This design comes from an exercise in tuning for small area, a short achievable clock period and few clock cycles on the open sky130 flow, not from production work.
RTL that was checked went through simulation tests only; none was proved equivalent to the original.
The series may have gaps, and a smaller design here may also do less where the tests do not look.
The RTL of runs 2, 3, 5 and 6 was laid out without a check of its function.

`design/flow/constraint.sdc`:
```
create_clock -name core_clock -period 8.5 [get_ports {CLK}]
set_input_delay 1.7000 -clock core_clock [delete_from_list [all_inputs] [get_ports {CLK}]]
set_output_delay 1.7000 -clock core_clock [all_outputs]
set_load 0.01 [all_outputs]
```
`design/flow/config.mk`:
```
export PLATFORM = sky130hd
export DESIGN_NAME = CONVEX
export DESIGN_NICKNAME = CONVEX
export VERILOG_FILES = /design/flow/design.v
export SDC_FILE = /design/flow/constraint.sdc
export NUM_CORES = 4
export LEC_CHECK = 0
export CAP_MARGIN = 20
export CORE_MARGIN = 2
export CORE_UTILIZATION = 55
export SLEW_MARGIN = 20
```
`design/flow/run.sh`:
```
#!/bin/bash
# synth_recipe.tcl (not shown) runs the flow's synth.tcl, then flattens the netlist and writes it again
# the make line also repeats each setting of config.mk as NAME=value (left out here)
make -C /OpenROAD-flow-scripts/flow DESIGN_CONFIG=/design/flow/config.mk WORK_HOME=/design/flow/orfs CLKGATE_MAP_FILE= SYNTH_SCRIPT=/design/flow/synth_recipe.tcl finish
```
`design/flow/design.v`:
```
module CONVEX(
input               CLK,
input               RST,
input       [4:0]   PT_XY,
output              READ_PT,
output reg  [9:0]   DROP_X,
output reg  [9:0]   DROP_Y,
output reg          DROP_V);
localparam IDLE     = 3'd0;
localparam INIT     = 3'd1;
localparam DELAY    = 3'd2;
localparam READ     = 3'd3;
localparam PROC     = 3'd4;
localparam WAIT     = 3'd5;
reg  [2:0]  state, state_w;
reg  [3:0]  cnt, cnt_w;
reg  [9:0]  PT_NEW_x, PT_NEW_y;
reg  [9:0]  PT_x [0:11], PT_x_w [0:11];
reg  [9:0]  PT_y [0:11], PT_y_w [0:11];
reg  [3:0]  PT_cnt;
reg  [9:0]  PT_IN_x, PT_IN_y, PT_LEFT_x, PT_LEFT_y, PT_RIGHT_x, PT_RIGHT_y;
wire [1:0]  PT_TYPE;
reg         CUT_TYPE_last;
reg  [3:0]  preserve_cnt, preserve_cnt_w;
wire [3:0]  preserve_cnt_add_one, preserve_cnt_minus_one;
reg         add_new, dropped, type_valid;
assign preserve_cnt_add_one = preserve_cnt + 1'b1;
assign preserve_cnt_minus_one = preserve_cnt - 1'b1;
assign READ_PT = (state_w == READ) || (state_w == INIT);
always @(*) begin
    state_w = state;
    case (state)
        IDLE:   state_w = INIT;
        INIT:   state_w = (cnt == 4'd11) ? DELAY : INIT;
        DELAY:  state_w = READ;
        READ:   state_w = (cnt[1:0] == 2'd3) ? PROC : READ;
        PROC:   state_w = (cnt == PT_cnt) ? WAIT : PROC;
        WAIT:   state_w = READ;
    endcase
end
always @(posedge CLK or posedge RST) begin
    if (RST)    state <= IDLE;
    else        state <= state_w;
end
always @(*) begin
    cnt_w = cnt;
    case (state)
        INIT:   cnt_w = (cnt == 4'd11) ? 4'd0 : cnt + 1'b1;
        READ:   cnt_w = (cnt[1:0] == 2'd3) ? 4'd0 : cnt + 1'b1;
        PROC:   cnt_w = cnt + 1'b1;
        WAIT:   cnt_w = 4'd0;
    endcase
end
always @(posedge CLK or posedge RST) begin
    if (RST)    cnt <= 4'd0;
    else        cnt <= cnt_w;
end
always @(posedge CLK) begin
    if (state == INIT || state == READ) begin
        PT_NEW_x <= cnt[1] ? PT_NEW_x : {PT_NEW_x[4:0], PT_XY};
        PT_NEW_y <= cnt[1] ? {PT_NEW_y[4:0], PT_XY} : PT_NEW_y;
    end
end
always @(posedge CLK) begin
    if (state == READ) PT_cnt <= preserve_cnt;
end
integer i;
always @(*) begin
    for (i = 0; i < 12; i = i + 1) begin
        PT_x_w[i] = PT_x[i];
        PT_y_w[i] = PT_y[i];
    end
    case (state)
        INIT, DELAY: begin
            for (i = 0; i < 12; i = i + 1) begin
                PT_x_w[preserve_cnt] = PT_NEW_x;
                PT_y_w[preserve_cnt] = PT_NEW_y;
            end
        end
        PROC, WAIT: begin
            for (i = 0; i < 11; i = i + 1) begin
                PT_x_w[i] = PT_x[i+1];
                PT_y_w[i] = PT_y[i+1];
            end
            if (!type_valid) begin
                PT_x_w[preserve_cnt] = PT_x[0];
                PT_y_w[preserve_cnt] = PT_y[0];
            end
            else if (PT_TYPE[1]) begin
                if (CUT_TYPE_last && !dropped) begin
                    PT_x_w[preserve_cnt] = PT_NEW_x;
                    PT_y_w[preserve_cnt] = PT_NEW_y;
                    PT_x_w[preserve_cnt_add_one] = PT_LEFT_x;
                    PT_y_w[preserve_cnt_add_one] = PT_LEFT_y;
                end
                else begin
                    PT_x_w[preserve_cnt] = PT_LEFT_x;
                    PT_y_w[preserve_cnt] = PT_LEFT_y;
                    if (!add_new && state[0]) begin
                        PT_x_w[preserve_cnt_add_one] = PT_NEW_x;
                        PT_y_w[preserve_cnt_add_one] = PT_NEW_y;
                    end
                end
            end
            else if (!PT_TYPE[0]) begin
                PT_x_w[preserve_cnt] = PT_LEFT_x;
                PT_y_w[preserve_cnt] = PT_LEFT_y;
            end
            else if (!add_new) begin
                PT_x_w[preserve_cnt] = PT_NEW_x;
                PT_y_w[preserve_cnt] = PT_NEW_y;
            end
        end
    endcase
end
always @(posedge CLK) begin
    for (i = 0; i < 12; i = i + 1) begin
        PT_x[i] <= PT_x_w[i];
        PT_y[i] <= PT_y_w[i];
    end
end
always @(posedge CLK) begin
    if (state == READ) begin
        PT_LEFT_x <= PT_x[preserve_cnt];
        PT_LEFT_y <= PT_y[preserve_cnt];
        PT_IN_x <= PT_x[0];
        PT_IN_y <= PT_y[0];
        PT_RIGHT_x <= PT_x[1];
        PT_RIGHT_y <= PT_y[1];
    end
    else begin
        PT_LEFT_x <= PT_IN_x;
        PT_LEFT_y <= PT_IN_y;
        PT_IN_x <= PT_RIGHT_x;
        PT_IN_y <= PT_RIGHT_y;
        PT_RIGHT_x <= PT_x[2];
        PT_RIGHT_y <= PT_y[2];
    end
end
TYPE t0(.clk(CLK), .IN_x(PT_IN_x), .IN_y(PT_IN_y), .LEFT_x(PT_LEFT_x), .LEFT_y(PT_LEFT_y), 
        .RIGHT_x(PT_RIGHT_x), .RIGHT_y(PT_RIGHT_y), .NEW_x(PT_NEW_x), .NEW_y(PT_NEW_y), .TYPE(PT_TYPE));
always @(posedge CLK or posedge RST) begin
    if (RST)                type_valid <= 1'b0;
    else if (state == PROC) type_valid <= 1'b1;
    else                    type_valid <= 1'b0;
end
always @(*) begin
    preserve_cnt_w = preserve_cnt;
    case(state)
        INIT: preserve_cnt_w = cnt[3:2];
        PROC, WAIT: begin
            case(PT_TYPE)
                2'd1:   preserve_cnt_w = add_new ? preserve_cnt_minus_one : preserve_cnt;
                2'd2:   preserve_cnt_w = ((CUT_TYPE_last && !dropped) || (!add_new && state[0])) ? preserve_cnt_add_one : preserve_cnt;
            endcase
        end
    endcase
end
always @(posedge CLK) begin
    if (RST)    preserve_cnt <= 3'd0;
    else        preserve_cnt <= preserve_cnt_w;
end
always @(posedge CLK or posedge RST) begin
    if (RST)                CUT_TYPE_last <= 1'b0;
    else if (type_valid)    CUT_TYPE_last <= PT_TYPE[1];
    else                    CUT_TYPE_last <= 1'b0;
end
always @(posedge CLK or posedge RST) begin
    if (RST)                add_new <= 1'b0;
    else if (type_valid)    add_new <= PT_TYPE[0] || (CUT_TYPE_last && PT_TYPE[1]) || add_new;
    else                    add_new <= 1'b0;
end
always @(posedge CLK or posedge RST) begin
    if (RST)                dropped <= 1'b0;
    else if (type_valid)    dropped <= PT_TYPE[0] || dropped;
    else                    dropped <= 1'b0;
end
always @(posedge CLK or posedge RST) begin
    if (RST) begin
        DROP_V <= 1'b0;
        DROP_X <= 10'd0;
        DROP_Y <= 10'd0;
    end
    else if (type_valid) begin
        if (PT_TYPE[0]) begin
            DROP_V <= 1'b1;
            DROP_X <= PT_LEFT_x;
            DROP_Y <= PT_LEFT_y;
        end
        else if (state[0] && !add_new && !PT_TYPE[1]) begin
            DROP_V <= 1'b1;
            DROP_X <= PT_NEW_x;
            DROP_Y <= PT_NEW_y;
        end
        else begin
            DROP_V <= 1'b0;
            DROP_X <= 10'd0;
            DROP_Y <= 10'd0;
        end
    end
    else begin
        DROP_V <= 1'b0;
        DROP_X <= 10'd0;
        DROP_Y <= 10'd0;
    end
end
endmodule
module TYPE(
    input               clk,
    input       [9:0]   IN_x,
    input       [9:0]   IN_y,
    input       [9:0]   LEFT_x,
    input       [9:0]   LEFT_y,
    input       [9:0]   RIGHT_x,
    input       [9:0]   RIGHT_y,
    input       [9:0]   NEW_x,
    input       [9:0]   NEW_y,
    output reg  [1:0]   TYPE
);
wire signed [10:0]  tmp1, tmp2, tmp3, tmp4, tmp5, tmp6;
reg  signed [20:0]  xl_yn_w, xl_yr_w, xn_yl_w, xn_yr_w, xr_yl_w, xr_yn_w;
reg  signed [20:0]  xl_yn, xl_yr, xn_yl, xn_yr, xr_yl, xr_yn;
wire                l_r;
wire        [1:0]   l_n, n_r;
assign tmp1 = (LEFT_x - IN_x);
assign tmp2 = (NEW_x - IN_x);
assign tmp3 = (RIGHT_x - IN_x);
assign tmp4 = (LEFT_y - IN_y);
assign tmp5 = (NEW_y - IN_y);
assign tmp6 = (RIGHT_y - IN_y);
always @(*) begin
    xl_yn_w = (tmp1 * tmp5);
    xl_yr_w = (tmp1 * tmp6);
    xn_yl_w = (tmp2 * tmp4);
    xn_yr_w = (tmp2 * tmp6);
    xr_yl_w = (tmp3 * tmp4);
    xr_yn_w = (tmp3 * tmp5);
end
always @(posedge clk) begin
    xl_yn <= xl_yn_w;
    xl_yr <= xl_yr_w;
    xn_yl <= xn_yl_w;
    xn_yr <= xn_yr_w;
    xr_yl <= xr_yl_w;
    xr_yn <= xr_yn_w;
end
assign l_r = (xl_yr < xr_yl) ? 1'b0 : 1'b1;
assign l_n = (xl_yn < xn_yl) ? 2'd0 : (xl_yn > xn_yl) ? 2'd1 : 2'd2;
assign n_r = (xn_yr < xr_yn) ? 2'd0 : (xn_yr > xr_yn) ? 2'd1 : 2'd2;
always @(*) begin
    TYPE = 2'd0;
    case({l_n[1], n_r[1]})
        2'b00: begin
            if (l_r == l_n[0] && l_r == n_r[0])         TYPE = 2'd0;  
            else if (l_r != l_n[0] && l_r != n_r[0])    TYPE = 2'd1;  
            else                                        TYPE = 2'd2;  
        end
        2'b01: begin
            if (l_r == l_n[0])  TYPE = 2'd0;
            else                TYPE = 2'd1;
        end
        2'b10: begin
            if (l_r == n_r[0])  TYPE = 2'd0;
            else                TYPE = 2'd1;
        end
    endcase
end
endmodule
```
Figure 1. Gate families picked out (run 1).
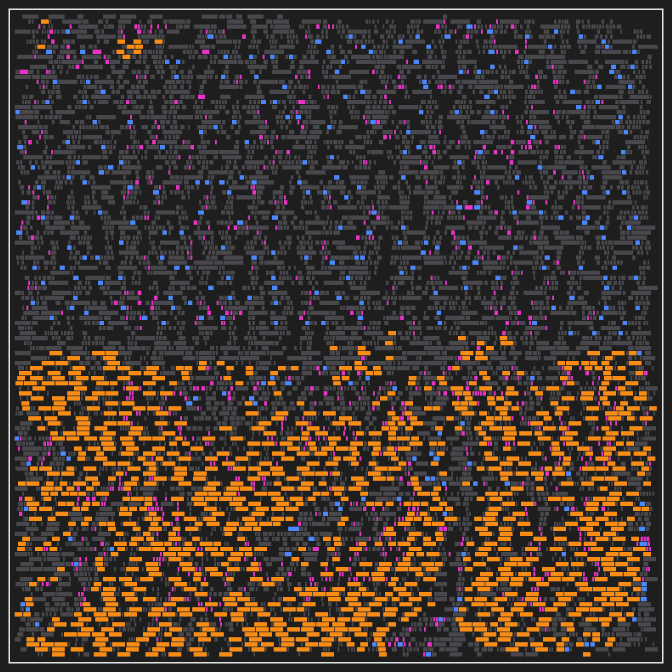
Orange marks fa/ha/maj cells, cells 1087, most used fa_1. Blue marks non-inverting ao/oa cells, cells 301, most used a21o_1, where all over the die. Magenta marks nor cells, cells 769, most used nor2_1, where all over the die.

Figure 2. The clock tree on the layout (run 1).
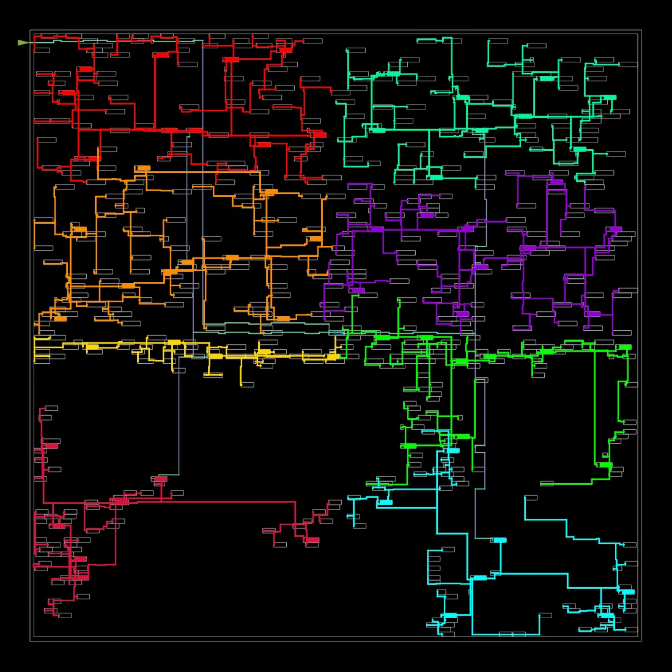
num sequential: 486
TritonCTS Buffers: 68
Num Clock Sinks: 486

==> flow_summary.json, run 1 <==
{
  "outcome": "complete, no violations",
  "drive_gt1_share_pct": 6.843,
  "rr_worst_depth": 28,
  "final_common_cell": "a21oi_1",
  "synth-seq-cells": 486,
  "dp_hpwl_microns": 188100,
  "core-area_sq_um": 121400,
  "post_cts_buffers": 0,
  "io_pins": 29,
  "critical_path_class": "reg -> reg",
  "path_common_cell": "fa_1",
  "clock_skew_ns": 0.06564,
  "synth_area_leaders": "fa_1 20%, edfxtp_1 12%, a21oi_1 8.6%, ha_1 7.5%, dfxtp_1 5.7%",
  "ys_seq_area_share_pct": 18.70,
  "overflow": 0,
  "cts_buffer_depth": 3,
  "viasPerCell": 6.789,
  "initial_core_util_pct": 55.22,
  "cts.clk_slew.worst_paths_ns": 0.07,
  "synth_edf_count": 264,
  "fin_setup_tns_ns": 0,
  "hold_viol": 0,
  "drt-met1-wl_microns": 108300,
  "rsz0062_at_grt": "no",
  "placed_cells": 9611,
  "tightest_slew_ns": 1.201,
  "cpMaxStageDelayCell": "or4b_2",
  "routed_wl_microns": 282500,
  "drcViolationCount": 0,
  "cap_violations": 0,
  "area_growth_pct": 6.501,
  "drtIter0Drc": 10677,
  "hold_class": "reg -> reg",
  "place.gp.congestion": 0.9710,
  "htreeDepth": 3,
  "ctsRootBufferMaster": "clkbuf_16",
  "antenna_found_initial": 16,
  "grt_pass1_vias": 63538,
  "final_cells": 9739,
  "syn-num-nets": 9527,
  "fin_crit_ns": 7.962,
  "syn_inst": 8433,
  "worstReg2RegStart": "PT_NEW_x[1]",
  "slowest_delay_ns": 0.78,
  "ant_nets": 0,
  "setup-violations-final": 0,
  "grtUsageTotal_pct": 44.62,
  "insertion_delay_ns": 0.71,
  "fmax_mhz": 125.6,
  "syn-cell-area_sq_um": 67030,
  "syn_avg_cell_area_sq_um": 7.949,
  "tritoncts": "yes",
  "whs_endpoint": "PT_LEFT_y[1]",
  "r2r-end": "t0.xn_yl[20]",
  "dieArea_sq_um": 124700,
  "synth_ff_type": "edfxtp_1",
  "top_layer_used": "met5",
  "cp_data_arrival_time_ns": 8.51,
  "synth_cell_types": 78,
  "dr.pass1.iters": 10,
  "hold_depth": 2,
  "cp-end-kind": "register",
  "layout_common_cells": "1138 x a21oi_1, 946 x inv_1, 816 x nand2_1, 684 x fa_1, 599 x nor2_1",
  "crit_fanout": 14,
  "slew_viol_final": 0,
  "vias": 66120,
  "synth_top_area_share_pct": 20.43,
  "grt_start_max_net_pins": 203,
  "grt_pass1_wl_microns": 416600,
  "drt-wirelength-per-cell_microns": 29.00
}
Testbench counts for the RTL of run 1, summed over its fixed seeds: cycles 38,076.
Figure 3. Full-chip view from the flow's report step (run 1).
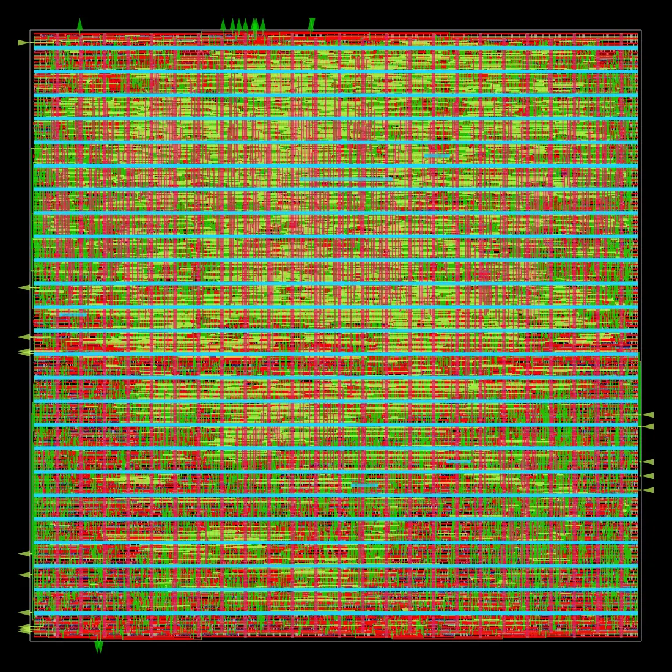
die span in x: 353.1 microns
post-route cell area: 71390 sq um

## run 1: cells by family (layout without fill, tap and decap cells)
logic type / count (synthesis) / count (layout) / share of synthesized area, %
AOI/OAI and AO/OA: 2799 / 2799 / 25.92
and+or+nand+nor: 2089 / 2089 / 13.96
buffers and inverters: 1690 / 1367 / 9.564
adders and majority gates: 1087 / 1087 / 27.95
DFF: 486 / 486 / 18.70
xor gates and xnor gates: 206 / 206 / 2.692
muxes: 76 / 76 / 1.215
other: 0 / 4 / 0
## run 1: cell usage after synthesis, types with 183 or more instances
library cell  number
nand2_1          836
dfxtp_1          190
o21ai_0          523
a21o_1           195
ha_1             403
a21oi_1         1147
o211ai_1         183
inv_1            948
fa_1             684
and2_1           301
nor2_1           604
clkbuf_1         668
edfxtp_1         264
## run 1: worst max-delay path, delay by kind of cell (launching register included)
family,cells,cell delay (ns)
flops,1,0.39
fa+ha+maj,7,3.15
simple gates,5,1.35
xor+xnor,1,0.09
compound gates,11,2.45
buf+inv,4,0.41
## run 1: layer usage
layer	GRT usage, %	vias up
met5	0.3019	-
met4	22.99	10
met2	60.93	5071
met1	61.84	31816
met3	15.82	1105
li1	-	28118
## run 1: registers in the layout, indices dropped and copies added, names as in the netlist, 10 cells and up
name / flops
DROP_X: 10
DROP_Y: 10
PT_IN_x: 10
PT_IN_y: 10
PT_LEFT_x: 10
PT_LEFT_y: 10
PT_NEW_x: 10
PT_NEW_y: 10
PT_RIGHT_x: 10
PT_RIGHT_y: 10
PT_x: 120
PT_y: 120
t0.xl_yn: 21
t0.xl_yr: 21
t0.xn_yl: 21
t0.xn_yr: 21
t0.xr_yl: 21
t0.xr_yn: 21
## run 1: per-stage QoR
| step | util (%) | hold slack [ns] | cell area (sq um) | setup slack (ns) |
|---|---|---|---|---|
| floorplan | - | 0.4064 | 67030 | 1.102 |
| finish | 58.81 | 0.4191 | 71390 | 0.5384 |
| global placement | 56.84 | 0.4369 | 69000 | 0.5100 |
| detailed placement | 56.85 | 0.4396 | 69010 | 0.4323 |
| global route | 58.80 | 0.4789 | 71380 | 0.1157 |
| CTS | 58.76 | 0.4081 | 71330 | 0.3532 |
## run 1: area by class of cell
class | instances | area [sq um]
Timing Repair Buffer | 293 | 2306
Tap cell | 1625 | 2033
Fill cell | 11334 | 50010
Antenna cell | 4 | 10.01
Clock buffer | 92 | 1934
Multi-Input combinational cell | 6257 | 48610
Inverter | 951 | 3575
Clock inverter | 31 | 382.9
Sequential cell | 486 | 12530
## run 1: how the worst max path moves through the flow
| stage | start | end | slack (ns) | depth (start not counted) |
|---|---|---|---|---|
| 4_1_cts | PT_NEW_x[1] | t0.xn_yl[19] | 0.35 | 27 |
| 3_5_place_dp | PT_NEW_x[1] | t0.xn_yl[19] | 0.43 | 27 |
| 6_report | PT_NEW_x[1] | t0.xn_yl[20] | 0.54 | 28 |
| 2_1_floorplan | PT_IN_x[1] | t0.xr_yn[20] | 1.10 | 30 |
| 3_3_place_gp | PT_NEW_x[1] | t0.xn_yl[19] | 0.51 | 27 |
| 5_1_grt | PT_IN_x[1] | t0.xn_yl[20] | 0.12 | 29 |
## run 1: repair_timing
| action | in CTS | in global routing |
|---|---|---|
| hold buffers | 0 | 0 |
| resized for setup | 0 | 3 |
| setup endpoints to repair | 0 | 3 |
--- run 2 (changed files replaced; the others as in run 1) ---
==> design/flow/design.v <==
module CONVEX(
input               CLK,
input               RST,
input       [4:0]   PT_XY,
output reg          READ_PT,
output reg  [9:0]   DROP_X,
output reg  [9:0]   DROP_Y,
output reg          DROP_V);
reg  [2:0]  rx_cnt;
reg  [19:0] rx;
reg         rx_full;
reg  [19:0] pn;
reg         pn_v;
reg  [1:0]  npts;
wire        accept   = READ_PT && (rx_cnt == 3'd0 || rx_cnt == 3'd1);
wire [2:0]  rx_cnt_n = accept ? 3'd4 : (rx_cnt != 3'd0 ? rx_cnt - 3'd1 : 3'd0);
wire        rx_done  = (rx_cnt == 3'd1);
wire        pn_take;                        
wire        rx_move  = rx_full && (!pn_v || pn_take);
wire        rx_full_n = rx_done || (rx_full && !rx_move);
wire        pn_v_n    = rx_move || (pn_v && !pn_take);
always @(posedge CLK) begin
    if (rx_cnt != 3'd0) rx <= {rx[14:0], PT_XY};
    if (rx_move) pn <= rx;
end
always @(posedge CLK or posedge RST) begin
    if (RST) begin
        rx_cnt  <= 3'd0;
        rx_full <= 1'b0;
        pn_v    <= 1'b0;
        READ_PT <= 1'b0;
    end
    else begin
        rx_cnt  <= rx_cnt_n;
        rx_full <= rx_full_n;
        pn_v    <= pn_v_n;
        READ_PT <= !rx_full_n && (rx_cnt_n == 3'd0 || (rx_cnt_n == 3'd1 && !pn_v_n));
    end
end
reg  [19:0] Q [0:11];
reg  [3:0]  cnt;
wire        pop;
reg  [1:0]  npush;
reg  [19:0] D0, D1;
wire [3:0]  base = cnt - {3'd0, pop};
reg  [12:0] at;                             
integer j;
always @(*) begin
    for (j = 0; j < 13; j = j + 1) at[j] = (cnt == j);
end
always @(posedge CLK) begin
    for (j = 0; j < 12; j = j + 1) begin
        if (pop ? at[j+1] : at[j])
            Q[j] <= D0;
        else if (j > 0 && (pop ? at[j] : at[(j > 0) ? j - 1 : 0]))
            Q[j] <= D1;
        else if (pop && j < 11)
            Q[j] <= Q[(j < 11) ? j + 1 : 11];
    end
end
always @(posedge CLK or posedge RST) begin
    if (RST) cnt <= 4'd0;
    else     cnt <= base + {2'd0, npush};
end
reg         in_pass, need_last;
reg  [3:0]  popcnt;
reg  [19:0] FIRST, PREV, PT;
reg         fin;                            
reg  [3:0]  Hp;                             
wire        fin_set;
wire [3:0]  Hp_new;
wire        can_pop = (cnt >= 4'd2) || (cnt != 4'd0 && fin);
wire        last_is = in_pass && need_last;                 
wire        start   = (!in_pass || last_is) && pn_v && npts == 2'd2 && cnt != 4'd0;
wire        direct  = pn_v && npts != 2'd2;             
wire        mid_pop = in_pass && !need_last && can_pop;
assign      pop     = start || mid_pop;
assign      pn_take = start || direct;
wire        issue   = mid_pop || last_is;
wire [19:0] B       = need_last ? FIRST : Q[0];
always @(posedge CLK) begin
    if (start) begin
        FIRST <= Q[0];
        PT    <= pn;
    end
    if (pop) PREV <= Q[0];
end
always @(posedge CLK or posedge RST) begin
    if (RST) begin
        in_pass   <= 1'b0;
        need_last <= 1'b0;
        popcnt    <= 4'd0;
        npts      <= 2'd0;
        fin       <= 1'b0;
        Hp        <= 4'd0;
    end
    else begin
        if (direct) begin
            npts <= npts + 2'd1;
            if (npts == 2'd1) begin
                fin <= 1'b1;
                Hp  <= 4'd2;
            end
        end
        if (last_is) begin
            in_pass   <= 1'b0;
            need_last <= 1'b0;
            fin       <= 1'b0;
        end
        if (start) begin
            in_pass <= 1'b1;
            popcnt  <= 4'd1;
        end
        else if (mid_pop) begin
            popcnt <= popcnt + 4'd1;
            if (fin && popcnt + 4'd1 == Hp) need_last <= 1'b1;
        end
        if (fin_set) begin
            fin <= 1'b1;
            Hp  <= Hp_new;
        end
    end
end
reg         s1_v, s1_first, s1_last;
reg  [19:0] s1_A;
reg  [10:0] s1_aX, s1_nY, s1_bX, s1_bY;
reg         s2_v, s2_first, s2_last;
reg  [19:0] s2_A;
reg  [22:0] s2_s, s2_c;
always @(posedge CLK) begin
    s1_A  <= PREV;
    s1_aX <= {1'b0, PREV[19:10]} - {1'b0, PT[19:10]};
    s1_nY <= {1'b0, PT[9:0]}     - {1'b0, PREV[9:0]};
    s1_bX <= {1'b0, B[19:10]}    - {1'b0, PT[19:10]};
    s1_bY <= {1'b0, B[9:0]}      - {1'b0, PT[9:0]};
    s1_first <= (popcnt == 4'd1);
    s1_last  <= need_last;
end
wire [22:0] cs_s, cs_c;
CXS cxs(.aX(s1_aX), .bY(s1_bY), .nY(s1_nY), .bX(s1_bX), .s(cs_s), .c(cs_c));
always @(posedge CLK) begin
    s2_A <= s1_A;
    s2_s <= cs_s;
    s2_c <= cs_c;
    s2_first <= s1_first;
    s2_last  <= s1_last;
end
wire [22:0] cs_t = s2_s + s2_c;
wire        s3_v     = s2_v;
wire        s3_first = s2_first;
wire        s3_last  = s2_last;
wire        s3_vis   = cs_t[22];
wire [19:0] s3_A     = s2_A;
always @(posedge CLK or posedge RST) begin
    if (RST) begin
        s1_v <= 1'b0;
        s2_v <= 1'b0;
    end
    else begin
        s1_v <= issue;
        s2_v <= s1_v;
    end
end
reg         prev_vis, vis0, anyvis;
reg  [19:0] R0, PD;
reg  [3:0]  Hrun;
reg         pend, pend_drop0, pend_ins0, pend_inside;
wire        vin   = prev_vis;
wire        vout  = s3_vis;
wire        dec   = s3_v && !s3_first;
wire        drop  = dec && vin && vout;
wire        ins   = dec && vout && !vin;
wire        drop0 = vout && vis0;
wire        ins0  = vis0 && !vout;
wire [3:0]  Hrun_n = Hrun - {3'd0, drop} + {3'd0, ins};
assign      fin_set = dec && s3_last;
assign      Hp_new  = Hrun_n - {3'd0, drop0} + {3'd0, ins0};
always @(*) begin
    npush = 2'd0;
    D0 = pn;
    D1 = PD;
    if (direct) begin
        npush = 2'd1;
    end
    else if (pend) begin
        D0 = R0;
        npush = pend_drop0 ? 2'd0 : pend_ins0 ? 2'd2 : 2'd1;
    end
    else if (dec) begin
        D0 = s3_A;
        npush = drop ? 2'd0 : ins ? 2'd2 : 2'd1;
    end
end
always @(posedge CLK) begin
    if (s3_v && s3_first) begin
        R0 <= s3_A;
        PD <= PT;
        vis0 <= s3_vis;
        prev_vis <= s3_vis;
        anyvis <= s3_vis;
        Hrun <= Hp;
    end
    else if (dec) begin
        prev_vis <= s3_vis;
        anyvis <= anyvis | s3_vis;
        Hrun <= Hrun_n;
    end
    if (fin_set) begin
        pend_drop0  <= drop0;
        pend_ins0   <= ins0;
        pend_inside <= !(anyvis || vout);
    end
end
always @(posedge CLK or posedge RST) begin
    if (RST) pend <= 1'b0;
    else     pend <= fin_set;
end
always @(posedge CLK) begin
    if (pend)
        {DROP_X, DROP_Y} <= pend_drop0 ? R0 : PD;
    else
        {DROP_X, DROP_Y} <= s3_A;
end
always @(posedge CLK or posedge RST) begin
    if (RST) DROP_V <= 1'b0;
    else     DROP_V <= pend ? (pend_drop0 || pend_inside) : drop;
end
endmodule
module CXS(input [10:0] aX, input [10:0] bY, input [10:0] nY, input [10:0] bX,
           output [22:0] s, output [22:0] c);
wire w1 = (aX[9] & bY[0]) ^ (aX[8] & bY[1]);
wire w2 = (aX[9] & bY[0]) & (aX[8] & bY[1]);
wire w3 = ~(aX[10] & bY[0]) ^ (aX[9] & bY[1]) ^ (aX[8] & bY[2]);
wire w4 = (~(aX[10] & bY[0]) & (aX[9] & bY[1])) | (~(aX[10] & bY[0]) & (aX[8] & bY[2])) | ((aX[9] & bY[1]) & (aX[8] & bY[2]));
wire w5 = (aX[7] & bY[3]) ^ (aX[6] & bY[4]) ^ (aX[5] & bY[5]);
wire w6 = ((aX[7] & bY[3]) & (aX[6] & bY[4])) | ((aX[7] & bY[3]) & (aX[5] & bY[5])) | ((aX[6] & bY[4]) & (aX[5] & bY[5]));
wire w7 = (aX[4] & bY[6]) ^ (aX[3] & bY[7]) ^ (aX[2] & bY[8]);
wire w8 = ((aX[4] & bY[6]) & (aX[3] & bY[7])) | ((aX[4] & bY[6]) & (aX[2] & bY[8])) | ((aX[3] & bY[7]) & (aX[2] & bY[8]));
wire w9 = ~(aX[10] & bY[1]) ^ (aX[9] & bY[2]) ^ (aX[8] & bY[3]);
wire w10 = (~(aX[10] & bY[1]) & (aX[9] & bY[2])) | (~(aX[10] & bY[1]) & (aX[8] & bY[3])) | ((aX[9] & bY[2]) & (aX[8] & bY[3]));
wire w11 = (aX[7] & bY[4]) ^ (aX[6] & bY[5]) ^ (aX[5] & bY[6]);
wire w12 = ((aX[7] & bY[4]) & (aX[6] & bY[5])) | ((aX[7] & bY[4]) & (aX[5] & bY[6])) | ((aX[6] & bY[5]) & (aX[5] & bY[6]));
wire w13 = (aX[4] & bY[7]) ^ (aX[3] & bY[8]);
wire w14 = (aX[4] & bY[7]) & (aX[3] & bY[8]);
wire w15 = ~(aX[10] & bY[2]) ^ (aX[9] & bY[3]) ^ (aX[8] & bY[4]);
wire w16 = (~(aX[10] & bY[2]) & (aX[9] & bY[3])) | (~(aX[10] & bY[2]) & (aX[8] & bY[4])) | ((aX[9] & bY[3]) & (aX[8] & bY[4]));
wire w17 = (aX[6] & bY[0]) ^ (aX[5] & bY[1]);
wire w18 = (aX[6] & bY[0]) & (aX[5] & bY[1]);
wire w19 = (aX[7] & bY[0]) ^ (aX[6] & bY[1]) ^ (aX[5] & bY[2]);
wire w20 = ((aX[7] & bY[0]) & (aX[6] & bY[1])) | ((aX[7] & bY[0]) & (aX[5] & bY[2])) | ((aX[6] & bY[1]) & (aX[5] & bY[2]));
wire w21 = (aX[4] & bY[3]) ^ (aX[3] & bY[4]) ^ (aX[2] & bY[5]);
wire w22 = ((aX[4] & bY[3]) & (aX[3] & bY[4])) | ((aX[4] & bY[3]) & (aX[2] & bY[5])) | ((aX[3] & bY[4]) & (aX[2] & bY[5]));
wire w23 = (aX[8] & bY[0]) ^ (aX[7] & bY[1]) ^ (aX[6] & bY[2]);
wire w24 = ((aX[8] & bY[0]) & (aX[7] & bY[1])) | ((aX[8] & bY[0]) & (aX[6] & bY[2])) | ((aX[7] & bY[1]) & (aX[6] & bY[2]));
wire w25 = (aX[5] & bY[3]) ^ (aX[4] & bY[4]) ^ (aX[3] & bY[5]);
wire w26 = ((aX[5] & bY[3]) & (aX[4] & bY[4])) | ((aX[5] & bY[3]) & (aX[3] & bY[5])) | ((aX[4] & bY[4]) & (aX[3] & bY[5]));
wire w27 = (aX[2] & bY[6]) ^ (aX[1] & bY[7]) ^ (aX[0] & bY[8]);
wire w28 = ((aX[2] & bY[6]) & (aX[1] & bY[7])) | ((aX[2] & bY[6]) & (aX[0] & bY[8])) | ((aX[1] & bY[7]) & (aX[0] & bY[8]));
wire w29 = (nY[8] & bX[0]) ^ (nY[7] & bX[1]);
wire w30 = (nY[8] & bX[0]) & (nY[7] & bX[1]);
wire w31 = w1 ^ (aX[7] & bY[2]) ^ (aX[6] & bY[3]);
wire w32 = (w1 & (aX[7] & bY[2])) | (w1 & (aX[6] & bY[3])) | ((aX[7] & bY[2]) & (aX[6] & bY[3]));
wire w33 = (aX[5] & bY[4]) ^ (aX[4] & bY[5]) ^ (aX[3] & bY[6]);
wire w34 = ((aX[5] & bY[4]) & (aX[4] & bY[5])) | ((aX[5] & bY[4]) & (aX[3] & bY[6])) | ((aX[4] & bY[5]) & (aX[3] & bY[6]));
wire w35 = (aX[2] & bY[7]) ^ (aX[1] & bY[8]) ^ (aX[0] & bY[9]);
wire w36 = ((aX[2] & bY[7]) & (aX[1] & bY[8])) | ((aX[2] & bY[7]) & (aX[0] & bY[9])) | ((aX[1] & bY[8]) & (aX[0] & bY[9]));
wire w37 = (nY[9] & bX[0]) ^ (nY[8] & bX[1]) ^ (nY[7] & bX[2]);
wire w38 = ((nY[9] & bX[0]) & (nY[8] & bX[1])) | ((nY[9] & bX[0]) & (nY[7] & bX[2])) | ((nY[8] & bX[1]) & (nY[7] & bX[2]));
wire w39 = (nY[6] & bX[3]) ^ (nY[5] & bX[4]) ^ (nY[4] & bX[5]);
wire w40 = ((nY[6] & bX[3]) & (nY[5] & bX[4])) | ((nY[6] & bX[3]) & (nY[4] & bX[5])) | ((nY[5] & bX[4]) & (nY[4] & bX[5]));
wire w41 = w3 ^ w5 ^ w7;
wire w42 = (w3 & w5) | (w3 & w7) | (w5 & w7);
wire w43 = (aX[1] & bY[9]) ^ (~aX[0] & bY[10]) ^ bY[10];
wire w44 = ((aX[1] & bY[9]) & (~aX[0] & bY[10])) | ((aX[1] & bY[9]) & bY[10]) | ((~aX[0] & bY[10]) & bY[10]);
wire w45 = ~(nY[10] & bX[0]) ^ (nY[9] & bX[1]) ^ (nY[8] & bX[2]);
wire w46 = (~(nY[10] & bX[0]) & (nY[9] & bX[1])) | (~(nY[10] & bX[0]) & (nY[8] & bX[2])) | ((nY[9] & bX[1]) & (nY[8] & bX[2]));
wire w47 = (nY[7] & bX[3]) ^ (nY[6] & bX[4]) ^ (nY[5] & bX[5]);
wire w48 = ((nY[7] & bX[3]) & (nY[6] & bX[4])) | ((nY[7] & bX[3]) & (nY[5] & bX[5])) | ((nY[6] & bX[4]) & (nY[5] & bX[5]));
wire w49 = (nY[4] & bX[6]) ^ (nY[3] & bX[7]) ^ (nY[2] & bX[8]);
wire w50 = ((nY[4] & bX[6]) & (nY[3] & bX[7])) | ((nY[4] & bX[6]) & (nY[2] & bX[8])) | ((nY[3] & bX[7]) & (nY[2] & bX[8]));
wire w51 = (nY[1] & bX[9]) ^ (~nY[0] & bX[10]);
wire w52 = (nY[1] & bX[9]) & (~nY[0] & bX[10]);
wire w53 = w9 ^ w11 ^ w13;
wire w54 = (w9 & w11) | (w9 & w13) | (w11 & w13);
wire w55 = (aX[2] & bY[9]) ^ (~aX[1] & bY[10]) ^ ~(nY[10] & bX[1]);
wire w56 = ((aX[2] & bY[9]) & (~aX[1] & bY[10])) | ((aX[2] & bY[9]) & ~(nY[10] & bX[1])) | ((~aX[1] & bY[10]) & ~(nY[10] & bX[1]));
wire w57 = (nY[9] & bX[2]) ^ (nY[8] & bX[3]) ^ (nY[7] & bX[4]);
wire w58 = ((nY[9] & bX[2]) & (nY[8] & bX[3])) | ((nY[9] & bX[2]) & (nY[7] & bX[4])) | ((nY[8] & bX[3]) & (nY[7] & bX[4]));
wire w59 = (nY[6] & bX[5]) ^ (nY[5] & bX[6]) ^ (nY[4] & bX[7]);
wire w60 = ((nY[6] & bX[5]) & (nY[5] & bX[6])) | ((nY[6] & bX[5]) & (nY[4] & bX[7])) | ((nY[5] & bX[6]) & (nY[4] & bX[7]));
wire w61 = (nY[3] & bX[8]) ^ (nY[2] & bX[9]) ^ (~nY[1] & bX[10]);
wire w62 = ((nY[3] & bX[8]) & (nY[2] & bX[9])) | ((nY[3] & bX[8]) & (~nY[1] & bX[10])) | ((nY[2] & bX[9]) & (~nY[1] & bX[10]));
wire w63 = 1'b1 ^ w4 ^ w6;
wire w64 = (1'b1 & w4) | (1'b1 & w6) | (w4 & w6);
wire w65 = w15 ^ (aX[7] & bY[5]) ^ (aX[6] & bY[6]);
wire w66 = (w15 & (aX[7] & bY[5])) | (w15 & (aX[6] & bY[6])) | ((aX[7] & bY[5]) & (aX[6] & bY[6]));
wire w67 = (aX[5] & bY[7]) ^ (aX[4] & bY[8]) ^ (aX[3] & bY[9]);
wire w68 = ((aX[5] & bY[7]) & (aX[4] & bY[8])) | ((aX[5] & bY[7]) & (aX[3] & bY[9])) | ((aX[4] & bY[8]) & (aX[3] & bY[9]));
wire w69 = (~aX[2] & bY[10]) ^ ~(nY[10] & bX[2]) ^ (nY[9] & bX[3]);
wire w70 = ((~aX[2] & bY[10]) & ~(nY[10] & bX[2])) | ((~aX[2] & bY[10]) & (nY[9] & bX[3])) | (~(nY[10] & bX[2]) & (nY[9] & bX[3]));
wire w71 = (nY[8] & bX[4]) ^ (nY[7] & bX[5]) ^ (nY[6] & bX[6]);
wire w72 = ((nY[8] & bX[4]) & (nY[7] & bX[5])) | ((nY[8] & bX[4]) & (nY[6] & bX[6])) | ((nY[7] & bX[5]) & (nY[6] & bX[6]));
wire w73 = (nY[5] & bX[7]) ^ (nY[4] & bX[8]) ^ (nY[3] & bX[9]);
wire w74 = ((nY[5] & bX[7]) & (nY[4] & bX[8])) | ((nY[5] & bX[7]) & (nY[3] & bX[9])) | ((nY[4] & bX[8]) & (nY[3] & bX[9]));
wire w75 = (~nY[2] & bX[10]) ^ w10 ^ w12;
wire w76 = ((~nY[2] & bX[10]) & w10) | ((~nY[2] & bX[10]) & w12) | (w10 & w12);
wire w77 = ~(aX[10] & bY[3]) ^ (aX[9] & bY[4]) ^ (aX[8] & bY[5]);
wire w78 = (~(aX[10] & bY[3]) & (aX[9] & bY[4])) | (~(aX[10] & bY[3]) & (aX[8] & bY[5])) | ((aX[9] & bY[4]) & (aX[8] & bY[5]));
wire w79 = (aX[7] & bY[6]) ^ (aX[6] & bY[7]) ^ (aX[5] & bY[8]);
wire w80 = ((aX[7] & bY[6]) & (aX[6] & bY[7])) | ((aX[7] & bY[6]) & (aX[5] & bY[8])) | ((aX[6] & bY[7]) & (aX[5] & bY[8]));
wire w81 = (aX[4] & bY[9]) ^ (~aX[3] & bY[10]) ^ ~(nY[10] & bX[3]);
wire w82 = ((aX[4] & bY[9]) & (~aX[3] & bY[10])) | ((aX[4] & bY[9]) & ~(nY[10] & bX[3])) | ((~aX[3] & bY[10]) & ~(nY[10] & bX[3]));
wire w83 = (nY[9] & bX[4]) ^ (nY[8] & bX[5]) ^ (nY[7] & bX[6]);
wire w84 = ((nY[9] & bX[4]) & (nY[8] & bX[5])) | ((nY[9] & bX[4]) & (nY[7] & bX[6])) | ((nY[8] & bX[5]) & (nY[7] & bX[6]));
wire w85 = (nY[6] & bX[7]) ^ (nY[5] & bX[8]) ^ (nY[4] & bX[9]);
wire w86 = ((nY[6] & bX[7]) & (nY[5] & bX[8])) | ((nY[6] & bX[7]) & (nY[4] & bX[9])) | ((nY[5] & bX[8]) & (nY[4] & bX[9]));
wire w87 = ~(aX[10] & bY[4]) ^ (aX[9] & bY[5]) ^ (aX[8] & bY[6]);
wire w88 = (~(aX[10] & bY[4]) & (aX[9] & bY[5])) | (~(aX[10] & bY[4]) & (aX[8] & bY[6])) | ((aX[9] & bY[5]) & (aX[8] & bY[6]));
wire w89 = (aX[7] & bY[7]) ^ (aX[6] & bY[8]) ^ (aX[5] & bY[9]);
wire w90 = ((aX[7] & bY[7]) & (aX[6] & bY[8])) | ((aX[7] & bY[7]) & (aX[5] & bY[9])) | ((aX[6] & bY[8]) & (aX[5] & bY[9]));
wire w91 = (~aX[4] & bY[10]) ^ ~(nY[10] & bX[4]) ^ (nY[9] & bX[5]);
wire w92 = ((~aX[4] & bY[10]) & ~(nY[10] & bX[4])) | ((~aX[4] & bY[10]) & (nY[9] & bX[5])) | (~(nY[10] & bX[4]) & (nY[9] & bX[5]));
wire w93 = ~(aX[10] & bY[5]) ^ (aX[9] & bY[6]) ^ (aX[8] & bY[7]);
wire w94 = (~(aX[10] & bY[5]) & (aX[9] & bY[6])) | (~(aX[10] & bY[5]) & (aX[8] & bY[7])) | ((aX[9] & bY[6]) & (aX[8] & bY[7]));
wire w95 = (aX[4] & bY[0]) ^ (aX[3] & bY[1]);
wire w96 = (aX[4] & bY[0]) & (aX[3] & bY[1]);
wire w97 = (aX[5] & bY[0]) ^ (aX[4] & bY[1]) ^ (aX[3] & bY[2]);
wire w98 = ((aX[5] & bY[0]) & (aX[4] & bY[1])) | ((aX[5] & bY[0]) & (aX[3] & bY[2])) | ((aX[4] & bY[1]) & (aX[3] & bY[2]));
wire w99 = (aX[2] & bY[3]) ^ (aX[1] & bY[4]) ^ (aX[0] & bY[5]);
wire w100 = ((aX[2] & bY[3]) & (aX[1] & bY[4])) | ((aX[2] & bY[3]) & (aX[0] & bY[5])) | ((aX[1] & bY[4]) & (aX[0] & bY[5]));
wire w101 = w17 ^ (aX[4] & bY[2]) ^ (aX[3] & bY[3]);
wire w102 = (w17 & (aX[4] & bY[2])) | (w17 & (aX[3] & bY[3])) | ((aX[4] & bY[2]) & (aX[3] & bY[3]));
wire w103 = (aX[2] & bY[4]) ^ (aX[1] & bY[5]) ^ (aX[0] & bY[6]);
wire w104 = ((aX[2] & bY[4]) & (aX[1] & bY[5])) | ((aX[2] & bY[4]) & (aX[0] & bY[6])) | ((aX[1] & bY[5]) & (aX[0] & bY[6]));
wire w105 = (nY[6] & bX[0]) ^ (nY[5] & bX[1]) ^ (nY[4] & bX[2]);
wire w106 = ((nY[6] & bX[0]) & (nY[5] & bX[1])) | ((nY[6] & bX[0]) & (nY[4] & bX[2])) | ((nY[5] & bX[1]) & (nY[4] & bX[2]));
wire w107 = w19 ^ w21 ^ (aX[1] & bY[6]);
wire w108 = (w19 & w21) | (w19 & (aX[1] & bY[6])) | (w21 & (aX[1] & bY[6]));
wire w109 = (aX[0] & bY[7]) ^ (nY[7] & bX[0]) ^ (nY[6] & bX[1]);
wire w110 = ((aX[0] & bY[7]) & (nY[7] & bX[0])) | ((aX[0] & bY[7]) & (nY[6] & bX[1])) | ((nY[7] & bX[0]) & (nY[6] & bX[1]));
wire w111 = (nY[5] & bX[2]) ^ (nY[4] & bX[3]) ^ (nY[3] & bX[4]);
wire w112 = ((nY[5] & bX[2]) & (nY[4] & bX[3])) | ((nY[5] & bX[2]) & (nY[3] & bX[4])) | ((nY[4] & bX[3]) & (nY[3] & bX[4]));
wire w113 = (nY[2] & bX[5]) ^ (nY[1] & bX[6]);
wire w114 = (nY[2] & bX[5]) & (nY[1] & bX[6]);
wire w115 = w23 ^ w25 ^ w27;
wire w116 = (w23 & w25) | (w23 & w27) | (w25 & w27);
wire w117 = w29 ^ (nY[6] & bX[2]) ^ (nY[5] & bX[3]);
wire w118 = (w29 & (nY[6] & bX[2])) | (w29 & (nY[5] & bX[3])) | ((nY[6] & bX[2]) & (nY[5] & bX[3]));
wire w119 = (nY[4] & bX[4]) ^ (nY[3] & bX[5]) ^ (nY[2] & bX[6]);
wire w120 = ((nY[4] & bX[4]) & (nY[3] & bX[5])) | ((nY[4] & bX[4]) & (nY[2] & bX[6])) | ((nY[3] & bX[5]) & (nY[2] & bX[6]));
wire w121 = (nY[1] & bX[7]) ^ (nY[0] & bX[8]) ^ w20;
wire w122 = ((nY[1] & bX[7]) & (nY[0] & bX[8])) | ((nY[1] & bX[7]) & w20) | ((nY[0] & bX[8]) & w20);
wire w123 = w31 ^ w33 ^ w35;
wire w124 = (w31 & w33) | (w31 & w35) | (w33 & w35);
wire w125 = w37 ^ w39 ^ (nY[3] & bX[6]);
wire w126 = (w37 & w39) | (w37 & (nY[3] & bX[6])) | (w39 & (nY[3] & bX[6]));
wire w127 = (nY[2] & bX[7]) ^ (nY[1] & bX[8]) ^ (nY[0] & bX[9]);
wire w128 = ((nY[2] & bX[7]) & (nY[1] & bX[8])) | ((nY[2] & bX[7]) & (nY[0] & bX[9])) | ((nY[1] & bX[8]) & (nY[0] & bX[9]));
wire w129 = w24 ^ w26 ^ w28;
wire w130 = (w24 & w26) | (w24 & w28) | (w26 & w28);
wire w131 = w41 ^ w43 ^ w45;
wire w132 = (w41 & w43) | (w41 & w45) | (w43 & w45);
wire w133 = w47 ^ w49 ^ w51;
wire w134 = (w47 & w49) | (w47 & w51) | (w49 & w51);
wire w135 = bX[10] ^ w2 ^ w32;
wire w136 = (bX[10] & w2) | (bX[10] & w32) | (w2 & w32);
wire w137 = w34 ^ w36 ^ w38;
wire w138 = (w34 & w36) | (w34 & w38) | (w36 & w38);
wire w139 = w53 ^ w55 ^ w57;
wire w140 = (w53 & w55) | (w53 & w57) | (w55 & w57);
wire w141 = w59 ^ w61 ^ w63;
wire w142 = (w59 & w61) | (w59 & w63) | (w61 & w63);
wire w143 = w8 ^ w42 ^ w44;
wire w144 = (w8 & w42) | (w8 & w44) | (w42 & w44);
wire w145 = w46 ^ w48 ^ w50;
wire w146 = (w46 & w48) | (w46 & w50) | (w48 & w50);
wire w147 = w65 ^ w67 ^ w69;
wire w148 = (w65 & w67) | (w65 & w69) | (w67 & w69);
wire w149 = w71 ^ w73 ^ w75;
wire w150 = (w71 & w73) | (w71 & w75) | (w73 & w75);
wire w151 = w14 ^ w54 ^ w56;
wire w152 = (w14 & w54) | (w14 & w56) | (w54 & w56);
wire w153 = w58 ^ w60 ^ w62;
wire w154 = (w58 & w60) | (w58 & w62) | (w60 & w62);
wire w155 = w77 ^ w79 ^ w81;
wire w156 = (w77 & w79) | (w77 & w81) | (w79 & w81);
wire w157 = w83 ^ w85 ^ (~nY[3] & bX[10]);
wire w158 = (w83 & w85) | (w83 & (~nY[3] & bX[10])) | (w85 & (~nY[3] & bX[10]));
wire w159 = w16 ^ w66 ^ w68;
wire w160 = (w16 & w66) | (w16 & w68) | (w66 & w68);
wire w161 = w70 ^ w72 ^ w74;
wire w162 = (w70 & w72) | (w70 & w74) | (w72 & w74);
wire w163 = w87 ^ w89 ^ w91;
wire w164 = (w87 & w89) | (w87 & w91) | (w89 & w91);
wire w165 = (nY[8] & bX[6]) ^ (nY[7] & bX[7]) ^ (nY[6] & bX[8]);
wire w166 = ((nY[8] & bX[6]) & (nY[7] & bX[7])) | ((nY[8] & bX[6]) & (nY[6] & bX[8])) | ((nY[7] & bX[7]) & (nY[6] & bX[8]));
wire w167 = (nY[5] & bX[9]) ^ (~nY[4] & bX[10]) ^ w78;
wire w168 = ((nY[5] & bX[9]) & (~nY[4] & bX[10])) | ((nY[5] & bX[9]) & w78) | ((~nY[4] & bX[10]) & w78);
wire w169 = w80 ^ w82 ^ w84;
wire w170 = (w80 & w82) | (w80 & w84) | (w82 & w84);
wire w171 = w93 ^ (aX[7] & bY[8]) ^ (aX[6] & bY[9]);
wire w172 = (w93 & (aX[7] & bY[8])) | (w93 & (aX[6] & bY[9])) | ((aX[7] & bY[8]) & (aX[6] & bY[9]));
wire w173 = (~aX[5] & bY[10]) ^ ~(nY[10] & bX[5]) ^ (nY[9] & bX[6]);
wire w174 = ((~aX[5] & bY[10]) & ~(nY[10] & bX[5])) | ((~aX[5] & bY[10]) & (nY[9] & bX[6])) | (~(nY[10] & bX[5]) & (nY[9] & bX[6]));
wire w175 = (nY[8] & bX[7]) ^ (nY[7] & bX[8]) ^ (nY[6] & bX[9]);
wire w176 = ((nY[8] & bX[7]) & (nY[7] & bX[8])) | ((nY[8] & bX[7]) & (nY[6] & bX[9])) | ((nY[7] & bX[8]) & (nY[6] & bX[9]));
wire w177 = (~nY[5] & bX[10]) ^ w88 ^ w90;
wire w178 = ((~nY[5] & bX[10]) & w88) | ((~nY[5] & bX[10]) & w90) | (w88 & w90);
wire w179 = ~(aX[10] & bY[6]) ^ (aX[9] & bY[7]) ^ (aX[8] & bY[8]);
wire w180 = (~(aX[10] & bY[6]) & (aX[9] & bY[7])) | (~(aX[10] & bY[6]) & (aX[8] & bY[8])) | ((aX[9] & bY[7]) & (aX[8] & bY[8]));
wire w181 = (aX[7] & bY[9]) ^ (~aX[6] & bY[10]) ^ ~(nY[10] & bX[6]);
wire w182 = ((aX[7] & bY[9]) & (~aX[6] & bY[10])) | ((aX[7] & bY[9]) & ~(nY[10] & bX[6])) | ((~aX[6] & bY[10]) & ~(nY[10] & bX[6]));
wire w183 = (nY[9] & bX[7]) ^ (nY[8] & bX[8]) ^ (nY[7] & bX[9]);
wire w184 = ((nY[9] & bX[7]) & (nY[8] & bX[8])) | ((nY[9] & bX[7]) & (nY[7] & bX[9])) | ((nY[8] & bX[8]) & (nY[7] & bX[9]));
wire w185 = ~(aX[10] & bY[7]) ^ (aX[9] & bY[8]) ^ (aX[8] & bY[9]);
wire w186 = (~(aX[10] & bY[7]) & (aX[9] & bY[8])) | (~(aX[10] & bY[7]) & (aX[8] & bY[9])) | ((aX[9] & bY[8]) & (aX[8] & bY[9]));
wire w187 = (aX[3] & bY[0]) ^ (aX[2] & bY[1]) ^ (aX[1] & bY[2]);
wire w188 = ((aX[3] & bY[0]) & (aX[2] & bY[1])) | ((aX[3] & bY[0]) & (aX[1] & bY[2])) | ((aX[2] & bY[1]) & (aX[1] & bY[2]));
wire w189 = w95 ^ (aX[2] & bY[2]) ^ (aX[1] & bY[3]);
wire w190 = (w95 & (aX[2] & bY[2])) | (w95 & (aX[1] & bY[3])) | ((aX[2] & bY[2]) & (aX[1] & bY[3]));
wire w191 = (aX[0] & bY[4]) ^ (nY[4] & bX[0]) ^ (nY[3] & bX[1]);
wire w192 = ((aX[0] & bY[4]) & (nY[4] & bX[0])) | ((aX[0] & bY[4]) & (nY[3] & bX[1])) | ((nY[4] & bX[0]) & (nY[3] & bX[1]));
wire w193 = w97 ^ w99 ^ (nY[5] & bX[0]);
wire w194 = (w97 & w99) | (w97 & (nY[5] & bX[0])) | (w99 & (nY[5] & bX[0]));
wire w195 = (nY[4] & bX[1]) ^ (nY[3] & bX[2]) ^ (nY[2] & bX[3]);
wire w196 = ((nY[4] & bX[1]) & (nY[3] & bX[2])) | ((nY[4] & bX[1]) & (nY[2] & bX[3])) | ((nY[3] & bX[2]) & (nY[2] & bX[3]));
wire w197 = (nY[1] & bX[4]) ^ (nY[0] & bX[5]);
wire w198 = (nY[1] & bX[4]) & (nY[0] & bX[5]);
wire w199 = w101 ^ w103 ^ w105;
wire w200 = (w101 & w103) | (w101 & w105) | (w103 & w105);
wire w201 = (nY[3] & bX[3]) ^ (nY[2] & bX[4]) ^ (nY[1] & bX[5]);
wire w202 = ((nY[3] & bX[3]) & (nY[2] & bX[4])) | ((nY[3] & bX[3]) & (nY[1] & bX[5])) | ((nY[2] & bX[4]) & (nY[1] & bX[5]));
wire w203 = (nY[0] & bX[6]) ^ w98 ^ w100;
wire w204 = ((nY[0] & bX[6]) & w98) | ((nY[0] & bX[6]) & w100) | (w98 & w100);
wire w205 = w107 ^ w109 ^ w111;
wire w206 = (w107 & w109) | (w107 & w111) | (w109 & w111);
wire w207 = w113 ^ (nY[0] & bX[7]) ^ w18;
wire w208 = (w113 & (nY[0] & bX[7])) | (w113 & w18) | ((nY[0] & bX[7]) & w18);
wire w209 = w102 ^ w104 ^ w106;
wire w210 = (w102 & w104) | (w102 & w106) | (w104 & w106);
wire w211 = w115 ^ w117 ^ w119;
wire w212 = (w115 & w117) | (w115 & w119) | (w117 & w119);
wire w213 = w121 ^ w22 ^ w108;
wire w214 = (w121 & w22) | (w121 & w108) | (w22 & w108);
wire w215 = w110 ^ w112 ^ w114;
wire w216 = (w110 & w112) | (w110 & w114) | (w112 & w114);
wire w217 = w123 ^ w125 ^ w127;
wire w218 = (w123 & w125) | (w123 & w127) | (w125 & w127);
wire w219 = w129 ^ w30 ^ w116;
wire w220 = (w129 & w30) | (w129 & w116) | (w30 & w116);
wire w221 = w118 ^ w120 ^ w122;
wire w222 = (w118 & w120) | (w118 & w122) | (w120 & w122);
wire w223 = w131 ^ w133 ^ w135;
wire w224 = (w131 & w133) | (w131 & w135) | (w133 & w135);
wire w225 = w137 ^ w40 ^ w124;
wire w226 = (w137 & w40) | (w137 & w124) | (w40 & w124);
wire w227 = w126 ^ w128 ^ w130;
wire w228 = (w126 & w128) | (w126 & w130) | (w128 & w130);
wire w229 = w139 ^ w141 ^ w143;
wire w230 = (w139 & w141) | (w139 & w143) | (w141 & w143);
wire w231 = w145 ^ w52 ^ w132;
wire w232 = (w145 & w52) | (w145 & w132) | (w52 & w132);
wire w233 = w134 ^ w136 ^ w138;
wire w234 = (w134 & w136) | (w134 & w138) | (w136 & w138);
wire w235 = w147 ^ w149 ^ w151;
wire w236 = (w147 & w149) | (w147 & w151) | (w149 & w151);
wire w237 = w153 ^ w64 ^ w140;
wire w238 = (w153 & w64) | (w153 & w140) | (w64 & w140);
wire w239 = w142 ^ w144 ^ w146;
wire w240 = (w142 & w144) | (w142 & w146) | (w144 & w146);
wire w241 = w155 ^ w157 ^ w159;
wire w242 = (w155 & w157) | (w155 & w159) | (w157 & w159);
wire w243 = w161 ^ w76 ^ w148;
wire w244 = (w161 & w76) | (w161 & w148) | (w76 & w148);
wire w245 = w150 ^ w152 ^ w154;
wire w246 = (w150 & w152) | (w150 & w154) | (w152 & w154);
wire w247 = w163 ^ w165 ^ w167;
wire w248 = (w163 & w165) | (w163 & w167) | (w165 & w167);
wire w249 = w169 ^ w86 ^ w156;
wire w250 = (w169 & w86) | (w169 & w156) | (w86 & w156);
wire w251 = w158 ^ w160 ^ w162;
wire w252 = (w158 & w160) | (w158 & w162) | (w160 & w162);
wire w253 = w171 ^ w173 ^ w175;
wire w254 = (w171 & w173) | (w171 & w175) | (w173 & w175);
wire w255 = w177 ^ w92 ^ w164;
wire w256 = (w177 & w92) | (w177 & w164) | (w92 & w164);
wire w257 = w166 ^ w168 ^ w170;
wire w258 = (w166 & w168) | (w166 & w170) | (w168 & w170);
wire w259 = w179 ^ w181 ^ w183;
wire w260 = (w179 & w181) | (w179 & w183) | (w181 & w183);
wire w261 = (~nY[6] & bX[10]) ^ w94 ^ w172;
wire w262 = ((~nY[6] & bX[10]) & w94) | ((~nY[6] & bX[10]) & w172) | (w94 & w172);
wire w263 = w174 ^ w176 ^ w178;
wire w264 = (w174 & w176) | (w174 & w178) | (w176 & w178);
wire w265 = w185 ^ (~aX[7] & bY[10]) ^ ~(nY[10] & bX[7]);
wire w266 = (w185 & (~aX[7] & bY[10])) | (w185 & ~(nY[10] & bX[7])) | ((~aX[7] & bY[10]) & ~(nY[10] & bX[7]));
wire w267 = (nY[9] & bX[8]) ^ (nY[8] & bX[9]) ^ (~nY[7] & bX[10]);
wire w268 = ((nY[9] & bX[8]) & (nY[8] & bX[9])) | ((nY[9] & bX[8]) & (~nY[7] & bX[10])) | ((nY[8] & bX[9]) & (~nY[7] & bX[10]));
wire w269 = w180 ^ w182 ^ w184;
wire w270 = (w180 & w182) | (w180 & w184) | (w182 & w184);
wire w271 = ~(aX[10] & bY[8]) ^ (aX[9] & bY[9]) ^ (~aX[8] & bY[10]);
wire w272 = (~(aX[10] & bY[8]) & (aX[9] & bY[9])) | (~(aX[10] & bY[8]) & (~aX[8] & bY[10])) | ((aX[9] & bY[9]) & (~aX[8] & bY[10]));
wire w273 = ~(nY[10] & bX[8]) ^ (nY[9] & bX[9]) ^ (~nY[8] & bX[10]);
wire w274 = (~(nY[10] & bX[8]) & (nY[9] & bX[9])) | (~(nY[10] & bX[8]) & (~nY[8] & bX[10])) | ((nY[9] & bX[9]) & (~nY[8] & bX[10]));
wire w275 = (aX[2] & bY[0]) ^ (aX[1] & bY[1]) ^ (aX[0] & bY[2]);
wire w276 = ((aX[2] & bY[0]) & (aX[1] & bY[1])) | ((aX[2] & bY[0]) & (aX[0] & bY[2])) | ((aX[1] & bY[1]) & (aX[0] & bY[2]));
wire w277 = w187 ^ (aX[0] & bY[3]) ^ (nY[3] & bX[0]);
wire w278 = (w187 & (aX[0] & bY[3])) | (w187 & (nY[3] & bX[0])) | ((aX[0] & bY[3]) & (nY[3] & bX[0]));
wire w279 = (nY[2] & bX[1]) ^ (nY[1] & bX[2]);
wire w280 = (nY[2] & bX[1]) & (nY[1] & bX[2]);
wire w281 = w189 ^ w191 ^ (nY[2] & bX[2]);
wire w282 = (w189 & w191) | (w189 & (nY[2] & bX[2])) | (w191 & (nY[2] & bX[2]));
wire w283 = (nY[1] & bX[3]) ^ (nY[0] & bX[4]) ^ w188;
wire w284 = ((nY[1] & bX[3]) & (nY[0] & bX[4])) | ((nY[1] & bX[3]) & w188) | ((nY[0] & bX[4]) & w188);
wire w285 = w193 ^ w195 ^ w197;
wire w286 = (w193 & w195) | (w193 & w197) | (w195 & w197);
wire w287 = w96 ^ w190 ^ w192;
wire w288 = (w96 & w190) | (w96 & w192) | (w190 & w192);
wire w289 = w199 ^ w201 ^ w203;
wire w290 = (w199 & w201) | (w199 & w203) | (w201 & w203);
wire w291 = w194 ^ w196 ^ w198;
wire w292 = (w194 & w196) | (w194 & w198) | (w196 & w198);
wire w293 = w205 ^ w207 ^ w209;
wire w294 = (w205 & w207) | (w205 & w209) | (w207 & w209);
wire w295 = w200 ^ w202 ^ w204;
wire w296 = (w200 & w202) | (w200 & w204) | (w202 & w204);
wire w297 = w211 ^ w213 ^ w215;
wire w298 = (w211 & w213) | (w211 & w215) | (w213 & w215);
wire w299 = w206 ^ w208 ^ w210;
wire w300 = (w206 & w208) | (w206 & w210) | (w208 & w210);
wire w301 = w217 ^ w219 ^ w221;
wire w302 = (w217 & w219) | (w217 & w221) | (w219 & w221);
wire w303 = w212 ^ w214 ^ w216;
wire w304 = (w212 & w214) | (w212 & w216) | (w214 & w216);
wire w305 = w223 ^ w225 ^ w227;
wire w306 = (w223 & w225) | (w223 & w227) | (w225 & w227);
wire w307 = w218 ^ w220 ^ w222;
wire w308 = (w218 & w220) | (w218 & w222) | (w220 & w222);
wire w309 = w229 ^ w231 ^ w233;
wire w310 = (w229 & w231) | (w229 & w233) | (w231 & w233);
wire w311 = w224 ^ w226 ^ w228;
wire w312 = (w224 & w226) | (w224 & w228) | (w226 & w228);
wire w313 = w235 ^ w237 ^ w239;
wire w314 = (w235 & w237) | (w235 & w239) | (w237 & w239);
wire w315 = w230 ^ w232 ^ w234;
wire w316 = (w230 & w232) | (w230 & w234) | (w232 & w234);
wire w317 = w241 ^ w243 ^ w245;
wire w318 = (w241 & w243) | (w241 & w245) | (w243 & w245);
wire w319 = w236 ^ w238 ^ w240;
wire w320 = (w236 & w238) | (w236 & w240) | (w238 & w240);
wire w321 = w247 ^ w249 ^ w251;
wire w322 = (w247 & w249) | (w247 & w251) | (w249 & w251);
wire w323 = w242 ^ w244 ^ w246;
wire w324 = (w242 & w244) | (w242 & w246) | (w244 & w246);
wire w325 = w253 ^ w255 ^ w257;
wire w326 = (w253 & w255) | (w253 & w257) | (w255 & w257);
wire w327 = w248 ^ w250 ^ w252;
wire w328 = (w248 & w250) | (w248 & w252) | (w250 & w252);
wire w329 = w259 ^ w261 ^ w263;
wire w330 = (w259 & w261) | (w259 & w263) | (w261 & w263);
wire w331 = w254 ^ w256 ^ w258;
wire w332 = (w254 & w256) | (w254 & w258) | (w256 & w258);
wire w333 = w265 ^ w267 ^ w269;
wire w334 = (w265 & w267) | (w265 & w269) | (w267 & w269);
wire w335 = w260 ^ w262 ^ w264;
wire w336 = (w260 & w262) | (w260 & w264) | (w262 & w264);
wire w337 = w271 ^ w273 ^ w186;
wire w338 = (w271 & w273) | (w271 & w186) | (w273 & w186);
wire w339 = w266 ^ w268 ^ w270;
wire w340 = (w266 & w268) | (w266 & w270) | (w268 & w270);
wire w341 = ~(aX[10] & bY[9]) ^ (~aX[9] & bY[10]) ^ ~(nY[10] & bX[9]);
wire w342 = (~(aX[10] & bY[9]) & (~aX[9] & bY[10])) | (~(aX[10] & bY[9]) & ~(nY[10] & bX[9])) | ((~aX[9] & bY[10]) & ~(nY[10] & bX[9]));
wire w343 = (~nY[9] & bX[10]) ^ w272 ^ w274;
wire w344 = ((~nY[9] & bX[10]) & w272) | ((~nY[9] & bX[10]) & w274) | (w272 & w274);
wire w345 = (aX[1] & bY[0]) ^ (aX[0] & bY[1]);
wire w346 = (aX[1] & bY[0]) & (aX[0] & bY[1]);
wire w347 = w275 ^ (nY[2] & bX[0]) ^ (nY[1] & bX[1]);
wire w348 = (w275 & (nY[2] & bX[0])) | (w275 & (nY[1] & bX[1])) | ((nY[2] & bX[0]) & (nY[1] & bX[1]));
wire w349 = w277 ^ w279 ^ (nY[0] & bX[3]);
wire w350 = (w277 & w279) | (w277 & (nY[0] & bX[3])) | (w279 & (nY[0] & bX[3]));
wire w351 = w281 ^ w283 ^ w278;
wire w352 = (w281 & w283) | (w281 & w278) | (w283 & w278);
wire w353 = w285 ^ w287 ^ w282;
wire w354 = (w285 & w287) | (w285 & w282) | (w287 & w282);
wire w355 = w289 ^ w291 ^ w286;
wire w356 = (w289 & w291) | (w289 & w286) | (w291 & w286);
wire w357 = w293 ^ w295 ^ w290;
wire w358 = (w293 & w295) | (w293 & w290) | (w295 & w290);
wire w359 = w297 ^ w299 ^ w294;
wire w360 = (w297 & w299) | (w297 & w294) | (w299 & w294);
wire w361 = w301 ^ w303 ^ w298;
wire w362 = (w301 & w303) | (w301 & w298) | (w303 & w298);
wire w363 = w305 ^ w307 ^ w302;
wire w364 = (w305 & w307) | (w305 & w302) | (w307 & w302);
wire w365 = w309 ^ w311 ^ w306;
wire w366 = (w309 & w311) | (w309 & w306) | (w311 & w306);
wire w367 = w313 ^ w315 ^ w310;
wire w368 = (w313 & w315) | (w313 & w310) | (w315 & w310);
wire w369 = w317 ^ w319 ^ w314;
wire w370 = (w317 & w319) | (w317 & w314) | (w319 & w314);
wire w371 = w321 ^ w323 ^ w318;
wire w372 = (w321 & w323) | (w321 & w318) | (w323 & w318);
wire w373 = w325 ^ w327 ^ w322;
wire w374 = (w325 & w327) | (w325 & w322) | (w327 & w322);
wire w375 = w329 ^ w331 ^ w326;
wire w376 = (w329 & w331) | (w329 & w326) | (w331 & w326);
wire w377 = w333 ^ w335 ^ w330;
wire w378 = (w333 & w335) | (w333 & w330) | (w335 & w330);
wire w379 = w337 ^ w339 ^ w334;
wire w380 = (w337 & w339) | (w337 & w334) | (w339 & w334);
wire w381 = w341 ^ w343 ^ w338;
wire w382 = (w341 & w343) | (w341 & w338) | (w343 & w338);
wire w383 = ~(~aX[10] & bY[10]) ^ ~(~nY[10] & bX[10]) ^ w342;
wire w384 = (~(~aX[10] & bY[10]) & ~(~nY[10] & bX[10])) | (~(~aX[10] & bY[10]) & w342) | (~(~nY[10] & bX[10]) & w342);
wire w385 = w345 ^ (nY[1] & bX[0]);
wire w386 = w345 & (nY[1] & bX[0]);
wire w387 = w347 ^ (nY[0] & bX[2]) ^ w346;
wire w388 = (w347 & (nY[0] & bX[2])) | (w347 & w346) | ((nY[0] & bX[2]) & w346);
wire w389 = w349 ^ w276 ^ w348;
wire w390 = (w349 & w276) | (w349 & w348) | (w276 & w348);
wire w391 = w351 ^ w280 ^ w350;
wire w392 = (w351 & w280) | (w351 & w350) | (w280 & w350);
wire w393 = w353 ^ w284 ^ w352;
wire w394 = (w353 & w284) | (w353 & w352) | (w284 & w352);
wire w395 = w355 ^ w288 ^ w354;
wire w396 = (w355 & w288) | (w355 & w354) | (w288 & w354);
wire w397 = w357 ^ w292 ^ w356;
wire w398 = (w357 & w292) | (w357 & w356) | (w292 & w356);
wire w399 = w359 ^ w296 ^ w358;
wire w400 = (w359 & w296) | (w359 & w358) | (w296 & w358);
wire w401 = w361 ^ w300 ^ w360;
wire w402 = (w361 & w300) | (w361 & w360) | (w300 & w360);
wire w403 = w363 ^ w304 ^ w362;
wire w404 = (w363 & w304) | (w363 & w362) | (w304 & w362);
wire w405 = w365 ^ w308 ^ w364;
wire w406 = (w365 & w308) | (w365 & w364) | (w308 & w364);
wire w407 = w367 ^ w312 ^ w366;
wire w408 = (w367 & w312) | (w367 & w366) | (w312 & w366);
wire w409 = w369 ^ w316 ^ w368;
wire w410 = (w369 & w316) | (w369 & w368) | (w316 & w368);
wire w411 = w371 ^ w320 ^ w370;
wire w412 = (w371 & w320) | (w371 & w370) | (w320 & w370);
wire w413 = w373 ^ w324 ^ w372;
wire w414 = (w373 & w324) | (w373 & w372) | (w324 & w372);
wire w415 = w375 ^ w328 ^ w374;
wire w416 = (w375 & w328) | (w375 & w374) | (w328 & w374);
wire w417 = w377 ^ w332 ^ w376;
wire w418 = (w377 & w332) | (w377 & w376) | (w332 & w376);
wire w419 = w379 ^ w336 ^ w378;
wire w420 = (w379 & w336) | (w379 & w378) | (w336 & w378);
wire w421 = w381 ^ w340 ^ w380;
wire w422 = (w381 & w340) | (w381 & w380) | (w340 & w380);
wire w423 = w383 ^ w344 ^ w382;
wire w424 = (w383 & w344) | (w383 & w382) | (w344 & w382);
assign s = {1'b1, w384, w423, w421, w419, w417, w415, w413, w411, w409, w407, w405, w403, w401, w399, w397, w395, w393, w391, w389, w387, w385, (aX[0] & bY[0])};
assign c = {1'b0, w424, w422, w420, w418, w416, w414, w412, w410, w408, w406, w404, w402, w400, w398, w396, w394, w392, w390, w388, w386, (nY[0] & bX[1]), (nY[0] & bX[0])};
endmodule
==> design/flow/config.mk <==
export PLATFORM = sky130hd
export DESIGN_NAME = CONVEX
export DESIGN_NICKNAME = CONVEX
export VERILOG_FILES = /design/flow/design.v
export SDC_FILE = /design/flow/constraint.sdc
export NUM_CORES = 4
export LEC_CHECK = 0
export ABC_CLOCK_PERIOD_IN_PS = 3500
export CAP_MARGIN = 20
export CORE_MARGIN = 2
export CORE_UTILIZATION = 55
export SETUP_SLACK_MARGIN = 4.5
export SLEW_MARGIN = 20
Figure 4. Cell area per tile (run 2).
The die is cut into 24 by 24 equal tiles; dark blue is low, red is high, 0 to 100% covered.
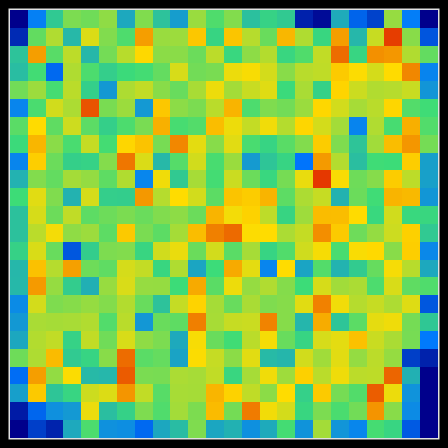
15% of the tiles are over 75% full. The mean over all tiles is 58%. 1.2% of the tiles are nearly empty. The fullest tile reaches 94%.

Figure 5. Register map, names as in the netlist (run 2).
Bar = 50 microns. Other sequential cells in the stronger grey, the rest of the logic in the fainter grey.
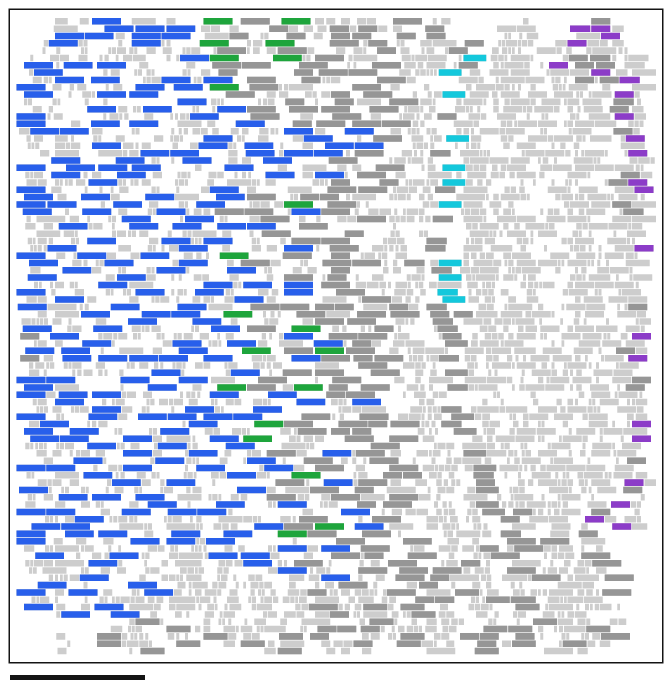
Green marks `rx`, flops 20. Cyan marks `s1_bY`, flops 11. Blue marks `Q`, flops 240. Purple marks `s2_s`, flops 22.
Final Core Density: 62.07%
Sequential cell area: 15530 sq um
fraction of standard cell area that is sequential: 44.46%

==> flow_summary.json, run 2 <==
{
  "synth_ff_type": "edfxtp_1",
  "setup-violations-final": 0,
  "hold_viol": 0,
  "cpMaxStageDelayCell": "fa_2",
  "syn-cell-area_sq_um": 31210,
  "syn_inst": 2682,
  "drcViolationCount": 0,
  "outcome": "complete, no violations",
  "antennaDiodeCount": 0,
  "synth-simple-area-share_pct": 10.27,
  "synth_cell_types": 66,
  "synth-compound-area-share_pct": 7.685,
  "core-area_sq_um": 56280,
  "rsz0062_at_grt": "yes",
  "cp-end-kind": "register",
  "cts_buffers": 60,
  "dieArea_sq_um": 58670,
  "cp_data_arrival_time_ns": 4.73,
  "fin_setup_tns_ns": 0,
  "clock_skew_ns": 0.02208,
  "area_growth_pct": 11.92,
  "drtIter0Drc": 1124,
  "grt_pass1_vias": 19561,
  "crit_family": "adder cells",
  "cts_buffer_depth": 3,
  "cts.clk_slew.worst_paths_ns": 0.06,
  "syn_avg_cell_area_sq_um": 11.64,
  "final_common_cell": "edfxtp_1",
  "tightest_slew_ns": 1.116,
  "layout_common_cells": "390 x edfxtp_1, 253 x nand2_1, 225 x inv_1, 203 x mux2i_1, 191 x fa_1",
  "path_common_cell": "fa_1",
  "place_ws_ns": 3.681,
  "io_pins": 29,
  "drive_gt1_share_pct": 14.68,
  "critical_path_buf_inv_count": 3,
  "regMostFlops": "Q",
  "multiInputGateArea_sq_um": 14460,
  "synth_top_family_by_area": "adder cells",
  "synth_edf_count": 390,
  "initial_core_util_pct": 55.46,
  "ctsRootBufferMaster": "clkbuf_16",
  "crit_fanout": 5,
  "slowest_delay_ns": 0.61,
  "synth_most_common_cell": "edfxtp_1",
  "hold_class": "reg -> reg",
  "viasPerCell": 5.409,
  "die_w_microns": 242.2,
  "vias": 18866,
  "synth-seq-cells": 569,
  "syn-num-nets": 2995,
  "placed_cell_area_sq_um": 32090,
  "largest_registers": "Q (240), s2_c (22), s2_s (22)",
  "hold_buffers": 0,
  "port-buffer-count": 28,
  "fin_crit_ns": 4.231,
  "ys_seq_area_share_pct": 49.44,
  "dr.pass1.iters": 7,
  "fmax_mhz": 236.4,
  "tritoncts": "yes",
  "synth_top_area_share_pct": 37.52,
  "final_area_sq_um": 34930,
  "critical_path_class": "reg -> reg",
  "synth_fa_ha_area_share_pct": 17.22,
  "ant_nets": 0,
  "insertion_delay_ns": 0.64,
  "n_fill_cell": 4511,
  "place.gp.congestion": 0.8963,
  "overflow": 0,
  "routed_wl_microns": 68240,
  "grtUsageTotal_pct": 23.72,
  "synth_area_leaders": "edfxtp_1 38%, fa_1 13%, dfxtp_1 9.7%, mux2i_1 6.5%, ha_1 4.0%",
  "muxShareOfSynthArea_pct": 8.603
}
Figure 6. The clock tree on the layout (run 2).
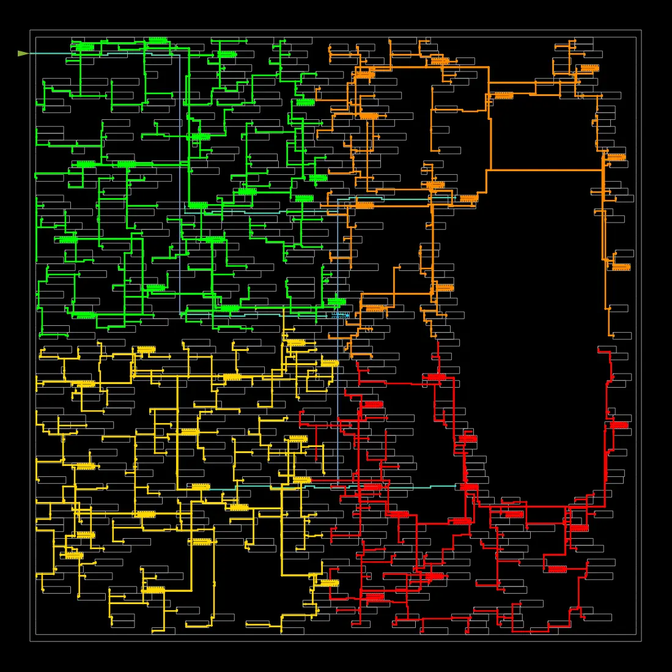
htree depth: 2
Num Clock Sinks: 569

## run 2: cell count changes after synthesis, sizes merged, moves of 168 or more
cell,previous run,this run
a211oi,172,4
a21oi,1164,117
clkbuf,668,116
fa,684,206
ha,403,100
inv,948,252
mux2i,33,203
nand2,836,261
nor2,604,144
o211ai,183,7
o21ai,527,161
o221ai,170,0
## run 2: layout make-up
type	instances	area share, %
clock buffer	77	4.628
clock inverter	34	1.365
inverter	254	2.740
multi-input combinational	1685	41.39
sequential	569	44.46
tap	756	2.708
timing repair buffer	112	2.701
timing repair inverter	1	0.01433
## run 2: routing by layer
metal	GRT usage [%]	share of wire [%]	wire length, microns
met5	0	0	0
met3	3.678	4.0	2723
met2	39.77	48	33040
met4	6.082	2.1	1423
met1	32.50	46	31060
## run 2: stage by stage
| stage | hold WS [ns] | cells |
|---|---|---|
| 3_5_place_dp | 0.3121 | 3337 |
| 6_report | 0.3288 | 3488 |
| 3_3_place_gp | 0.3109 | 3337 |
| 4_1_cts | 0.3268 | 3472 |
| 5_1_grt | 0.3366 | 3488 |
| 2_1_floorplan | 0.3096 | 2682 |
## run 2: kinds of logic after synthesis
logic type,count (synthesis)
muxes,261
AOI/OAI and AO/OA,398
xor gates and xnor gates,43
buffers and inverters,428
DFF,569
and+or+nand+nor,677
adders and majority gates,306
## run 2: worst paths after layout
path                           from        to  slack (ns)  cells after the start
setup / recovery           s1_bY[3]  s2_s[10]        4.27                     11
hold / removal              s1_last   s2_last        0.33                      0
setup reg to reg           s1_bY[3]  s2_s[10]        4.27                     11
hold reg to reg             s1_last   s2_last        0.33                      0
max in group asynchronous       RST      pend        6.58                      2
min in group asynchronous       RST   READ_PT        1.46                      2
## run 2: repair_timing
action                                  in CTS  in global routing
endpoints found under the setup margin      49                 43
gates cloned                                 1                  0
setup buffers                               23                 16
resized for setup                           74                 88
pin swaps                                   29                 59
--- run 3 (diff from run 2) ---
--- a/design/flow/config.mk
+++ b/design/flow/config.mk
@@ -6,5 +6,4 @@
 export NUM_CORES = 4
 export LEC_CHECK = 0
-export ABC_CLOCK_PERIOD_IN_PS = 3500
 export CAP_MARGIN = 20
 export CORE_MARGIN = 2
Figure 7. Zoomed window (run 3).
Region (48, 169) to (73, 194) microns. Cells in grey, sequential cells in the stronger grey; small squares are vias.
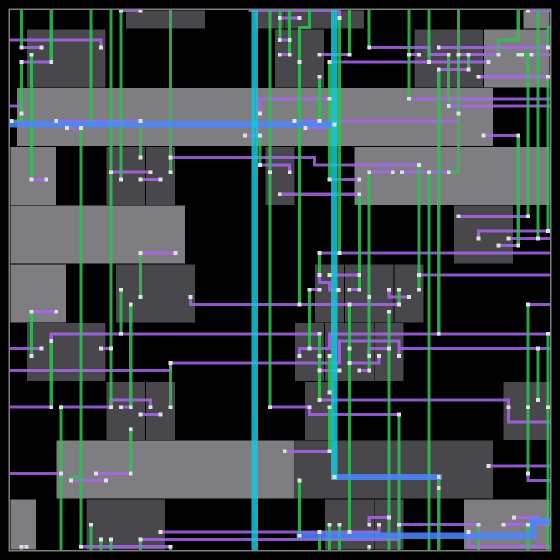
Cyan marks metal 4. Blue marks metal 3. Purple marks metal 1. Green marks metal 2.
28 logic cells have their middle in the window. Sequential cells in the window: 5. Netlist names of flops here include `Q` (5). Most frequent: nand2_1 (6), edfxtp_1 (5).

Figure 8. Gate families picked out (run 3).
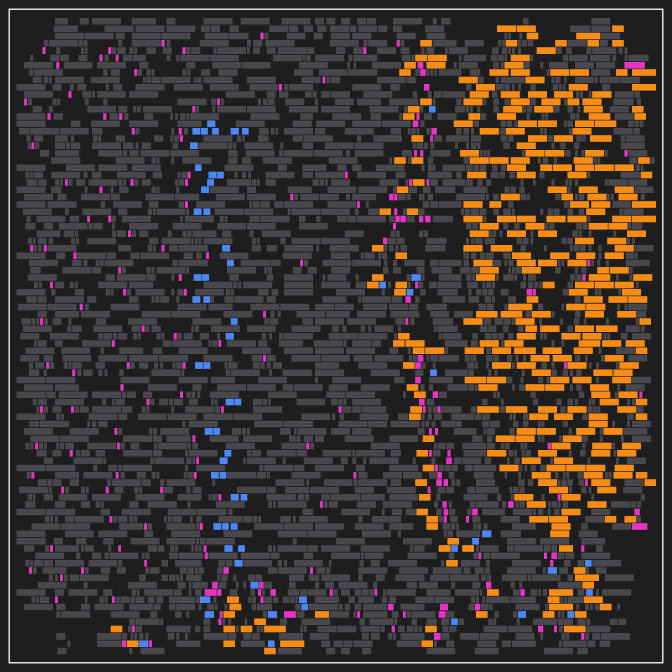
Magenta marks nor cells, cells 189, most used nor2_1, where all over the die. Blue marks non-inverting ao/oa cells, cells 62, most used a21o_1. Orange marks fa/ha/maj cells, cells 306, most used fa_1.
fin cells: 3488
fraction of area in multi-input gates: 41.39%
commonest non-fill, non-tap cell in the layout: edfxtp_1

==> flow_summary.json, run 3 <==
{
  "outcome": "complete, no violations",
  "dieArea_sq_um": 58670,
  "ys_top_cells_by_count": "390 x edfxtp_1, 261 x nand2_1, 252 x inv_1, 206 x fa_1, 203 x mux2i_1",
  "dr.pass1.iters": 7,
  "async_flop_share_pct": 4.745,
  "fin_setup_tns_ns": 0,
  "syn_avg_cell_area_sq_um": 11.64,
  "clkSinkCount": 569,
  "yosysTopAreaCell": "edfxtp_1",
  "antennaDiodeCount": 0,
  "cp-end-kind": "register",
  "dp_hpwl_microns": 46760,
  "cts_buffer_depth": 3,
  "place.gp.congestion": 0.8963,
  "n_fill_cell": 4511,
  "area_growth_pct": 11.92,
  "ys_seq_area_share_pct": 49.44,
  "initial_core_util_pct": 55.46,
  "finalCritPeriodShare_pct": 49.77,
  "largest_register_ffs": 240,
  "synth_top_area_share_pct": 37.52,
  "layout_common_cells": "390 x edfxtp_1, 253 x nand2_1, 225 x inv_1, 203 x mux2i_1, 191 x fa_1",
  "cap_violations": 0,
  "ctsRootBufferMaster": "clkbuf_16",
  "overflow": 0,
  "crit_path_start": "s1_bY[3]",
  "placed_cell_area_sq_um": 32090,
  "worstReg2RegStart": "s1_bY[3]",
  "slew_viol_final": 0,
  "whs_endpoint": "s2_last",
  "die_w_microns": 242.2,
  "io_pins": 29,
  "routed_wl_microns": 68240,
  "path_common_cell": "fa_1",
  "crit_fanout": 5,
  "cts.clk_slew.worst_paths_ns": 0.06,
  "rr_worst_depth": 11,
  "port-buffer-count": 28,
  "min_from": "s1_last",
  "synth_most_common_cell": "edfxtp_1",
  "drtIter0Drc": 1124,
  "vias": 18866,
  "htreeDepth": 2,
  "syn_inst": 2682,
  "fin_crit_ns": 4.231,
  "tightest_slew_ns": 1.116,
  "synth_ff_type": "edfxtp_1",
  "drt-wirelength-per-cell_microns": 19.56,
  "layout.nets": 2996,
  "drive_gt1_share_pct": 14.68,
  "r2r-end": "s2_s[10]",
  "synth-seq-cells": 569,
  "rows": 87,
  "slowest_delay_ns": 0.61,
  "critical_path_class": "reg -> reg",
  "insertion_delay_ns": 0.64,
  "cp_data_arrival_time_ns": 4.73,
  "synth_area_leaders": "edfxtp_1 38%, fa_1 13%, dfxtp_1 9.7%, mux2i_1 6.5%, ha_1 4.0%",
  "largest_registers": "Q (240), s2_c (22), s2_s (22)",
  "syn-num-nets": 2995,
  "drcViolationCount": 0,
  "setup-violations-final": 0,
  "grt_pass1_vias": 19561,
  "ant_nets": 0,
  "cp_cell_sequence": "nand2_2 -> fa_1 -> inv_1 -> fa_2 -> fa_2 -> fa_1 -> inv_2 -> fa_1 -> inv_1 -> fa_1 -> fa_1",
  "synth_cell_types": 66,
  "hold_viol": 0,
  "regMostFlops": "Q",
  "cp-start-kind": "register",
  "regToRegSetupSlack_ns": 4.27,
  "crit_required_ns": 9.00,
  "grt_pass1_wl_microns": 109600,
  "slew_headroom_pct": 25.62,
  "grtUsageTotal_pct": 23.72,
  "grt_start_max_net_pins": 66,
  "syn-cell-area_sq_um": 31210,
  "clock_skew_ns": 0.02208,
  "rsz0062_at_grt": "yes",
  "synth_edf_count": 390,
  "viasPerCell": 5.409,
  "synth-warning-count": 2,
  "core-area_sq_um": 56280,
  "tritoncts": "yes",
  "hold_depth": 0,
  "fmax_mhz": 236.4,
  "hold_class": "reg -> reg",
  "antenna_found_initial": 1,
  "cts_buffers": 60,
  "cpMaxStageDelayCell": "fa_2"
}
Figure 9. Full-chip view from the flow's report step (run 3).
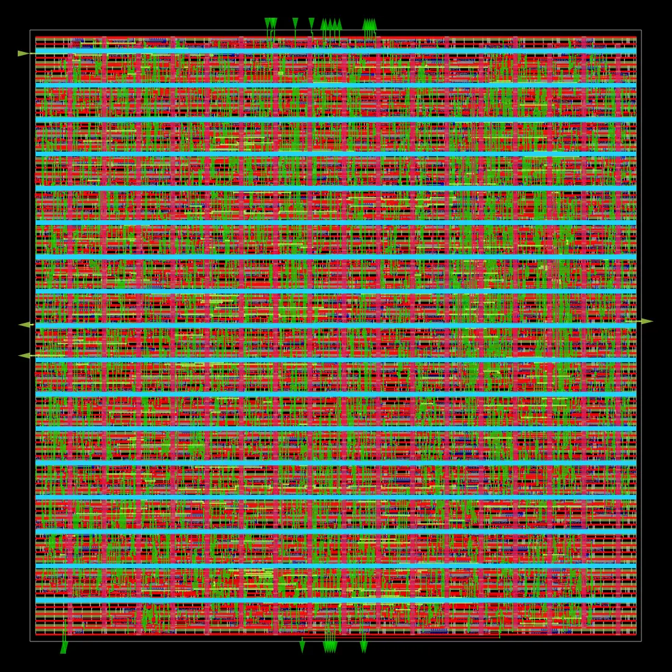
die height: 242.2 microns
post-route cell area: 34930 sq um

## run 3: final cells by class
cell class / count / area [sq um] / area share [%]
flip-flops and latches: 569 / 15530 / 44.46
multi-input cells: 1685 / 14460 / 41.39
clock buffers: 77 / 1617 / 4.628
inverters: 254 / 957.2 / 2.740
well taps: 756 / 945.9 / 2.708
repair buffers: 112 / 943.4 / 2.701
clock inverters: 34 / 476.7 / 1.365
repair inverters: 1 / 5.005 / 0.01433
## run 3: logic make-up after synthesis
kind of cell / share of synthesized area [%]
xor+xnor: 1.207
simple gates: 10.27
flops: 49.44
fa+ha+maj: 17.22
mux: 8.603
buf+inv: 5.572
compound gates: 7.685
## run 3: critical path: cells and delay by family, from the launching register on
kind | cells | cell delay, ns
buf+inv | 3 | 0.15
fa+ha+maj | 7 | 3.48
simple gates | 1 | 0.07
flops | 1 | 0.40
## run 3: layer usage
layer  wire [microns]  vias up  share of wire [%]  track usage, %
met3             2723      108                4.0           3.678
met4             1423        0                2.1           6.082
met5                0        -                  0               0
li1                 -     9044                  -               -
met1            31060     9342                 46           32.50
met2            33040      372                 48           39.77
## run 3: per-stage QoR
step	util, %	instances	hold WS, ns	setup WS, ns
6_report	62.07	3488	0.3288	4.269
4_1_cts	61.38	3472	0.3268	4.273
3_3_place_gp	57.02	3337	0.3109	3.780
2_1_floorplan	-	2682	0.3096	4.393
3_5_place_dp	57.02	3337	0.3121	3.681
5_1_grt	62.07	3488	0.3366	4.176
## run 3: what timing repair did
item,in CTS,in global routing
hold buffers,0,0
pin swaps,29,59
setup buffers,23,16
resized for setup,74,88
endpoints found under the setup margin,49,43
gates cloned,1,0
## run 3: worst max path at each step
stage	end	cells after the start
4_1_cts	s2_s[12]	12
3_5_place_dp	Hp[3]	19
3_3_place_gp	Hp[3]	19
6_report	s2_s[10]	11
2_1_floorplan	s2_s[12]	13
5_1_grt	s2_s[10]	11
--- run 4 (diff from run 3) ---
--- a/design/flow/design.v
+++ b/design/flow/design.v
@@ -44,14 +44,10 @@
 reg  [19:0] D0, D1;
 wire [3:0]  base = cnt - {3'd0, pop};
-reg  [12:0] at;                             
 integer j;
-always @(*) begin
-    for (j = 0; j < 13; j = j + 1) at[j] = (cnt == j);
-end
 always @(posedge CLK) begin
     for (j = 0; j < 12; j = j + 1) begin
-        if (pop ? at[j+1] : at[j])
+        if (npush != 2'd0 && base == j)
             Q[j] <= D0;
-        else if (j > 0 && (pop ? at[j] : at[(j > 0) ? j - 1 : 0]))
+        else if (npush == 2'd2 && base + 4'd1 == j)
             Q[j] <= D1;
         else if (pop && j < 11)
@@ -128,4 +124,6 @@
 reg  [19:0] s2_A;
 reg  [22:0] s2_s, s2_c;
+reg         s3_v, s3_first, s3_last, s3_vis;
+reg  [19:0] s3_A;
 always @(posedge CLK) begin
     s1_A  <= PREV;
@@ -147,17 +145,20 @@
 end
 wire [22:0] cs_t = s2_s + s2_c;
-wire        s3_v     = s2_v;
-wire        s3_first = s2_first;
-wire        s3_last  = s2_last;
-wire        s3_vis   = cs_t[22];
-wire [19:0] s3_A     = s2_A;
+always @(posedge CLK) begin
+    s3_A   <= s2_A;
+    s3_vis <= cs_t[22];
+    s3_first <= s2_first;
+    s3_last  <= s2_last;
+end
 always @(posedge CLK or posedge RST) begin
     if (RST) begin
         s1_v <= 1'b0;
         s2_v <= 1'b0;
+        s3_v <= 1'b0;
     end
     else begin
         s1_v <= issue;
         s2_v <= s1_v;
+        s3_v <= s2_v;
     end
 end
--- a/design/flow/config.mk
+++ b/design/flow/config.mk
@@ -9,4 +9,3 @@
 export CORE_MARGIN = 2
 export CORE_UTILIZATION = 55
-export SETUP_SLACK_MARGIN = 4.5
 export SLEW_MARGIN = 20
Figure 10. The clock tree on the layout (run 4).
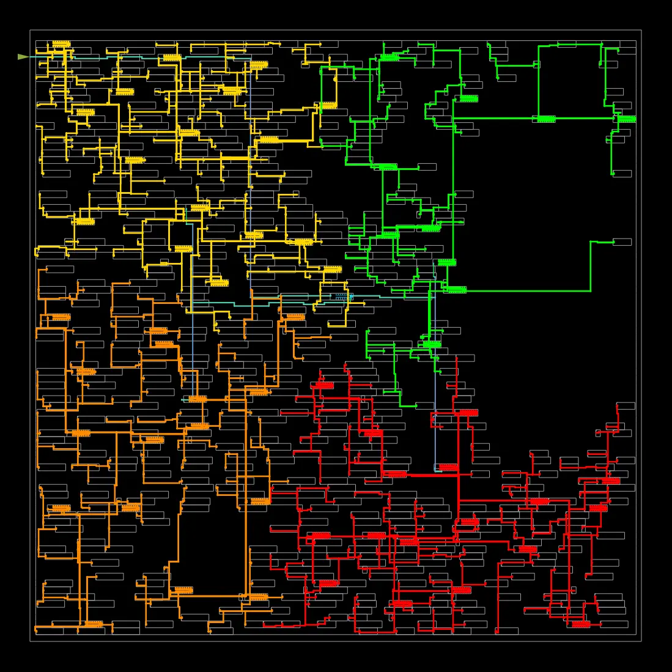
TritonCTS Buffers: 61
Num Clock Sinks: 593
num sequential: 593

Figure 11. Zoomed window (run 4).
Region (48, 170) to (73, 195) microns. Cells in grey, sequential cells in the stronger grey; small squares are vias.
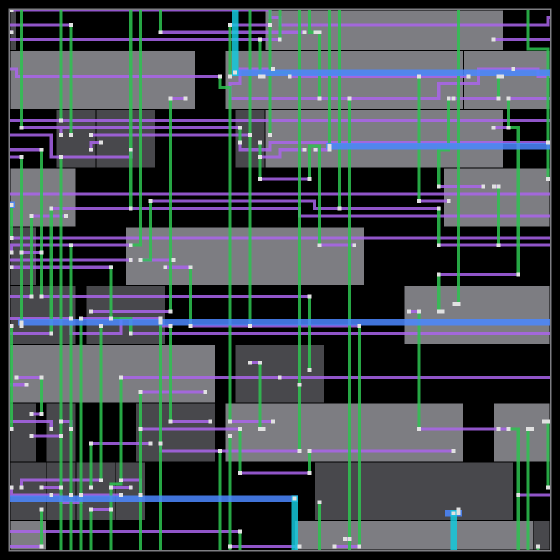
Blue marks metal 3. Green marks metal 2. Cyan marks metal 4. Purple marks metal 1.
Netlist names of flops here include `Q` (3), `rx` (3). Most frequent: edfxtp_1 (9), nand2_1 (4), o21ai_0 (4). 24 logic cells have their middle in the window. Sequential cells in the window: 9.

==> flow_summary.json, run 4 <==
{
  "clock_skew_ns": 0.06595,
  "slew_headroom_pct": 26.51,
  "cap_violations": 0,
  "place_ws_ns": 3.508,
  "cp-end-kind": "register",
  "vias": 18817,
  "drive_gt1_share_pct": 8.330,
  "die_y_microns": 243.6,
  "hold_class": "reg -> reg",
  "ys_seq_area_share_pct": 50.40,
  "finalCritPeriodShare_pct": 59.89,
  "crit_required_ns": 8.70,
  "synth_cell_types": 61,
  "largest_register_ffs": 240,
  "tightest_slew_ns": 1.092,
  "synth-seq-cells": 593,
  "post_cts_buffers": 0,
  "fin_ws_ns": 3.409,
  "ctsRootBufferMaster": "clkbuf_16",
  "regMostFlops": "Q",
  "synth_area_leaders": "edfxtp_1 37%, fa_1 13%, dfxtp_1 11%, mux2i_1 7.9%, ha_1 3.7%",
  "critical_path_buf_inv_count": 1,
  "ant_nets": 0,
  "synth_edf_count": 390,
  "fin_crit_ns": 5.091,
  "cp_cell_sequence": "nor3_1 -> a22o_1 -> inv_1 -> ha_1 -> ha_1 -> or4b_1 -> nand2_1 -> o21a_1 -> nand2_1 -> nand2_1",
  "outcome": "complete, no violations",
  "port-buffer-count": 28,
  "synth_ff_type": "edfxtp_1",
  "drtIter0Drc": 1213,
  "hold_viol": 0,
  "dp_hpwl_microns": 53080,
  "insertion_delay_ns": 0.64,
  "utilization_pct": 60.91,
  "drcViolationCount": 0,
  "critical_path_class": "reg -> reg",
  "cts_buffer_depth": 3,
  "grtUsageTotal_pct": 25.51,
  "cp-start-kind": "register",
  "viasPerCell": 5.424,
  "drt-wirelength-per-cell_microns": 21.22,
  "antennaDiodeCount": 0,
  "crit_fanout": 21,
  "yosysTopAreaCell": "edfxtp_1",
  "fin_setup_tns_ns": 0,
  "largest_registers": "Q (240), s2_c (22), s2_s (22)",
  "syn-cell-area_sq_um": 31580,
  "slowest_delay_ns": 1.01,
  "ys_top_cells_by_count": "390 x edfxtp_1, 285 x nand2_1, 272 x inv_1, 249 x mux2i_1, 206 x fa_1",
  "antenna_found_initial": 1,
  "cts_resized": 0,
  "dieArea_sq_um": 59340,
  "syn_avg_cell_area_sq_um": 11.70,
  "core-area_sq_um": 56600,
  "fmax_mhz": 196.4,
  "cts.clk_slew.worst_paths_ns": 0.06,
  "crit_family": "simple AND/OR/NAND/NOR gates",
  "final_common_cell": "edfxtp_1",
  "rsz0062_at_grt": "no",
  "dr.pass1.iters": 5,
  "layout.nets": 2975,
  "cp_data_arrival_time_ns": 5.29,
  "initial_core_util_pct": 55.78,
  "cpMaxStageDelayCell": "nand2_1",
  "area_growth_pct": 9.181,
  "path_common_cell": "nand2_1",
  "syn-num-nets": 3007,
  "slew_viol_final": 0,
  "syn_inst": 2700,
  "synth_top_area_share_pct": 37.09,
  "async_flop_share_pct": 4.722,
  "grt_pass1_wl_microns": 115600,
  "die_w_microns": 243.6,
  "n_fill_cell": 4614,
  "grt_pass1_vias": 19650,
  "tritoncts": "yes",
  "setup-violations-final": 0
}
Testbench counts for the RTL of run 4, summed over its fixed seeds: cycles 26,407.
Figure 12. Full-chip view from the flow's report step (run 4).
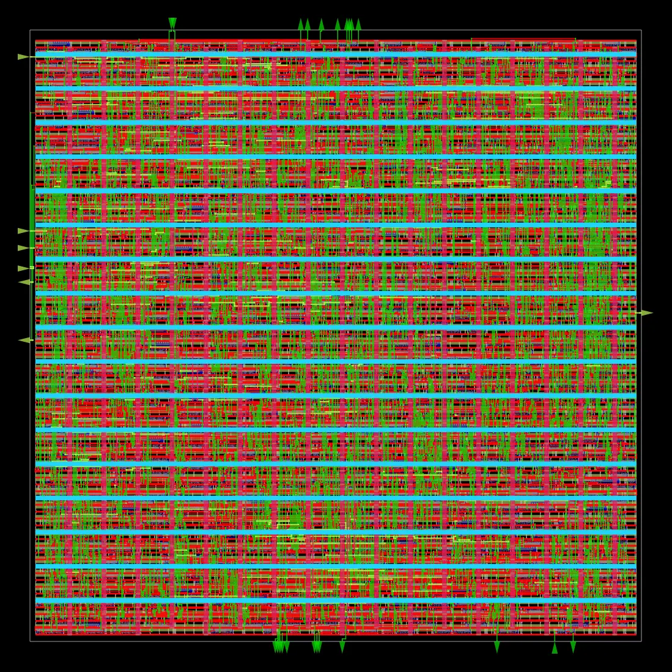
WL final: 73620 microns
Boundary Pins: 29
site row count: 87

-- run 4: changes by cell type after synthesis, moves of 20 or more --
cell and change:
a31oi_1 -21, and2_1 -23, dfxtp_1 +23, inv_1 +20, mux2i_1 +46, nand2_1 +24, nor2_1 -26, o21ai_1 +23
-- run 4: worst paths after layout --
kind,depth (start not counted),slack (ns),endpoint,from
max in group asynchronous,3,6.70,pend,RST
min,0,0.31,s2_A[12],s1_A[12]
min reg2reg,0,0.31,s2_A[12],s1_A[12]
max,10,3.41,Q[0][1],cnt[3]
min in group asynchronous,3,1.49,Hp[3],RST
max reg2reg,10,3.41,Q[0][1],cnt[3]
-- run 4: cells by family (layout without fill, tap and decap cells) --
group / count (synthesis) / after routing / share of synthesized area, %
DFF: 593 / 593 / 50.40
and+or+nand+nor: 652 / 652 / 9.906
muxes: 307 / 307 / 9.962
xor gates and xnor gates: 41 / 41 / 1.137
buffers and inverters: 444 / 457 / 5.496
AOI/OAI and AO/OA: 363 / 363 / 6.312
adders and majority gates: 300 / 300 / 16.78
-- run 4: through the flow --
stage | area, sq um | instances
4_1_cts | 34470 | 3469
6_report | 34480 | 3469
3_3_place_gp | 32560 | 3361
5_1_grt | 34480 | 3469
2_1_floorplan | 31580 | 2700
3_5_place_dp | 32560 | 3361
-- run 4: cell type report --
| class | instances | area [sq um] | area share [%] |
|---|---|---|---|
| clock inverters | 33 | 287.8 | 0.8347 |
| clock buffers | 75 | 1620 | 4.700 |
| repair buffers | 76 | 640.6 | 1.858 |
| well taps | 756 | 945.9 | 2.744 |
| multi-input cells | 1663 | 14040 | 40.72 |
| inverters | 273 | 1025 | 2.972 |
| flip-flops and latches | 593 | 15920 | 46.17 |
-- run 4: layer usage --
| metal | vias up | GRT usage, % | wire length (microns) |
|---|---|---|---|
| li1 | 8971 | - | - |
| met1 | 9382 | 34.64 | 32930 |
| met2 | 370 | 44.05 | 36370 |
| met3 | 94 | 3.040 | 2797 |
| met4 | 0 | 6.044 | 1527 |
| met5 | - | 0 | 0 |
==> run 5: too many edits to list; what changed since run 4 <==
design/flow/design.v: 658 -> 624 lines; modules unchanged: 0
  CONVEX: edited, 229 -> 250 lines
  CXS: edited, 429 -> 374 lines
--- a/design/flow/config.mk
+++ b/design/flow/config.mk
@@ -9,3 +9,4 @@
 export CORE_MARGIN = 2
 export CORE_UTILIZATION = 55
+export SETUP_SLACK_MARGIN = 3.5
 export SLEW_MARGIN = 20
Figure 13. Register map, names as in the netlist (run 5).
Bar = 50 microns. Other sequential cells in the stronger grey, the rest of the logic in the fainter grey.
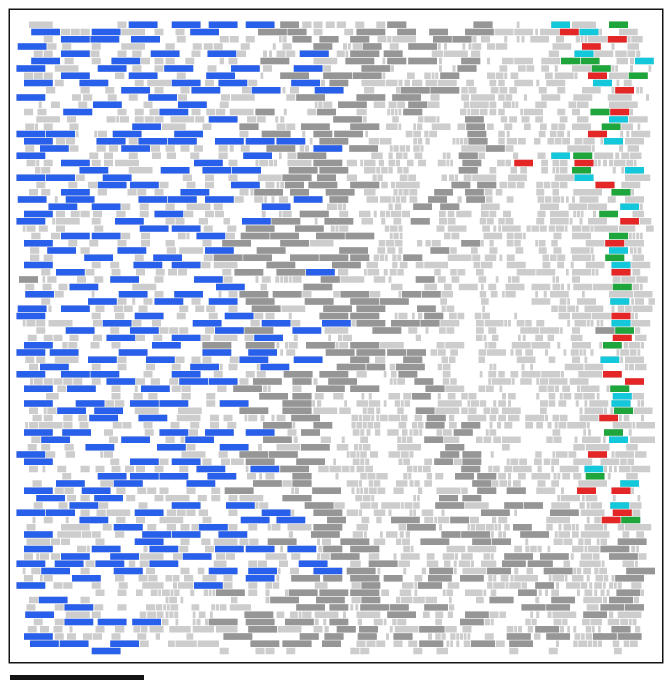
Green marks `s2_r1`, flops 21. Cyan marks `s2_r2`, flops 22. Red marks `s2_r0`, flops 23. Blue marks `Q`, flops 240.
Final Core Density: 61.80%
Sequential cell area: 16110 sq um
fraction of standard cell area that is sequential: 46.15%

Figure 14. Full-chip view from the flow's report step (run 5).
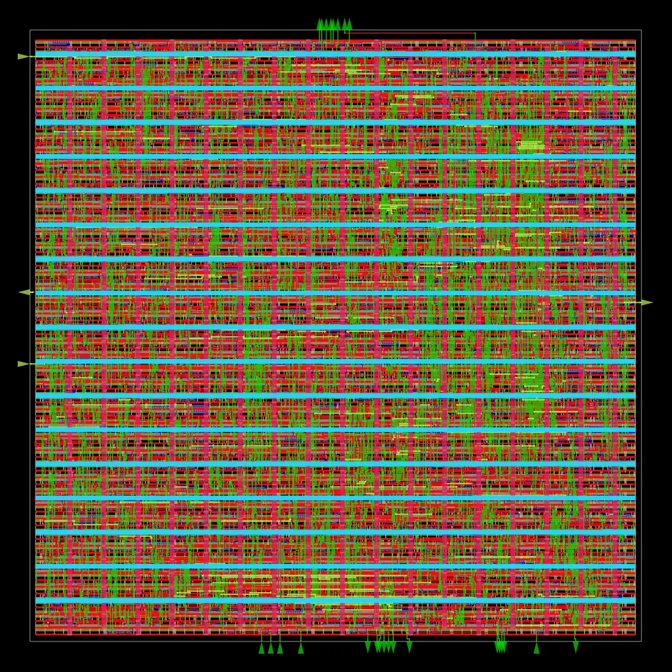
die span in x: 243.5 microns
fin cells: 3294

==> flow_summary.json, run 5 <==
{
  "final_area_sq_um": 34920,
  "r2r-end": "Hp[3]",
  "drt-wirelength-per-cell_microns": 20.77,
  "viasPerCell": 5.589,
  "hold_viol": 0,
  "synth_area_leaders": "edfxtp_1 37%, mux2i_1 16%, dfxtp_1 12%, fa_1 7.2%, ha_1 4.2%",
  "min_from": "s1_A[5]",
  "cts.clk_slew.worst_paths_ns": 0.06,
  "cts_buffers": 69,
  "finalCritPeriodShare_pct": 56.07,
  "drcViolationCount": 0,
  "fmax_mhz": 209.8,
  "syn_avg_cell_area_sq_um": 12.56,
  "antenna_found_initial": 0,
  "drtIter0Drc": 1194,
  "regToRegSetupSlack_ns": 3.73,
  "slowest_delay_ns": 0.54,
  "placed_cell_area_sq_um": 32340,
  "core-area_sq_um": 56500,
  "dr.pass1.iters": 7,
  "cap_violations": 0,
  "fin_crit_ns": 4.766,
  "routed_wl_microns": 68420,
  "crit_fanout": 3,
  "regMostFlops": "Q",
  "cts_buffer_depth": 3,
  "cp_cell_sequence": "inv_1 -> fa_1 -> inv_1 -> ha_1 -> a21o_1 -> a21o_1 -> a221oi_4 -> nand3_4 -> xnor2_4 -> nand3_2 -> ha_4 -> inv_1 -> ha_2 -> fa_2 -> inv_1 -> ha_1 -> a21o_1 -> a21oi_2 -> xnor2_1 -> xnor2_1 -> o21ai_0",
  "synth_ff_type": "edfxtp_1",
  "grt_pass1_wl_microns": 109700,
  "grtUsageTotal_pct": 23.55,
  "tritoncts": "yes",
  "clock_skew_ns": 0.02108,
  "ys_seq_area_share_pct": 51.08,
  "drive_gt1_share_pct": 8.511,
  "dp_hpwl_microns": 48110,
  "grt_pass1_vias": 19073,
  "synth_cell_types": 67,
  "rsz0062_at_grt": "no",
  "fin_setup_tns_ns": 0,
  "syn-cell-area_sq_um": 31540,
  "rr_worst_depth": 21,
  "crit_family": "adder cells",
  "outcome": "complete, no violations",
  "critical_path_buf_inv_count": 4,
  "synth_top_area_share_pct": 37.13,
  "synth-seq-cells": 603,
  "final_common_cell": "mux2i_1",
  "io_pins": 29,
  "initial_core_util_pct": 55.83,
  "yosysTopAreaCell": "edfxtp_1",
  "whs_endpoint": "s2_A[5]",
  "tightest_slew_ns": 1.063,
  "cp-start-kind": "register",
  "largest_registers": "Q (240), s2_r0 (23), s2_r2 (22)",
  "cpMaxStageDelayCell": "fa_2",
  "dieArea_sq_um": 59280,
  "antennaDiodeCount": 0,
  "hold_class": "reg -> reg",
  "cp-end-kind": "register",
  "rows": 87,
  "largest_register_ffs": 240,
  "synth_edf_count": 390,
  "slew_viol_final": 0,
  "n_fill_cell": 4423,
  "port-buffer-count": 28,
  "path_common_cell": "inv_1",
  "worstReg2RegStart": "s2_r0[19]"
}
Figure 15. The clock tree on the layout (run 5).
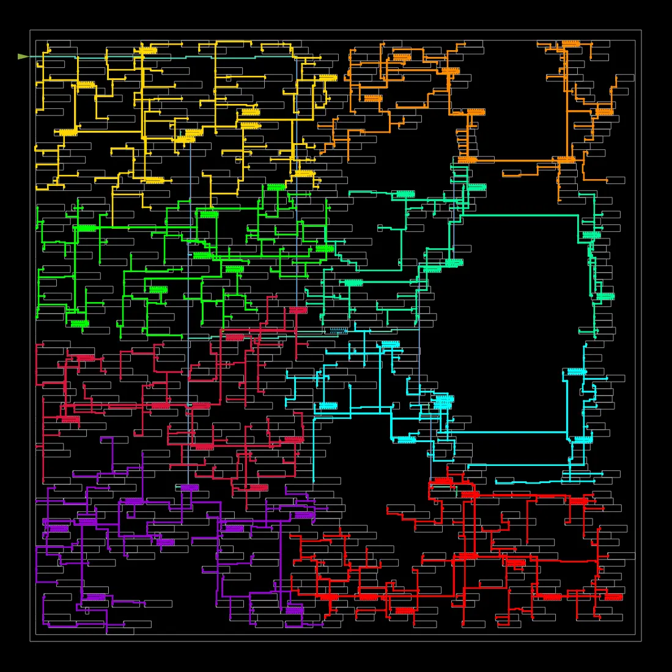
root buf cell: clkbuf_16
htree depth: 3

-- run 5: cell types whose count changed after synthesis, moves of 20 or more --
cell and delta:
a21oi_1 -43, a22oi_1 +101, and2_1 -143, clkbuf_1 -20
fa_1 -92, mux2_2 -36, mux2i_1 +241, nand2_1 -201
nor2_1 -51, o21ai_0 -110, o21ai_1 -31, xnor2_1 +102
xor2_1 +50
-- run 5: stage by stage --
step / util, % / setup WS, ns / hold WS, ns / std cells
after floorplan: - / 3.795 / 0.3096 / 2511
after global placement: 57.22 / 2.929 / 0.3103 / 3156
after detailed placement: 57.25 / 2.675 / 0.3121 / 3157
after CTS: 61.57 / 3.511 / 0.3255 / 3288
after global routing: 61.80 / 3.484 / 0.3309 / 3294
final: 61.80 / 3.734 / 0.3235 / 3294
-- run 5: final cells by class --
type | instances | area [sq um] | share of cell area (%)
Tap cell | 756 | 945.9 | 2.709
Clock inverter | 31 | 342.8 | 0.9819
Clock buffer | 96 | 2019 | 5.784
Sequential cell | 603 | 16110 | 46.15
Timing Repair Buffer | 65 | 558.0 | 1.598
Multi-Input combinational cell | 1479 | 13940 | 39.93
Inverter | 264 | 993.5 | 2.845
-- run 5: worst max-delay path by stage --
stage	from	to	slack (ns)	cells after the start
finish	s2_r0[19]	Hp[3]	3.73	21
global route	s2_r0[19]	Hp[3]	3.48	21
CTS	s2_r0[19]	Hp[3]	3.51	21
detailed placement	s2_r0[11]	Hp[3]	2.67	21
global placement	s2_r0[11]	Hp[3]	2.93	21
floorplan	s2_r0[3]	Hp[3]	3.79	21
-- run 5: logic make-up (layout without fill, tap and decap cells) --
family | count (synthesis) | in the layout | share of synthesized area, %
multiplexers | 516 | 516 | 16.57
flip-flops | 603 | 603 | 51.08
AO/OA/AOI/OAI | 291 | 291 | 6.116
adder cells (fa/ha/maj) | 220 | 220 | 11.44
AND/OR/NAND/NOR | 259 | 259 | 3.887
buffers and inverters | 429 | 456 | 5.549
XOR/XNOR | 193 | 193 | 5.359
-- run 5: what timing repair did --
action                                  CTS  global route
gates resized for setup                   9            12
endpoints found under the setup margin   10             1
pin swaps                                 5             7
cloned                                    0             0
setup buffers                             4             4
-- run 5: worst register-to-register path, cell delays in order (launching register included) --
cell,delay (ns)
dfxtp_1,0.31
inv_1,0.05
fa_1,0.53
inv_1,0.05
ha_1,0.31
a21o_1,0.18
a21o_1,0.20
a221oi_4,0.34
nand3_4,0.20
xnor2_4,0.25
nand3_2,0.13
ha_4,0.33
inv_1,0.04
ha_2,0.18
fa_2,0.54
inv_1,0.06
ha_1,0.28
a21o_1,0.19
a21oi_2,0.14
xnor2_1,0.14
xnor2_1,0.13
o21ai_0,0.09
-- run 5: per-layer routing --
layer  track usage, %  vias to the layer above  wire length [microns]
met2            39.48                      370                  32950
li1                 -                     8729                      -
met3            3.283                      113                   2726
met1            31.99                     9199                  31250
met4            6.983                        0                   1490
met5                0                        -                      0
--- run 6 (diff from run 5) ---
--- a/design/flow/config.mk
+++ b/design/flow/config.mk
@@ -9,4 +9,4 @@
 export CORE_MARGIN = 2
 export CORE_UTILIZATION = 55
-export SETUP_SLACK_MARGIN = 3.5
+export SETUP_SLACK_MARGIN = 5
 export SLEW_MARGIN = 20
Figure 16. Cell area per tile (run 6).
The die is cut into 24 by 24 equal tiles; dark blue is low, red is high, 0 to 100% covered.
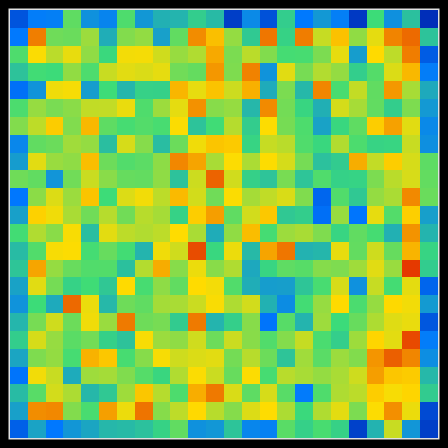
The fullest tile reaches 94%. The mean over all tiles is 58%. 14% of the tiles are over 75% full.

Figure 17. The clock tree on the layout (run 6).
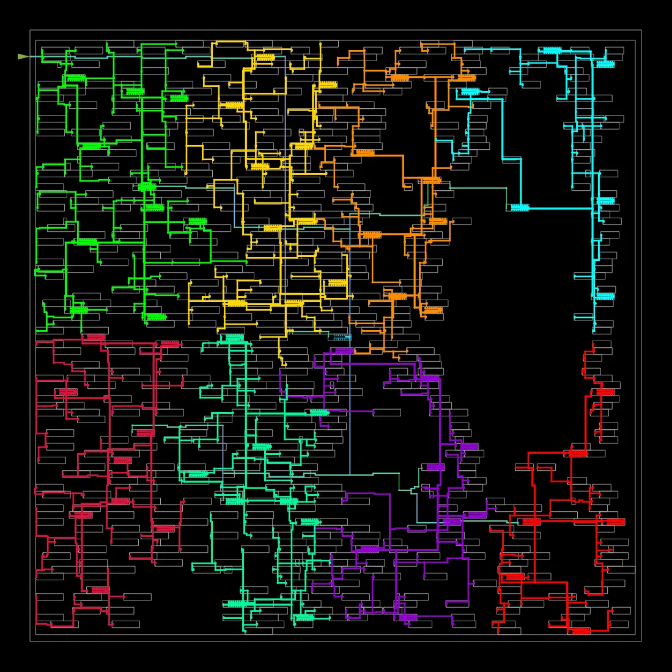
num sequential: 603
TritonCTS Buffers: 67
Num Clock Sinks: 603

==> flow_summary.json, run 6 <==
{
  "finalCritPeriodShare_pct": 52.90,
  "drive_gt1_share_pct": 10.54,
  "syn-cell-area_sq_um": 31540,
  "drtIter0Drc": 905,
  "clock_skew_ns": 0.01913,
  "drt-wirelength-per-cell_microns": 20.87,
  "fin_crit_ns": 4.497,
  "place_ws_ns": 3.359,
  "synth_fa_ha_area_share_pct": 11.44,
  "rsz0062_at_grt": "yes",
  "final_area_sq_um": 35200,
  "fmax_mhz": 222.4,
  "regToRegSetupSlack_ns": 4.00,
  "antenna_found_initial": 0,
  "port-buffer-count": 28,
  "rr_worst_depth": 22,
  "ctsRootBufferMaster": "clkbuf_16",
  "placed_cell_area_sq_um": 32420,
  "tightest_slew_ns": 1.083,
  "largest_register_ffs": 240,
  "r2r-end": "Hp[3]",
  "min_from": "s1_A[11]",
  "yosysTopAreaCell": "edfxtp_1",
  "largest_registers": "Q (240), s2_r0 (23), s2_r2 (22)",
  "dp_hpwl_microns": 47540,
  "synth_top_area_share_pct": 37.13,
  "synth-compound-area-share_pct": 6.116,
  "grt_pass1_wl_microns": 109400,
  "crit_fanout": 4,
  "io_pins": 29,
  "cts_buffer_depth": 3,
  "synth_cell_types": 67,
  "outcome": "complete, no violations",
  "grtUsageTotal_pct": 23.50,
  "ys_seq_area_share_pct": 51.08,
  "fin_ws_ns": 4.003,
  "hold_class": "reg -> reg",
  "regMostFlops": "Q",
  "viasPerCell": 5.559,
  "cts.clk_slew.worst_paths_ns": 0.06
}
Figure 18. Gate families picked out (run 6).
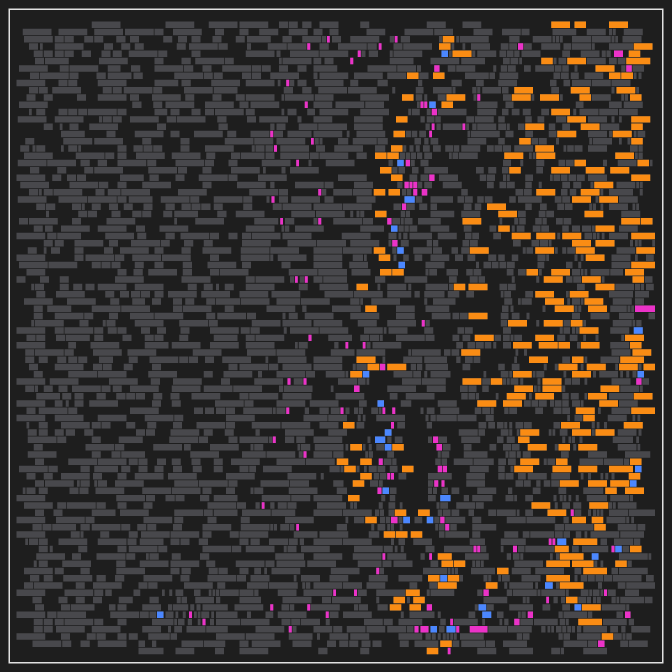
Magenta marks nor cells, cells 103, most used nor2_1. Blue marks non-inverting ao/oa cells, cells 31, most used a21o_1. Orange marks fa/ha/maj cells, cells 220, most used fa_1.
commonest non-fill, non-tap cell in the layout: mux2i_1
fraction of area in multi-input gates: 40.45%

==> run 6: cell counts after synthesis <==
Identical to the previous run, type by type.
==> run 6: cell families (layout without fill, tap and decap cells) <==
family | after synthesis | count (layout)
AND/OR/NAND/NOR | 259 | 261
AO/OA/AOI/OAI | 291 | 291
flip-flops | 603 | 603
XOR/XNOR | 193 | 193
buffers and inverters | 429 | 448
adder cells (fa/ha/maj) | 220 | 220
multiplexers | 516 | 517
==> run 6: worst max-delay path: stages, from the launching register on <==
cell      delay, ns
dfxtp_2        0.32
inv_2          0.03
fa_1           0.54
inv_2          0.05
ha_4           0.25
nand4_1        0.15
buf_4          0.20
nor4_4         0.30
o311ai_2       0.19
nand3_4        0.13
xnor2_4        0.09
and3b_1        0.22
ha_4           0.26
inv_2          0.03
ha_4           0.15
fa_2           0.54
inv_2          0.06
ha_4           0.20
a21o_1         0.16
a21oi_2        0.13
xnor2_1        0.15
xnor2_1        0.14
o21ai_1        0.07
==> run 6: worst max path at each step <==
stage / start / endpoint / slack, ns / cells after the start
final: s2_r2[19] / Hp[3] / 4.00 / 22
after CTS: s2_r2[17] / Hp[3] / 3.93 / 21
after global routing: s2_r2[19] / Hp[3] / 3.76 / 22
after global placement: s2_r0[11] / Hp[3] / 3.46 / 21
after floorplan: s2_r0[19] / Hp[3] / 4.16 / 21
after detailed placement: s2_r0[11] / Hp[3] / 3.36 / 21
==> run 6: what timing repair did <==
item / in CTS / in global routing
resized for setup: 58 / 58
cloned: 1 / 2
setup endpoints to repair: 275 / 211
setup buffers: 6 / 5
pin swaps: 26 / 17
==> run 6: layout make-up <==
type                    instances  area, sq um
fillers                      4408        21290
flip-flops and latches        603        16160
multi-input cells            1482        14240
clock buffers                  86         1861
inverters                     264         1007
well taps                     756        945.9
repair buffers                 66        668.1
clock inverters                32        326.6
==> run 6: per-layer routing <==
metal  up-vias  routed length, microns  track usage, %
met4         0                    1688           6.857
met3       119                    2057           3.316
met2       315                   33530           39.04
met1      9136                   31360           32.25
li1       8715                       -               -
met5         -                       0               0
==> run 6: per-stage QoR <==
step	instances	hold WS [ns]	utilization, %
global placement	3157	0.3128	57.37
CTS	3282	0.3247	61.81
finish	3289	0.3183	62.31
detailed placement	3157	0.3143	57.38
global route	3289	0.3201	62.31
floorplan	2511	0.3096	-

==> layout pictures side by side <==
Register map, names as in the netlist.
picture 1
Bar = 50 microns. Other sequential cells in the stronger grey, the rest of the logic in the fainter grey.
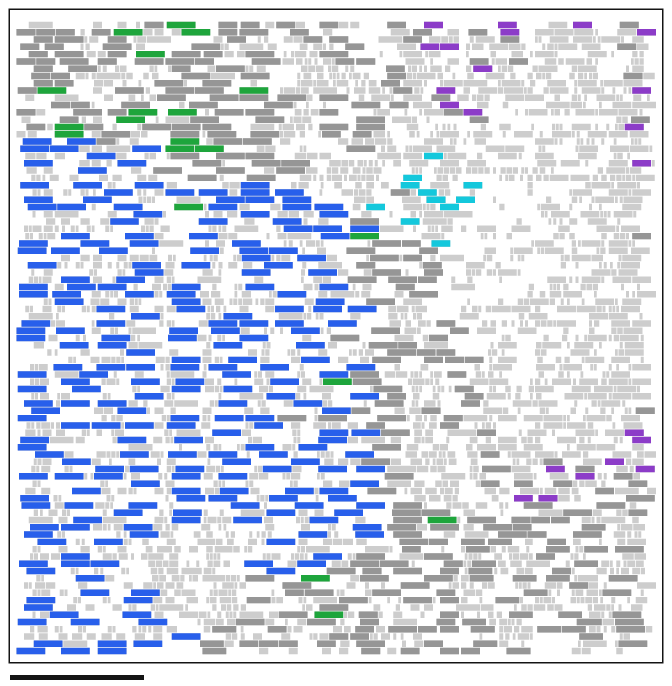
picture 2
Bar = 100 microns. Other sequential cells in the stronger grey, the rest of the logic in the fainter grey.
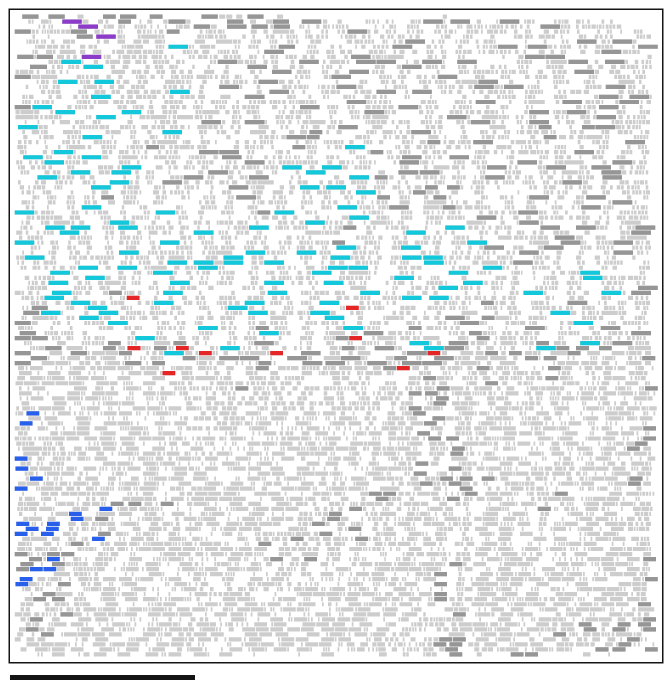
picture 3
Bar = 50 microns. Other sequential cells in the stronger grey, the rest of the logic in the fainter grey.
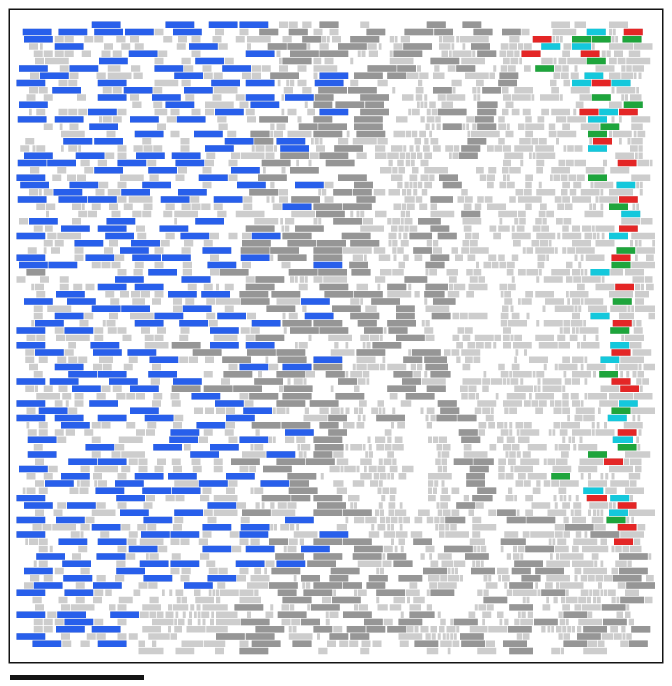
Of these, most cells: picture 2
Of these, fewest sequential cells: picture 2
Picture 3 comes from run 6.
Picture 2 comes from run 1.
Picture 1 comes from run 4.


==> layout pictures side by side <==
Zoomed window.
panel A
Region (76, 252) to (101, 277) microns. Cells in grey, sequential cells in the stronger grey; small squares are vias.
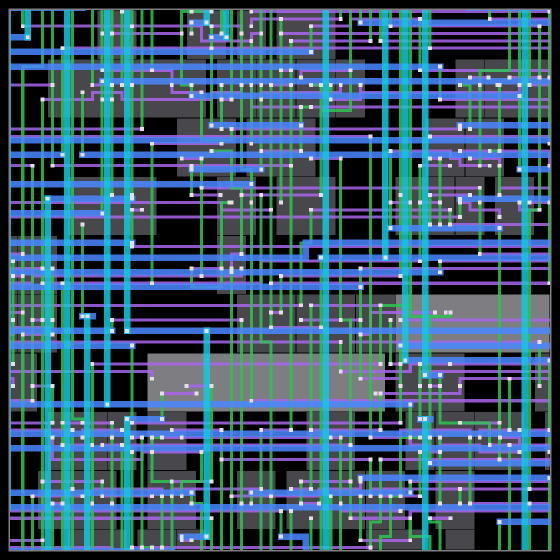
panel B
Region (48, 170) to (73, 195) microns. Cells in grey, sequential cells in the stronger grey; small squares are vias.
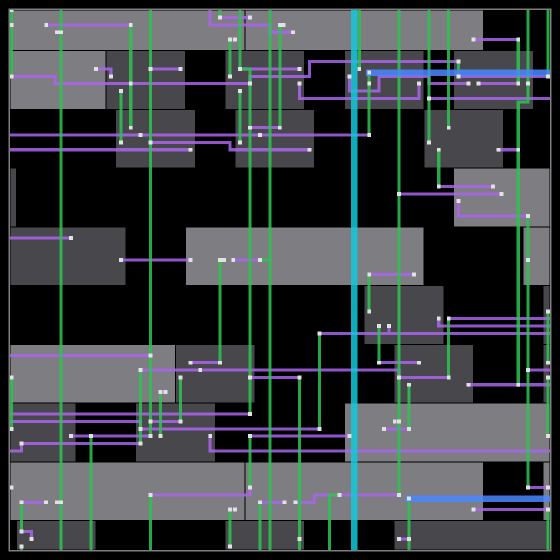
panel C
Region (48, 170) to (73, 195) microns. Cells in grey, sequential cells in the stronger grey; small squares are vias.
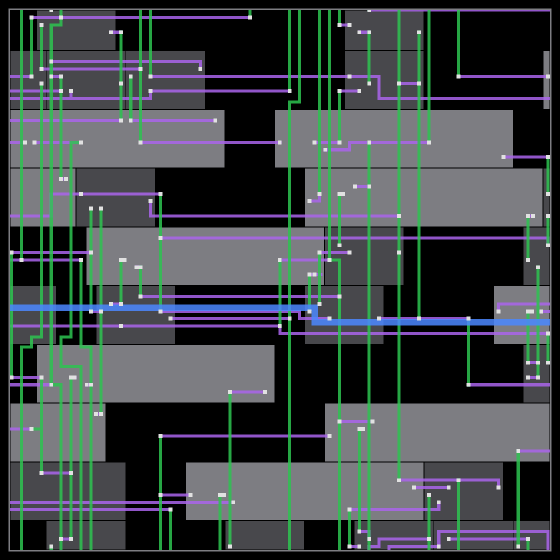
| picture | from |
|---|---|
| panel B | run 5 |
| panel C | run 6 |
| panel A | run 1 |

Key to panel B:
Green marks metal 2. Purple marks metal 1. Cyan marks metal 4. Blue marks metal 3.
23 logic cells have their middle in the window. Most frequent: mux2i_1 (14), edfxtp_1 (7), clkbuf_16 (2). Sequential cells in the window: 7. Netlist names of flops here include `Q` (7).

[re-timing with driven ports]
Ports are ideal in the flow. The routed layouts listed here were re-timed in OpenROAD. Step 1: set_driving_cell puts a clkbuf_16 on CLK and a buf_2 on each other input, an assumption about the parent block. Step 2 moves the port delays by t, midway between the first and last clock arrival at a register: inputs arrive t later, outputs are due t later. That takes back most of the time a late clock gives input paths. Slacks: ideal / step 1 / step 2; pairs: ideal / step 1.
run	shift t [ns]	setup WS [ns]	hold WS [ns]
run 1	0.763	0.538 / 0.538 / 0.538	0.419 / 0.419 / 0.419
run 2	0.686	4.269 / 4.269 / 4.269	0.329 / 0.329 / 0.329
run 3	0.686	4.269 / 4.269 / 4.269	0.329 / 0.329 / 0.329
run 4	0.667	3.409 / 3.409 / 3.409	0.310 / 0.310 / 0.310
run 5	0.647	3.734 / 3.734 / 3.734	0.324 / 0.324 / 0.324
run 6	0.667	4.003 / 4.003 / 4.003	0.318 / 0.318 / 0.318
After both steps setup and hold are still met in every run listed.
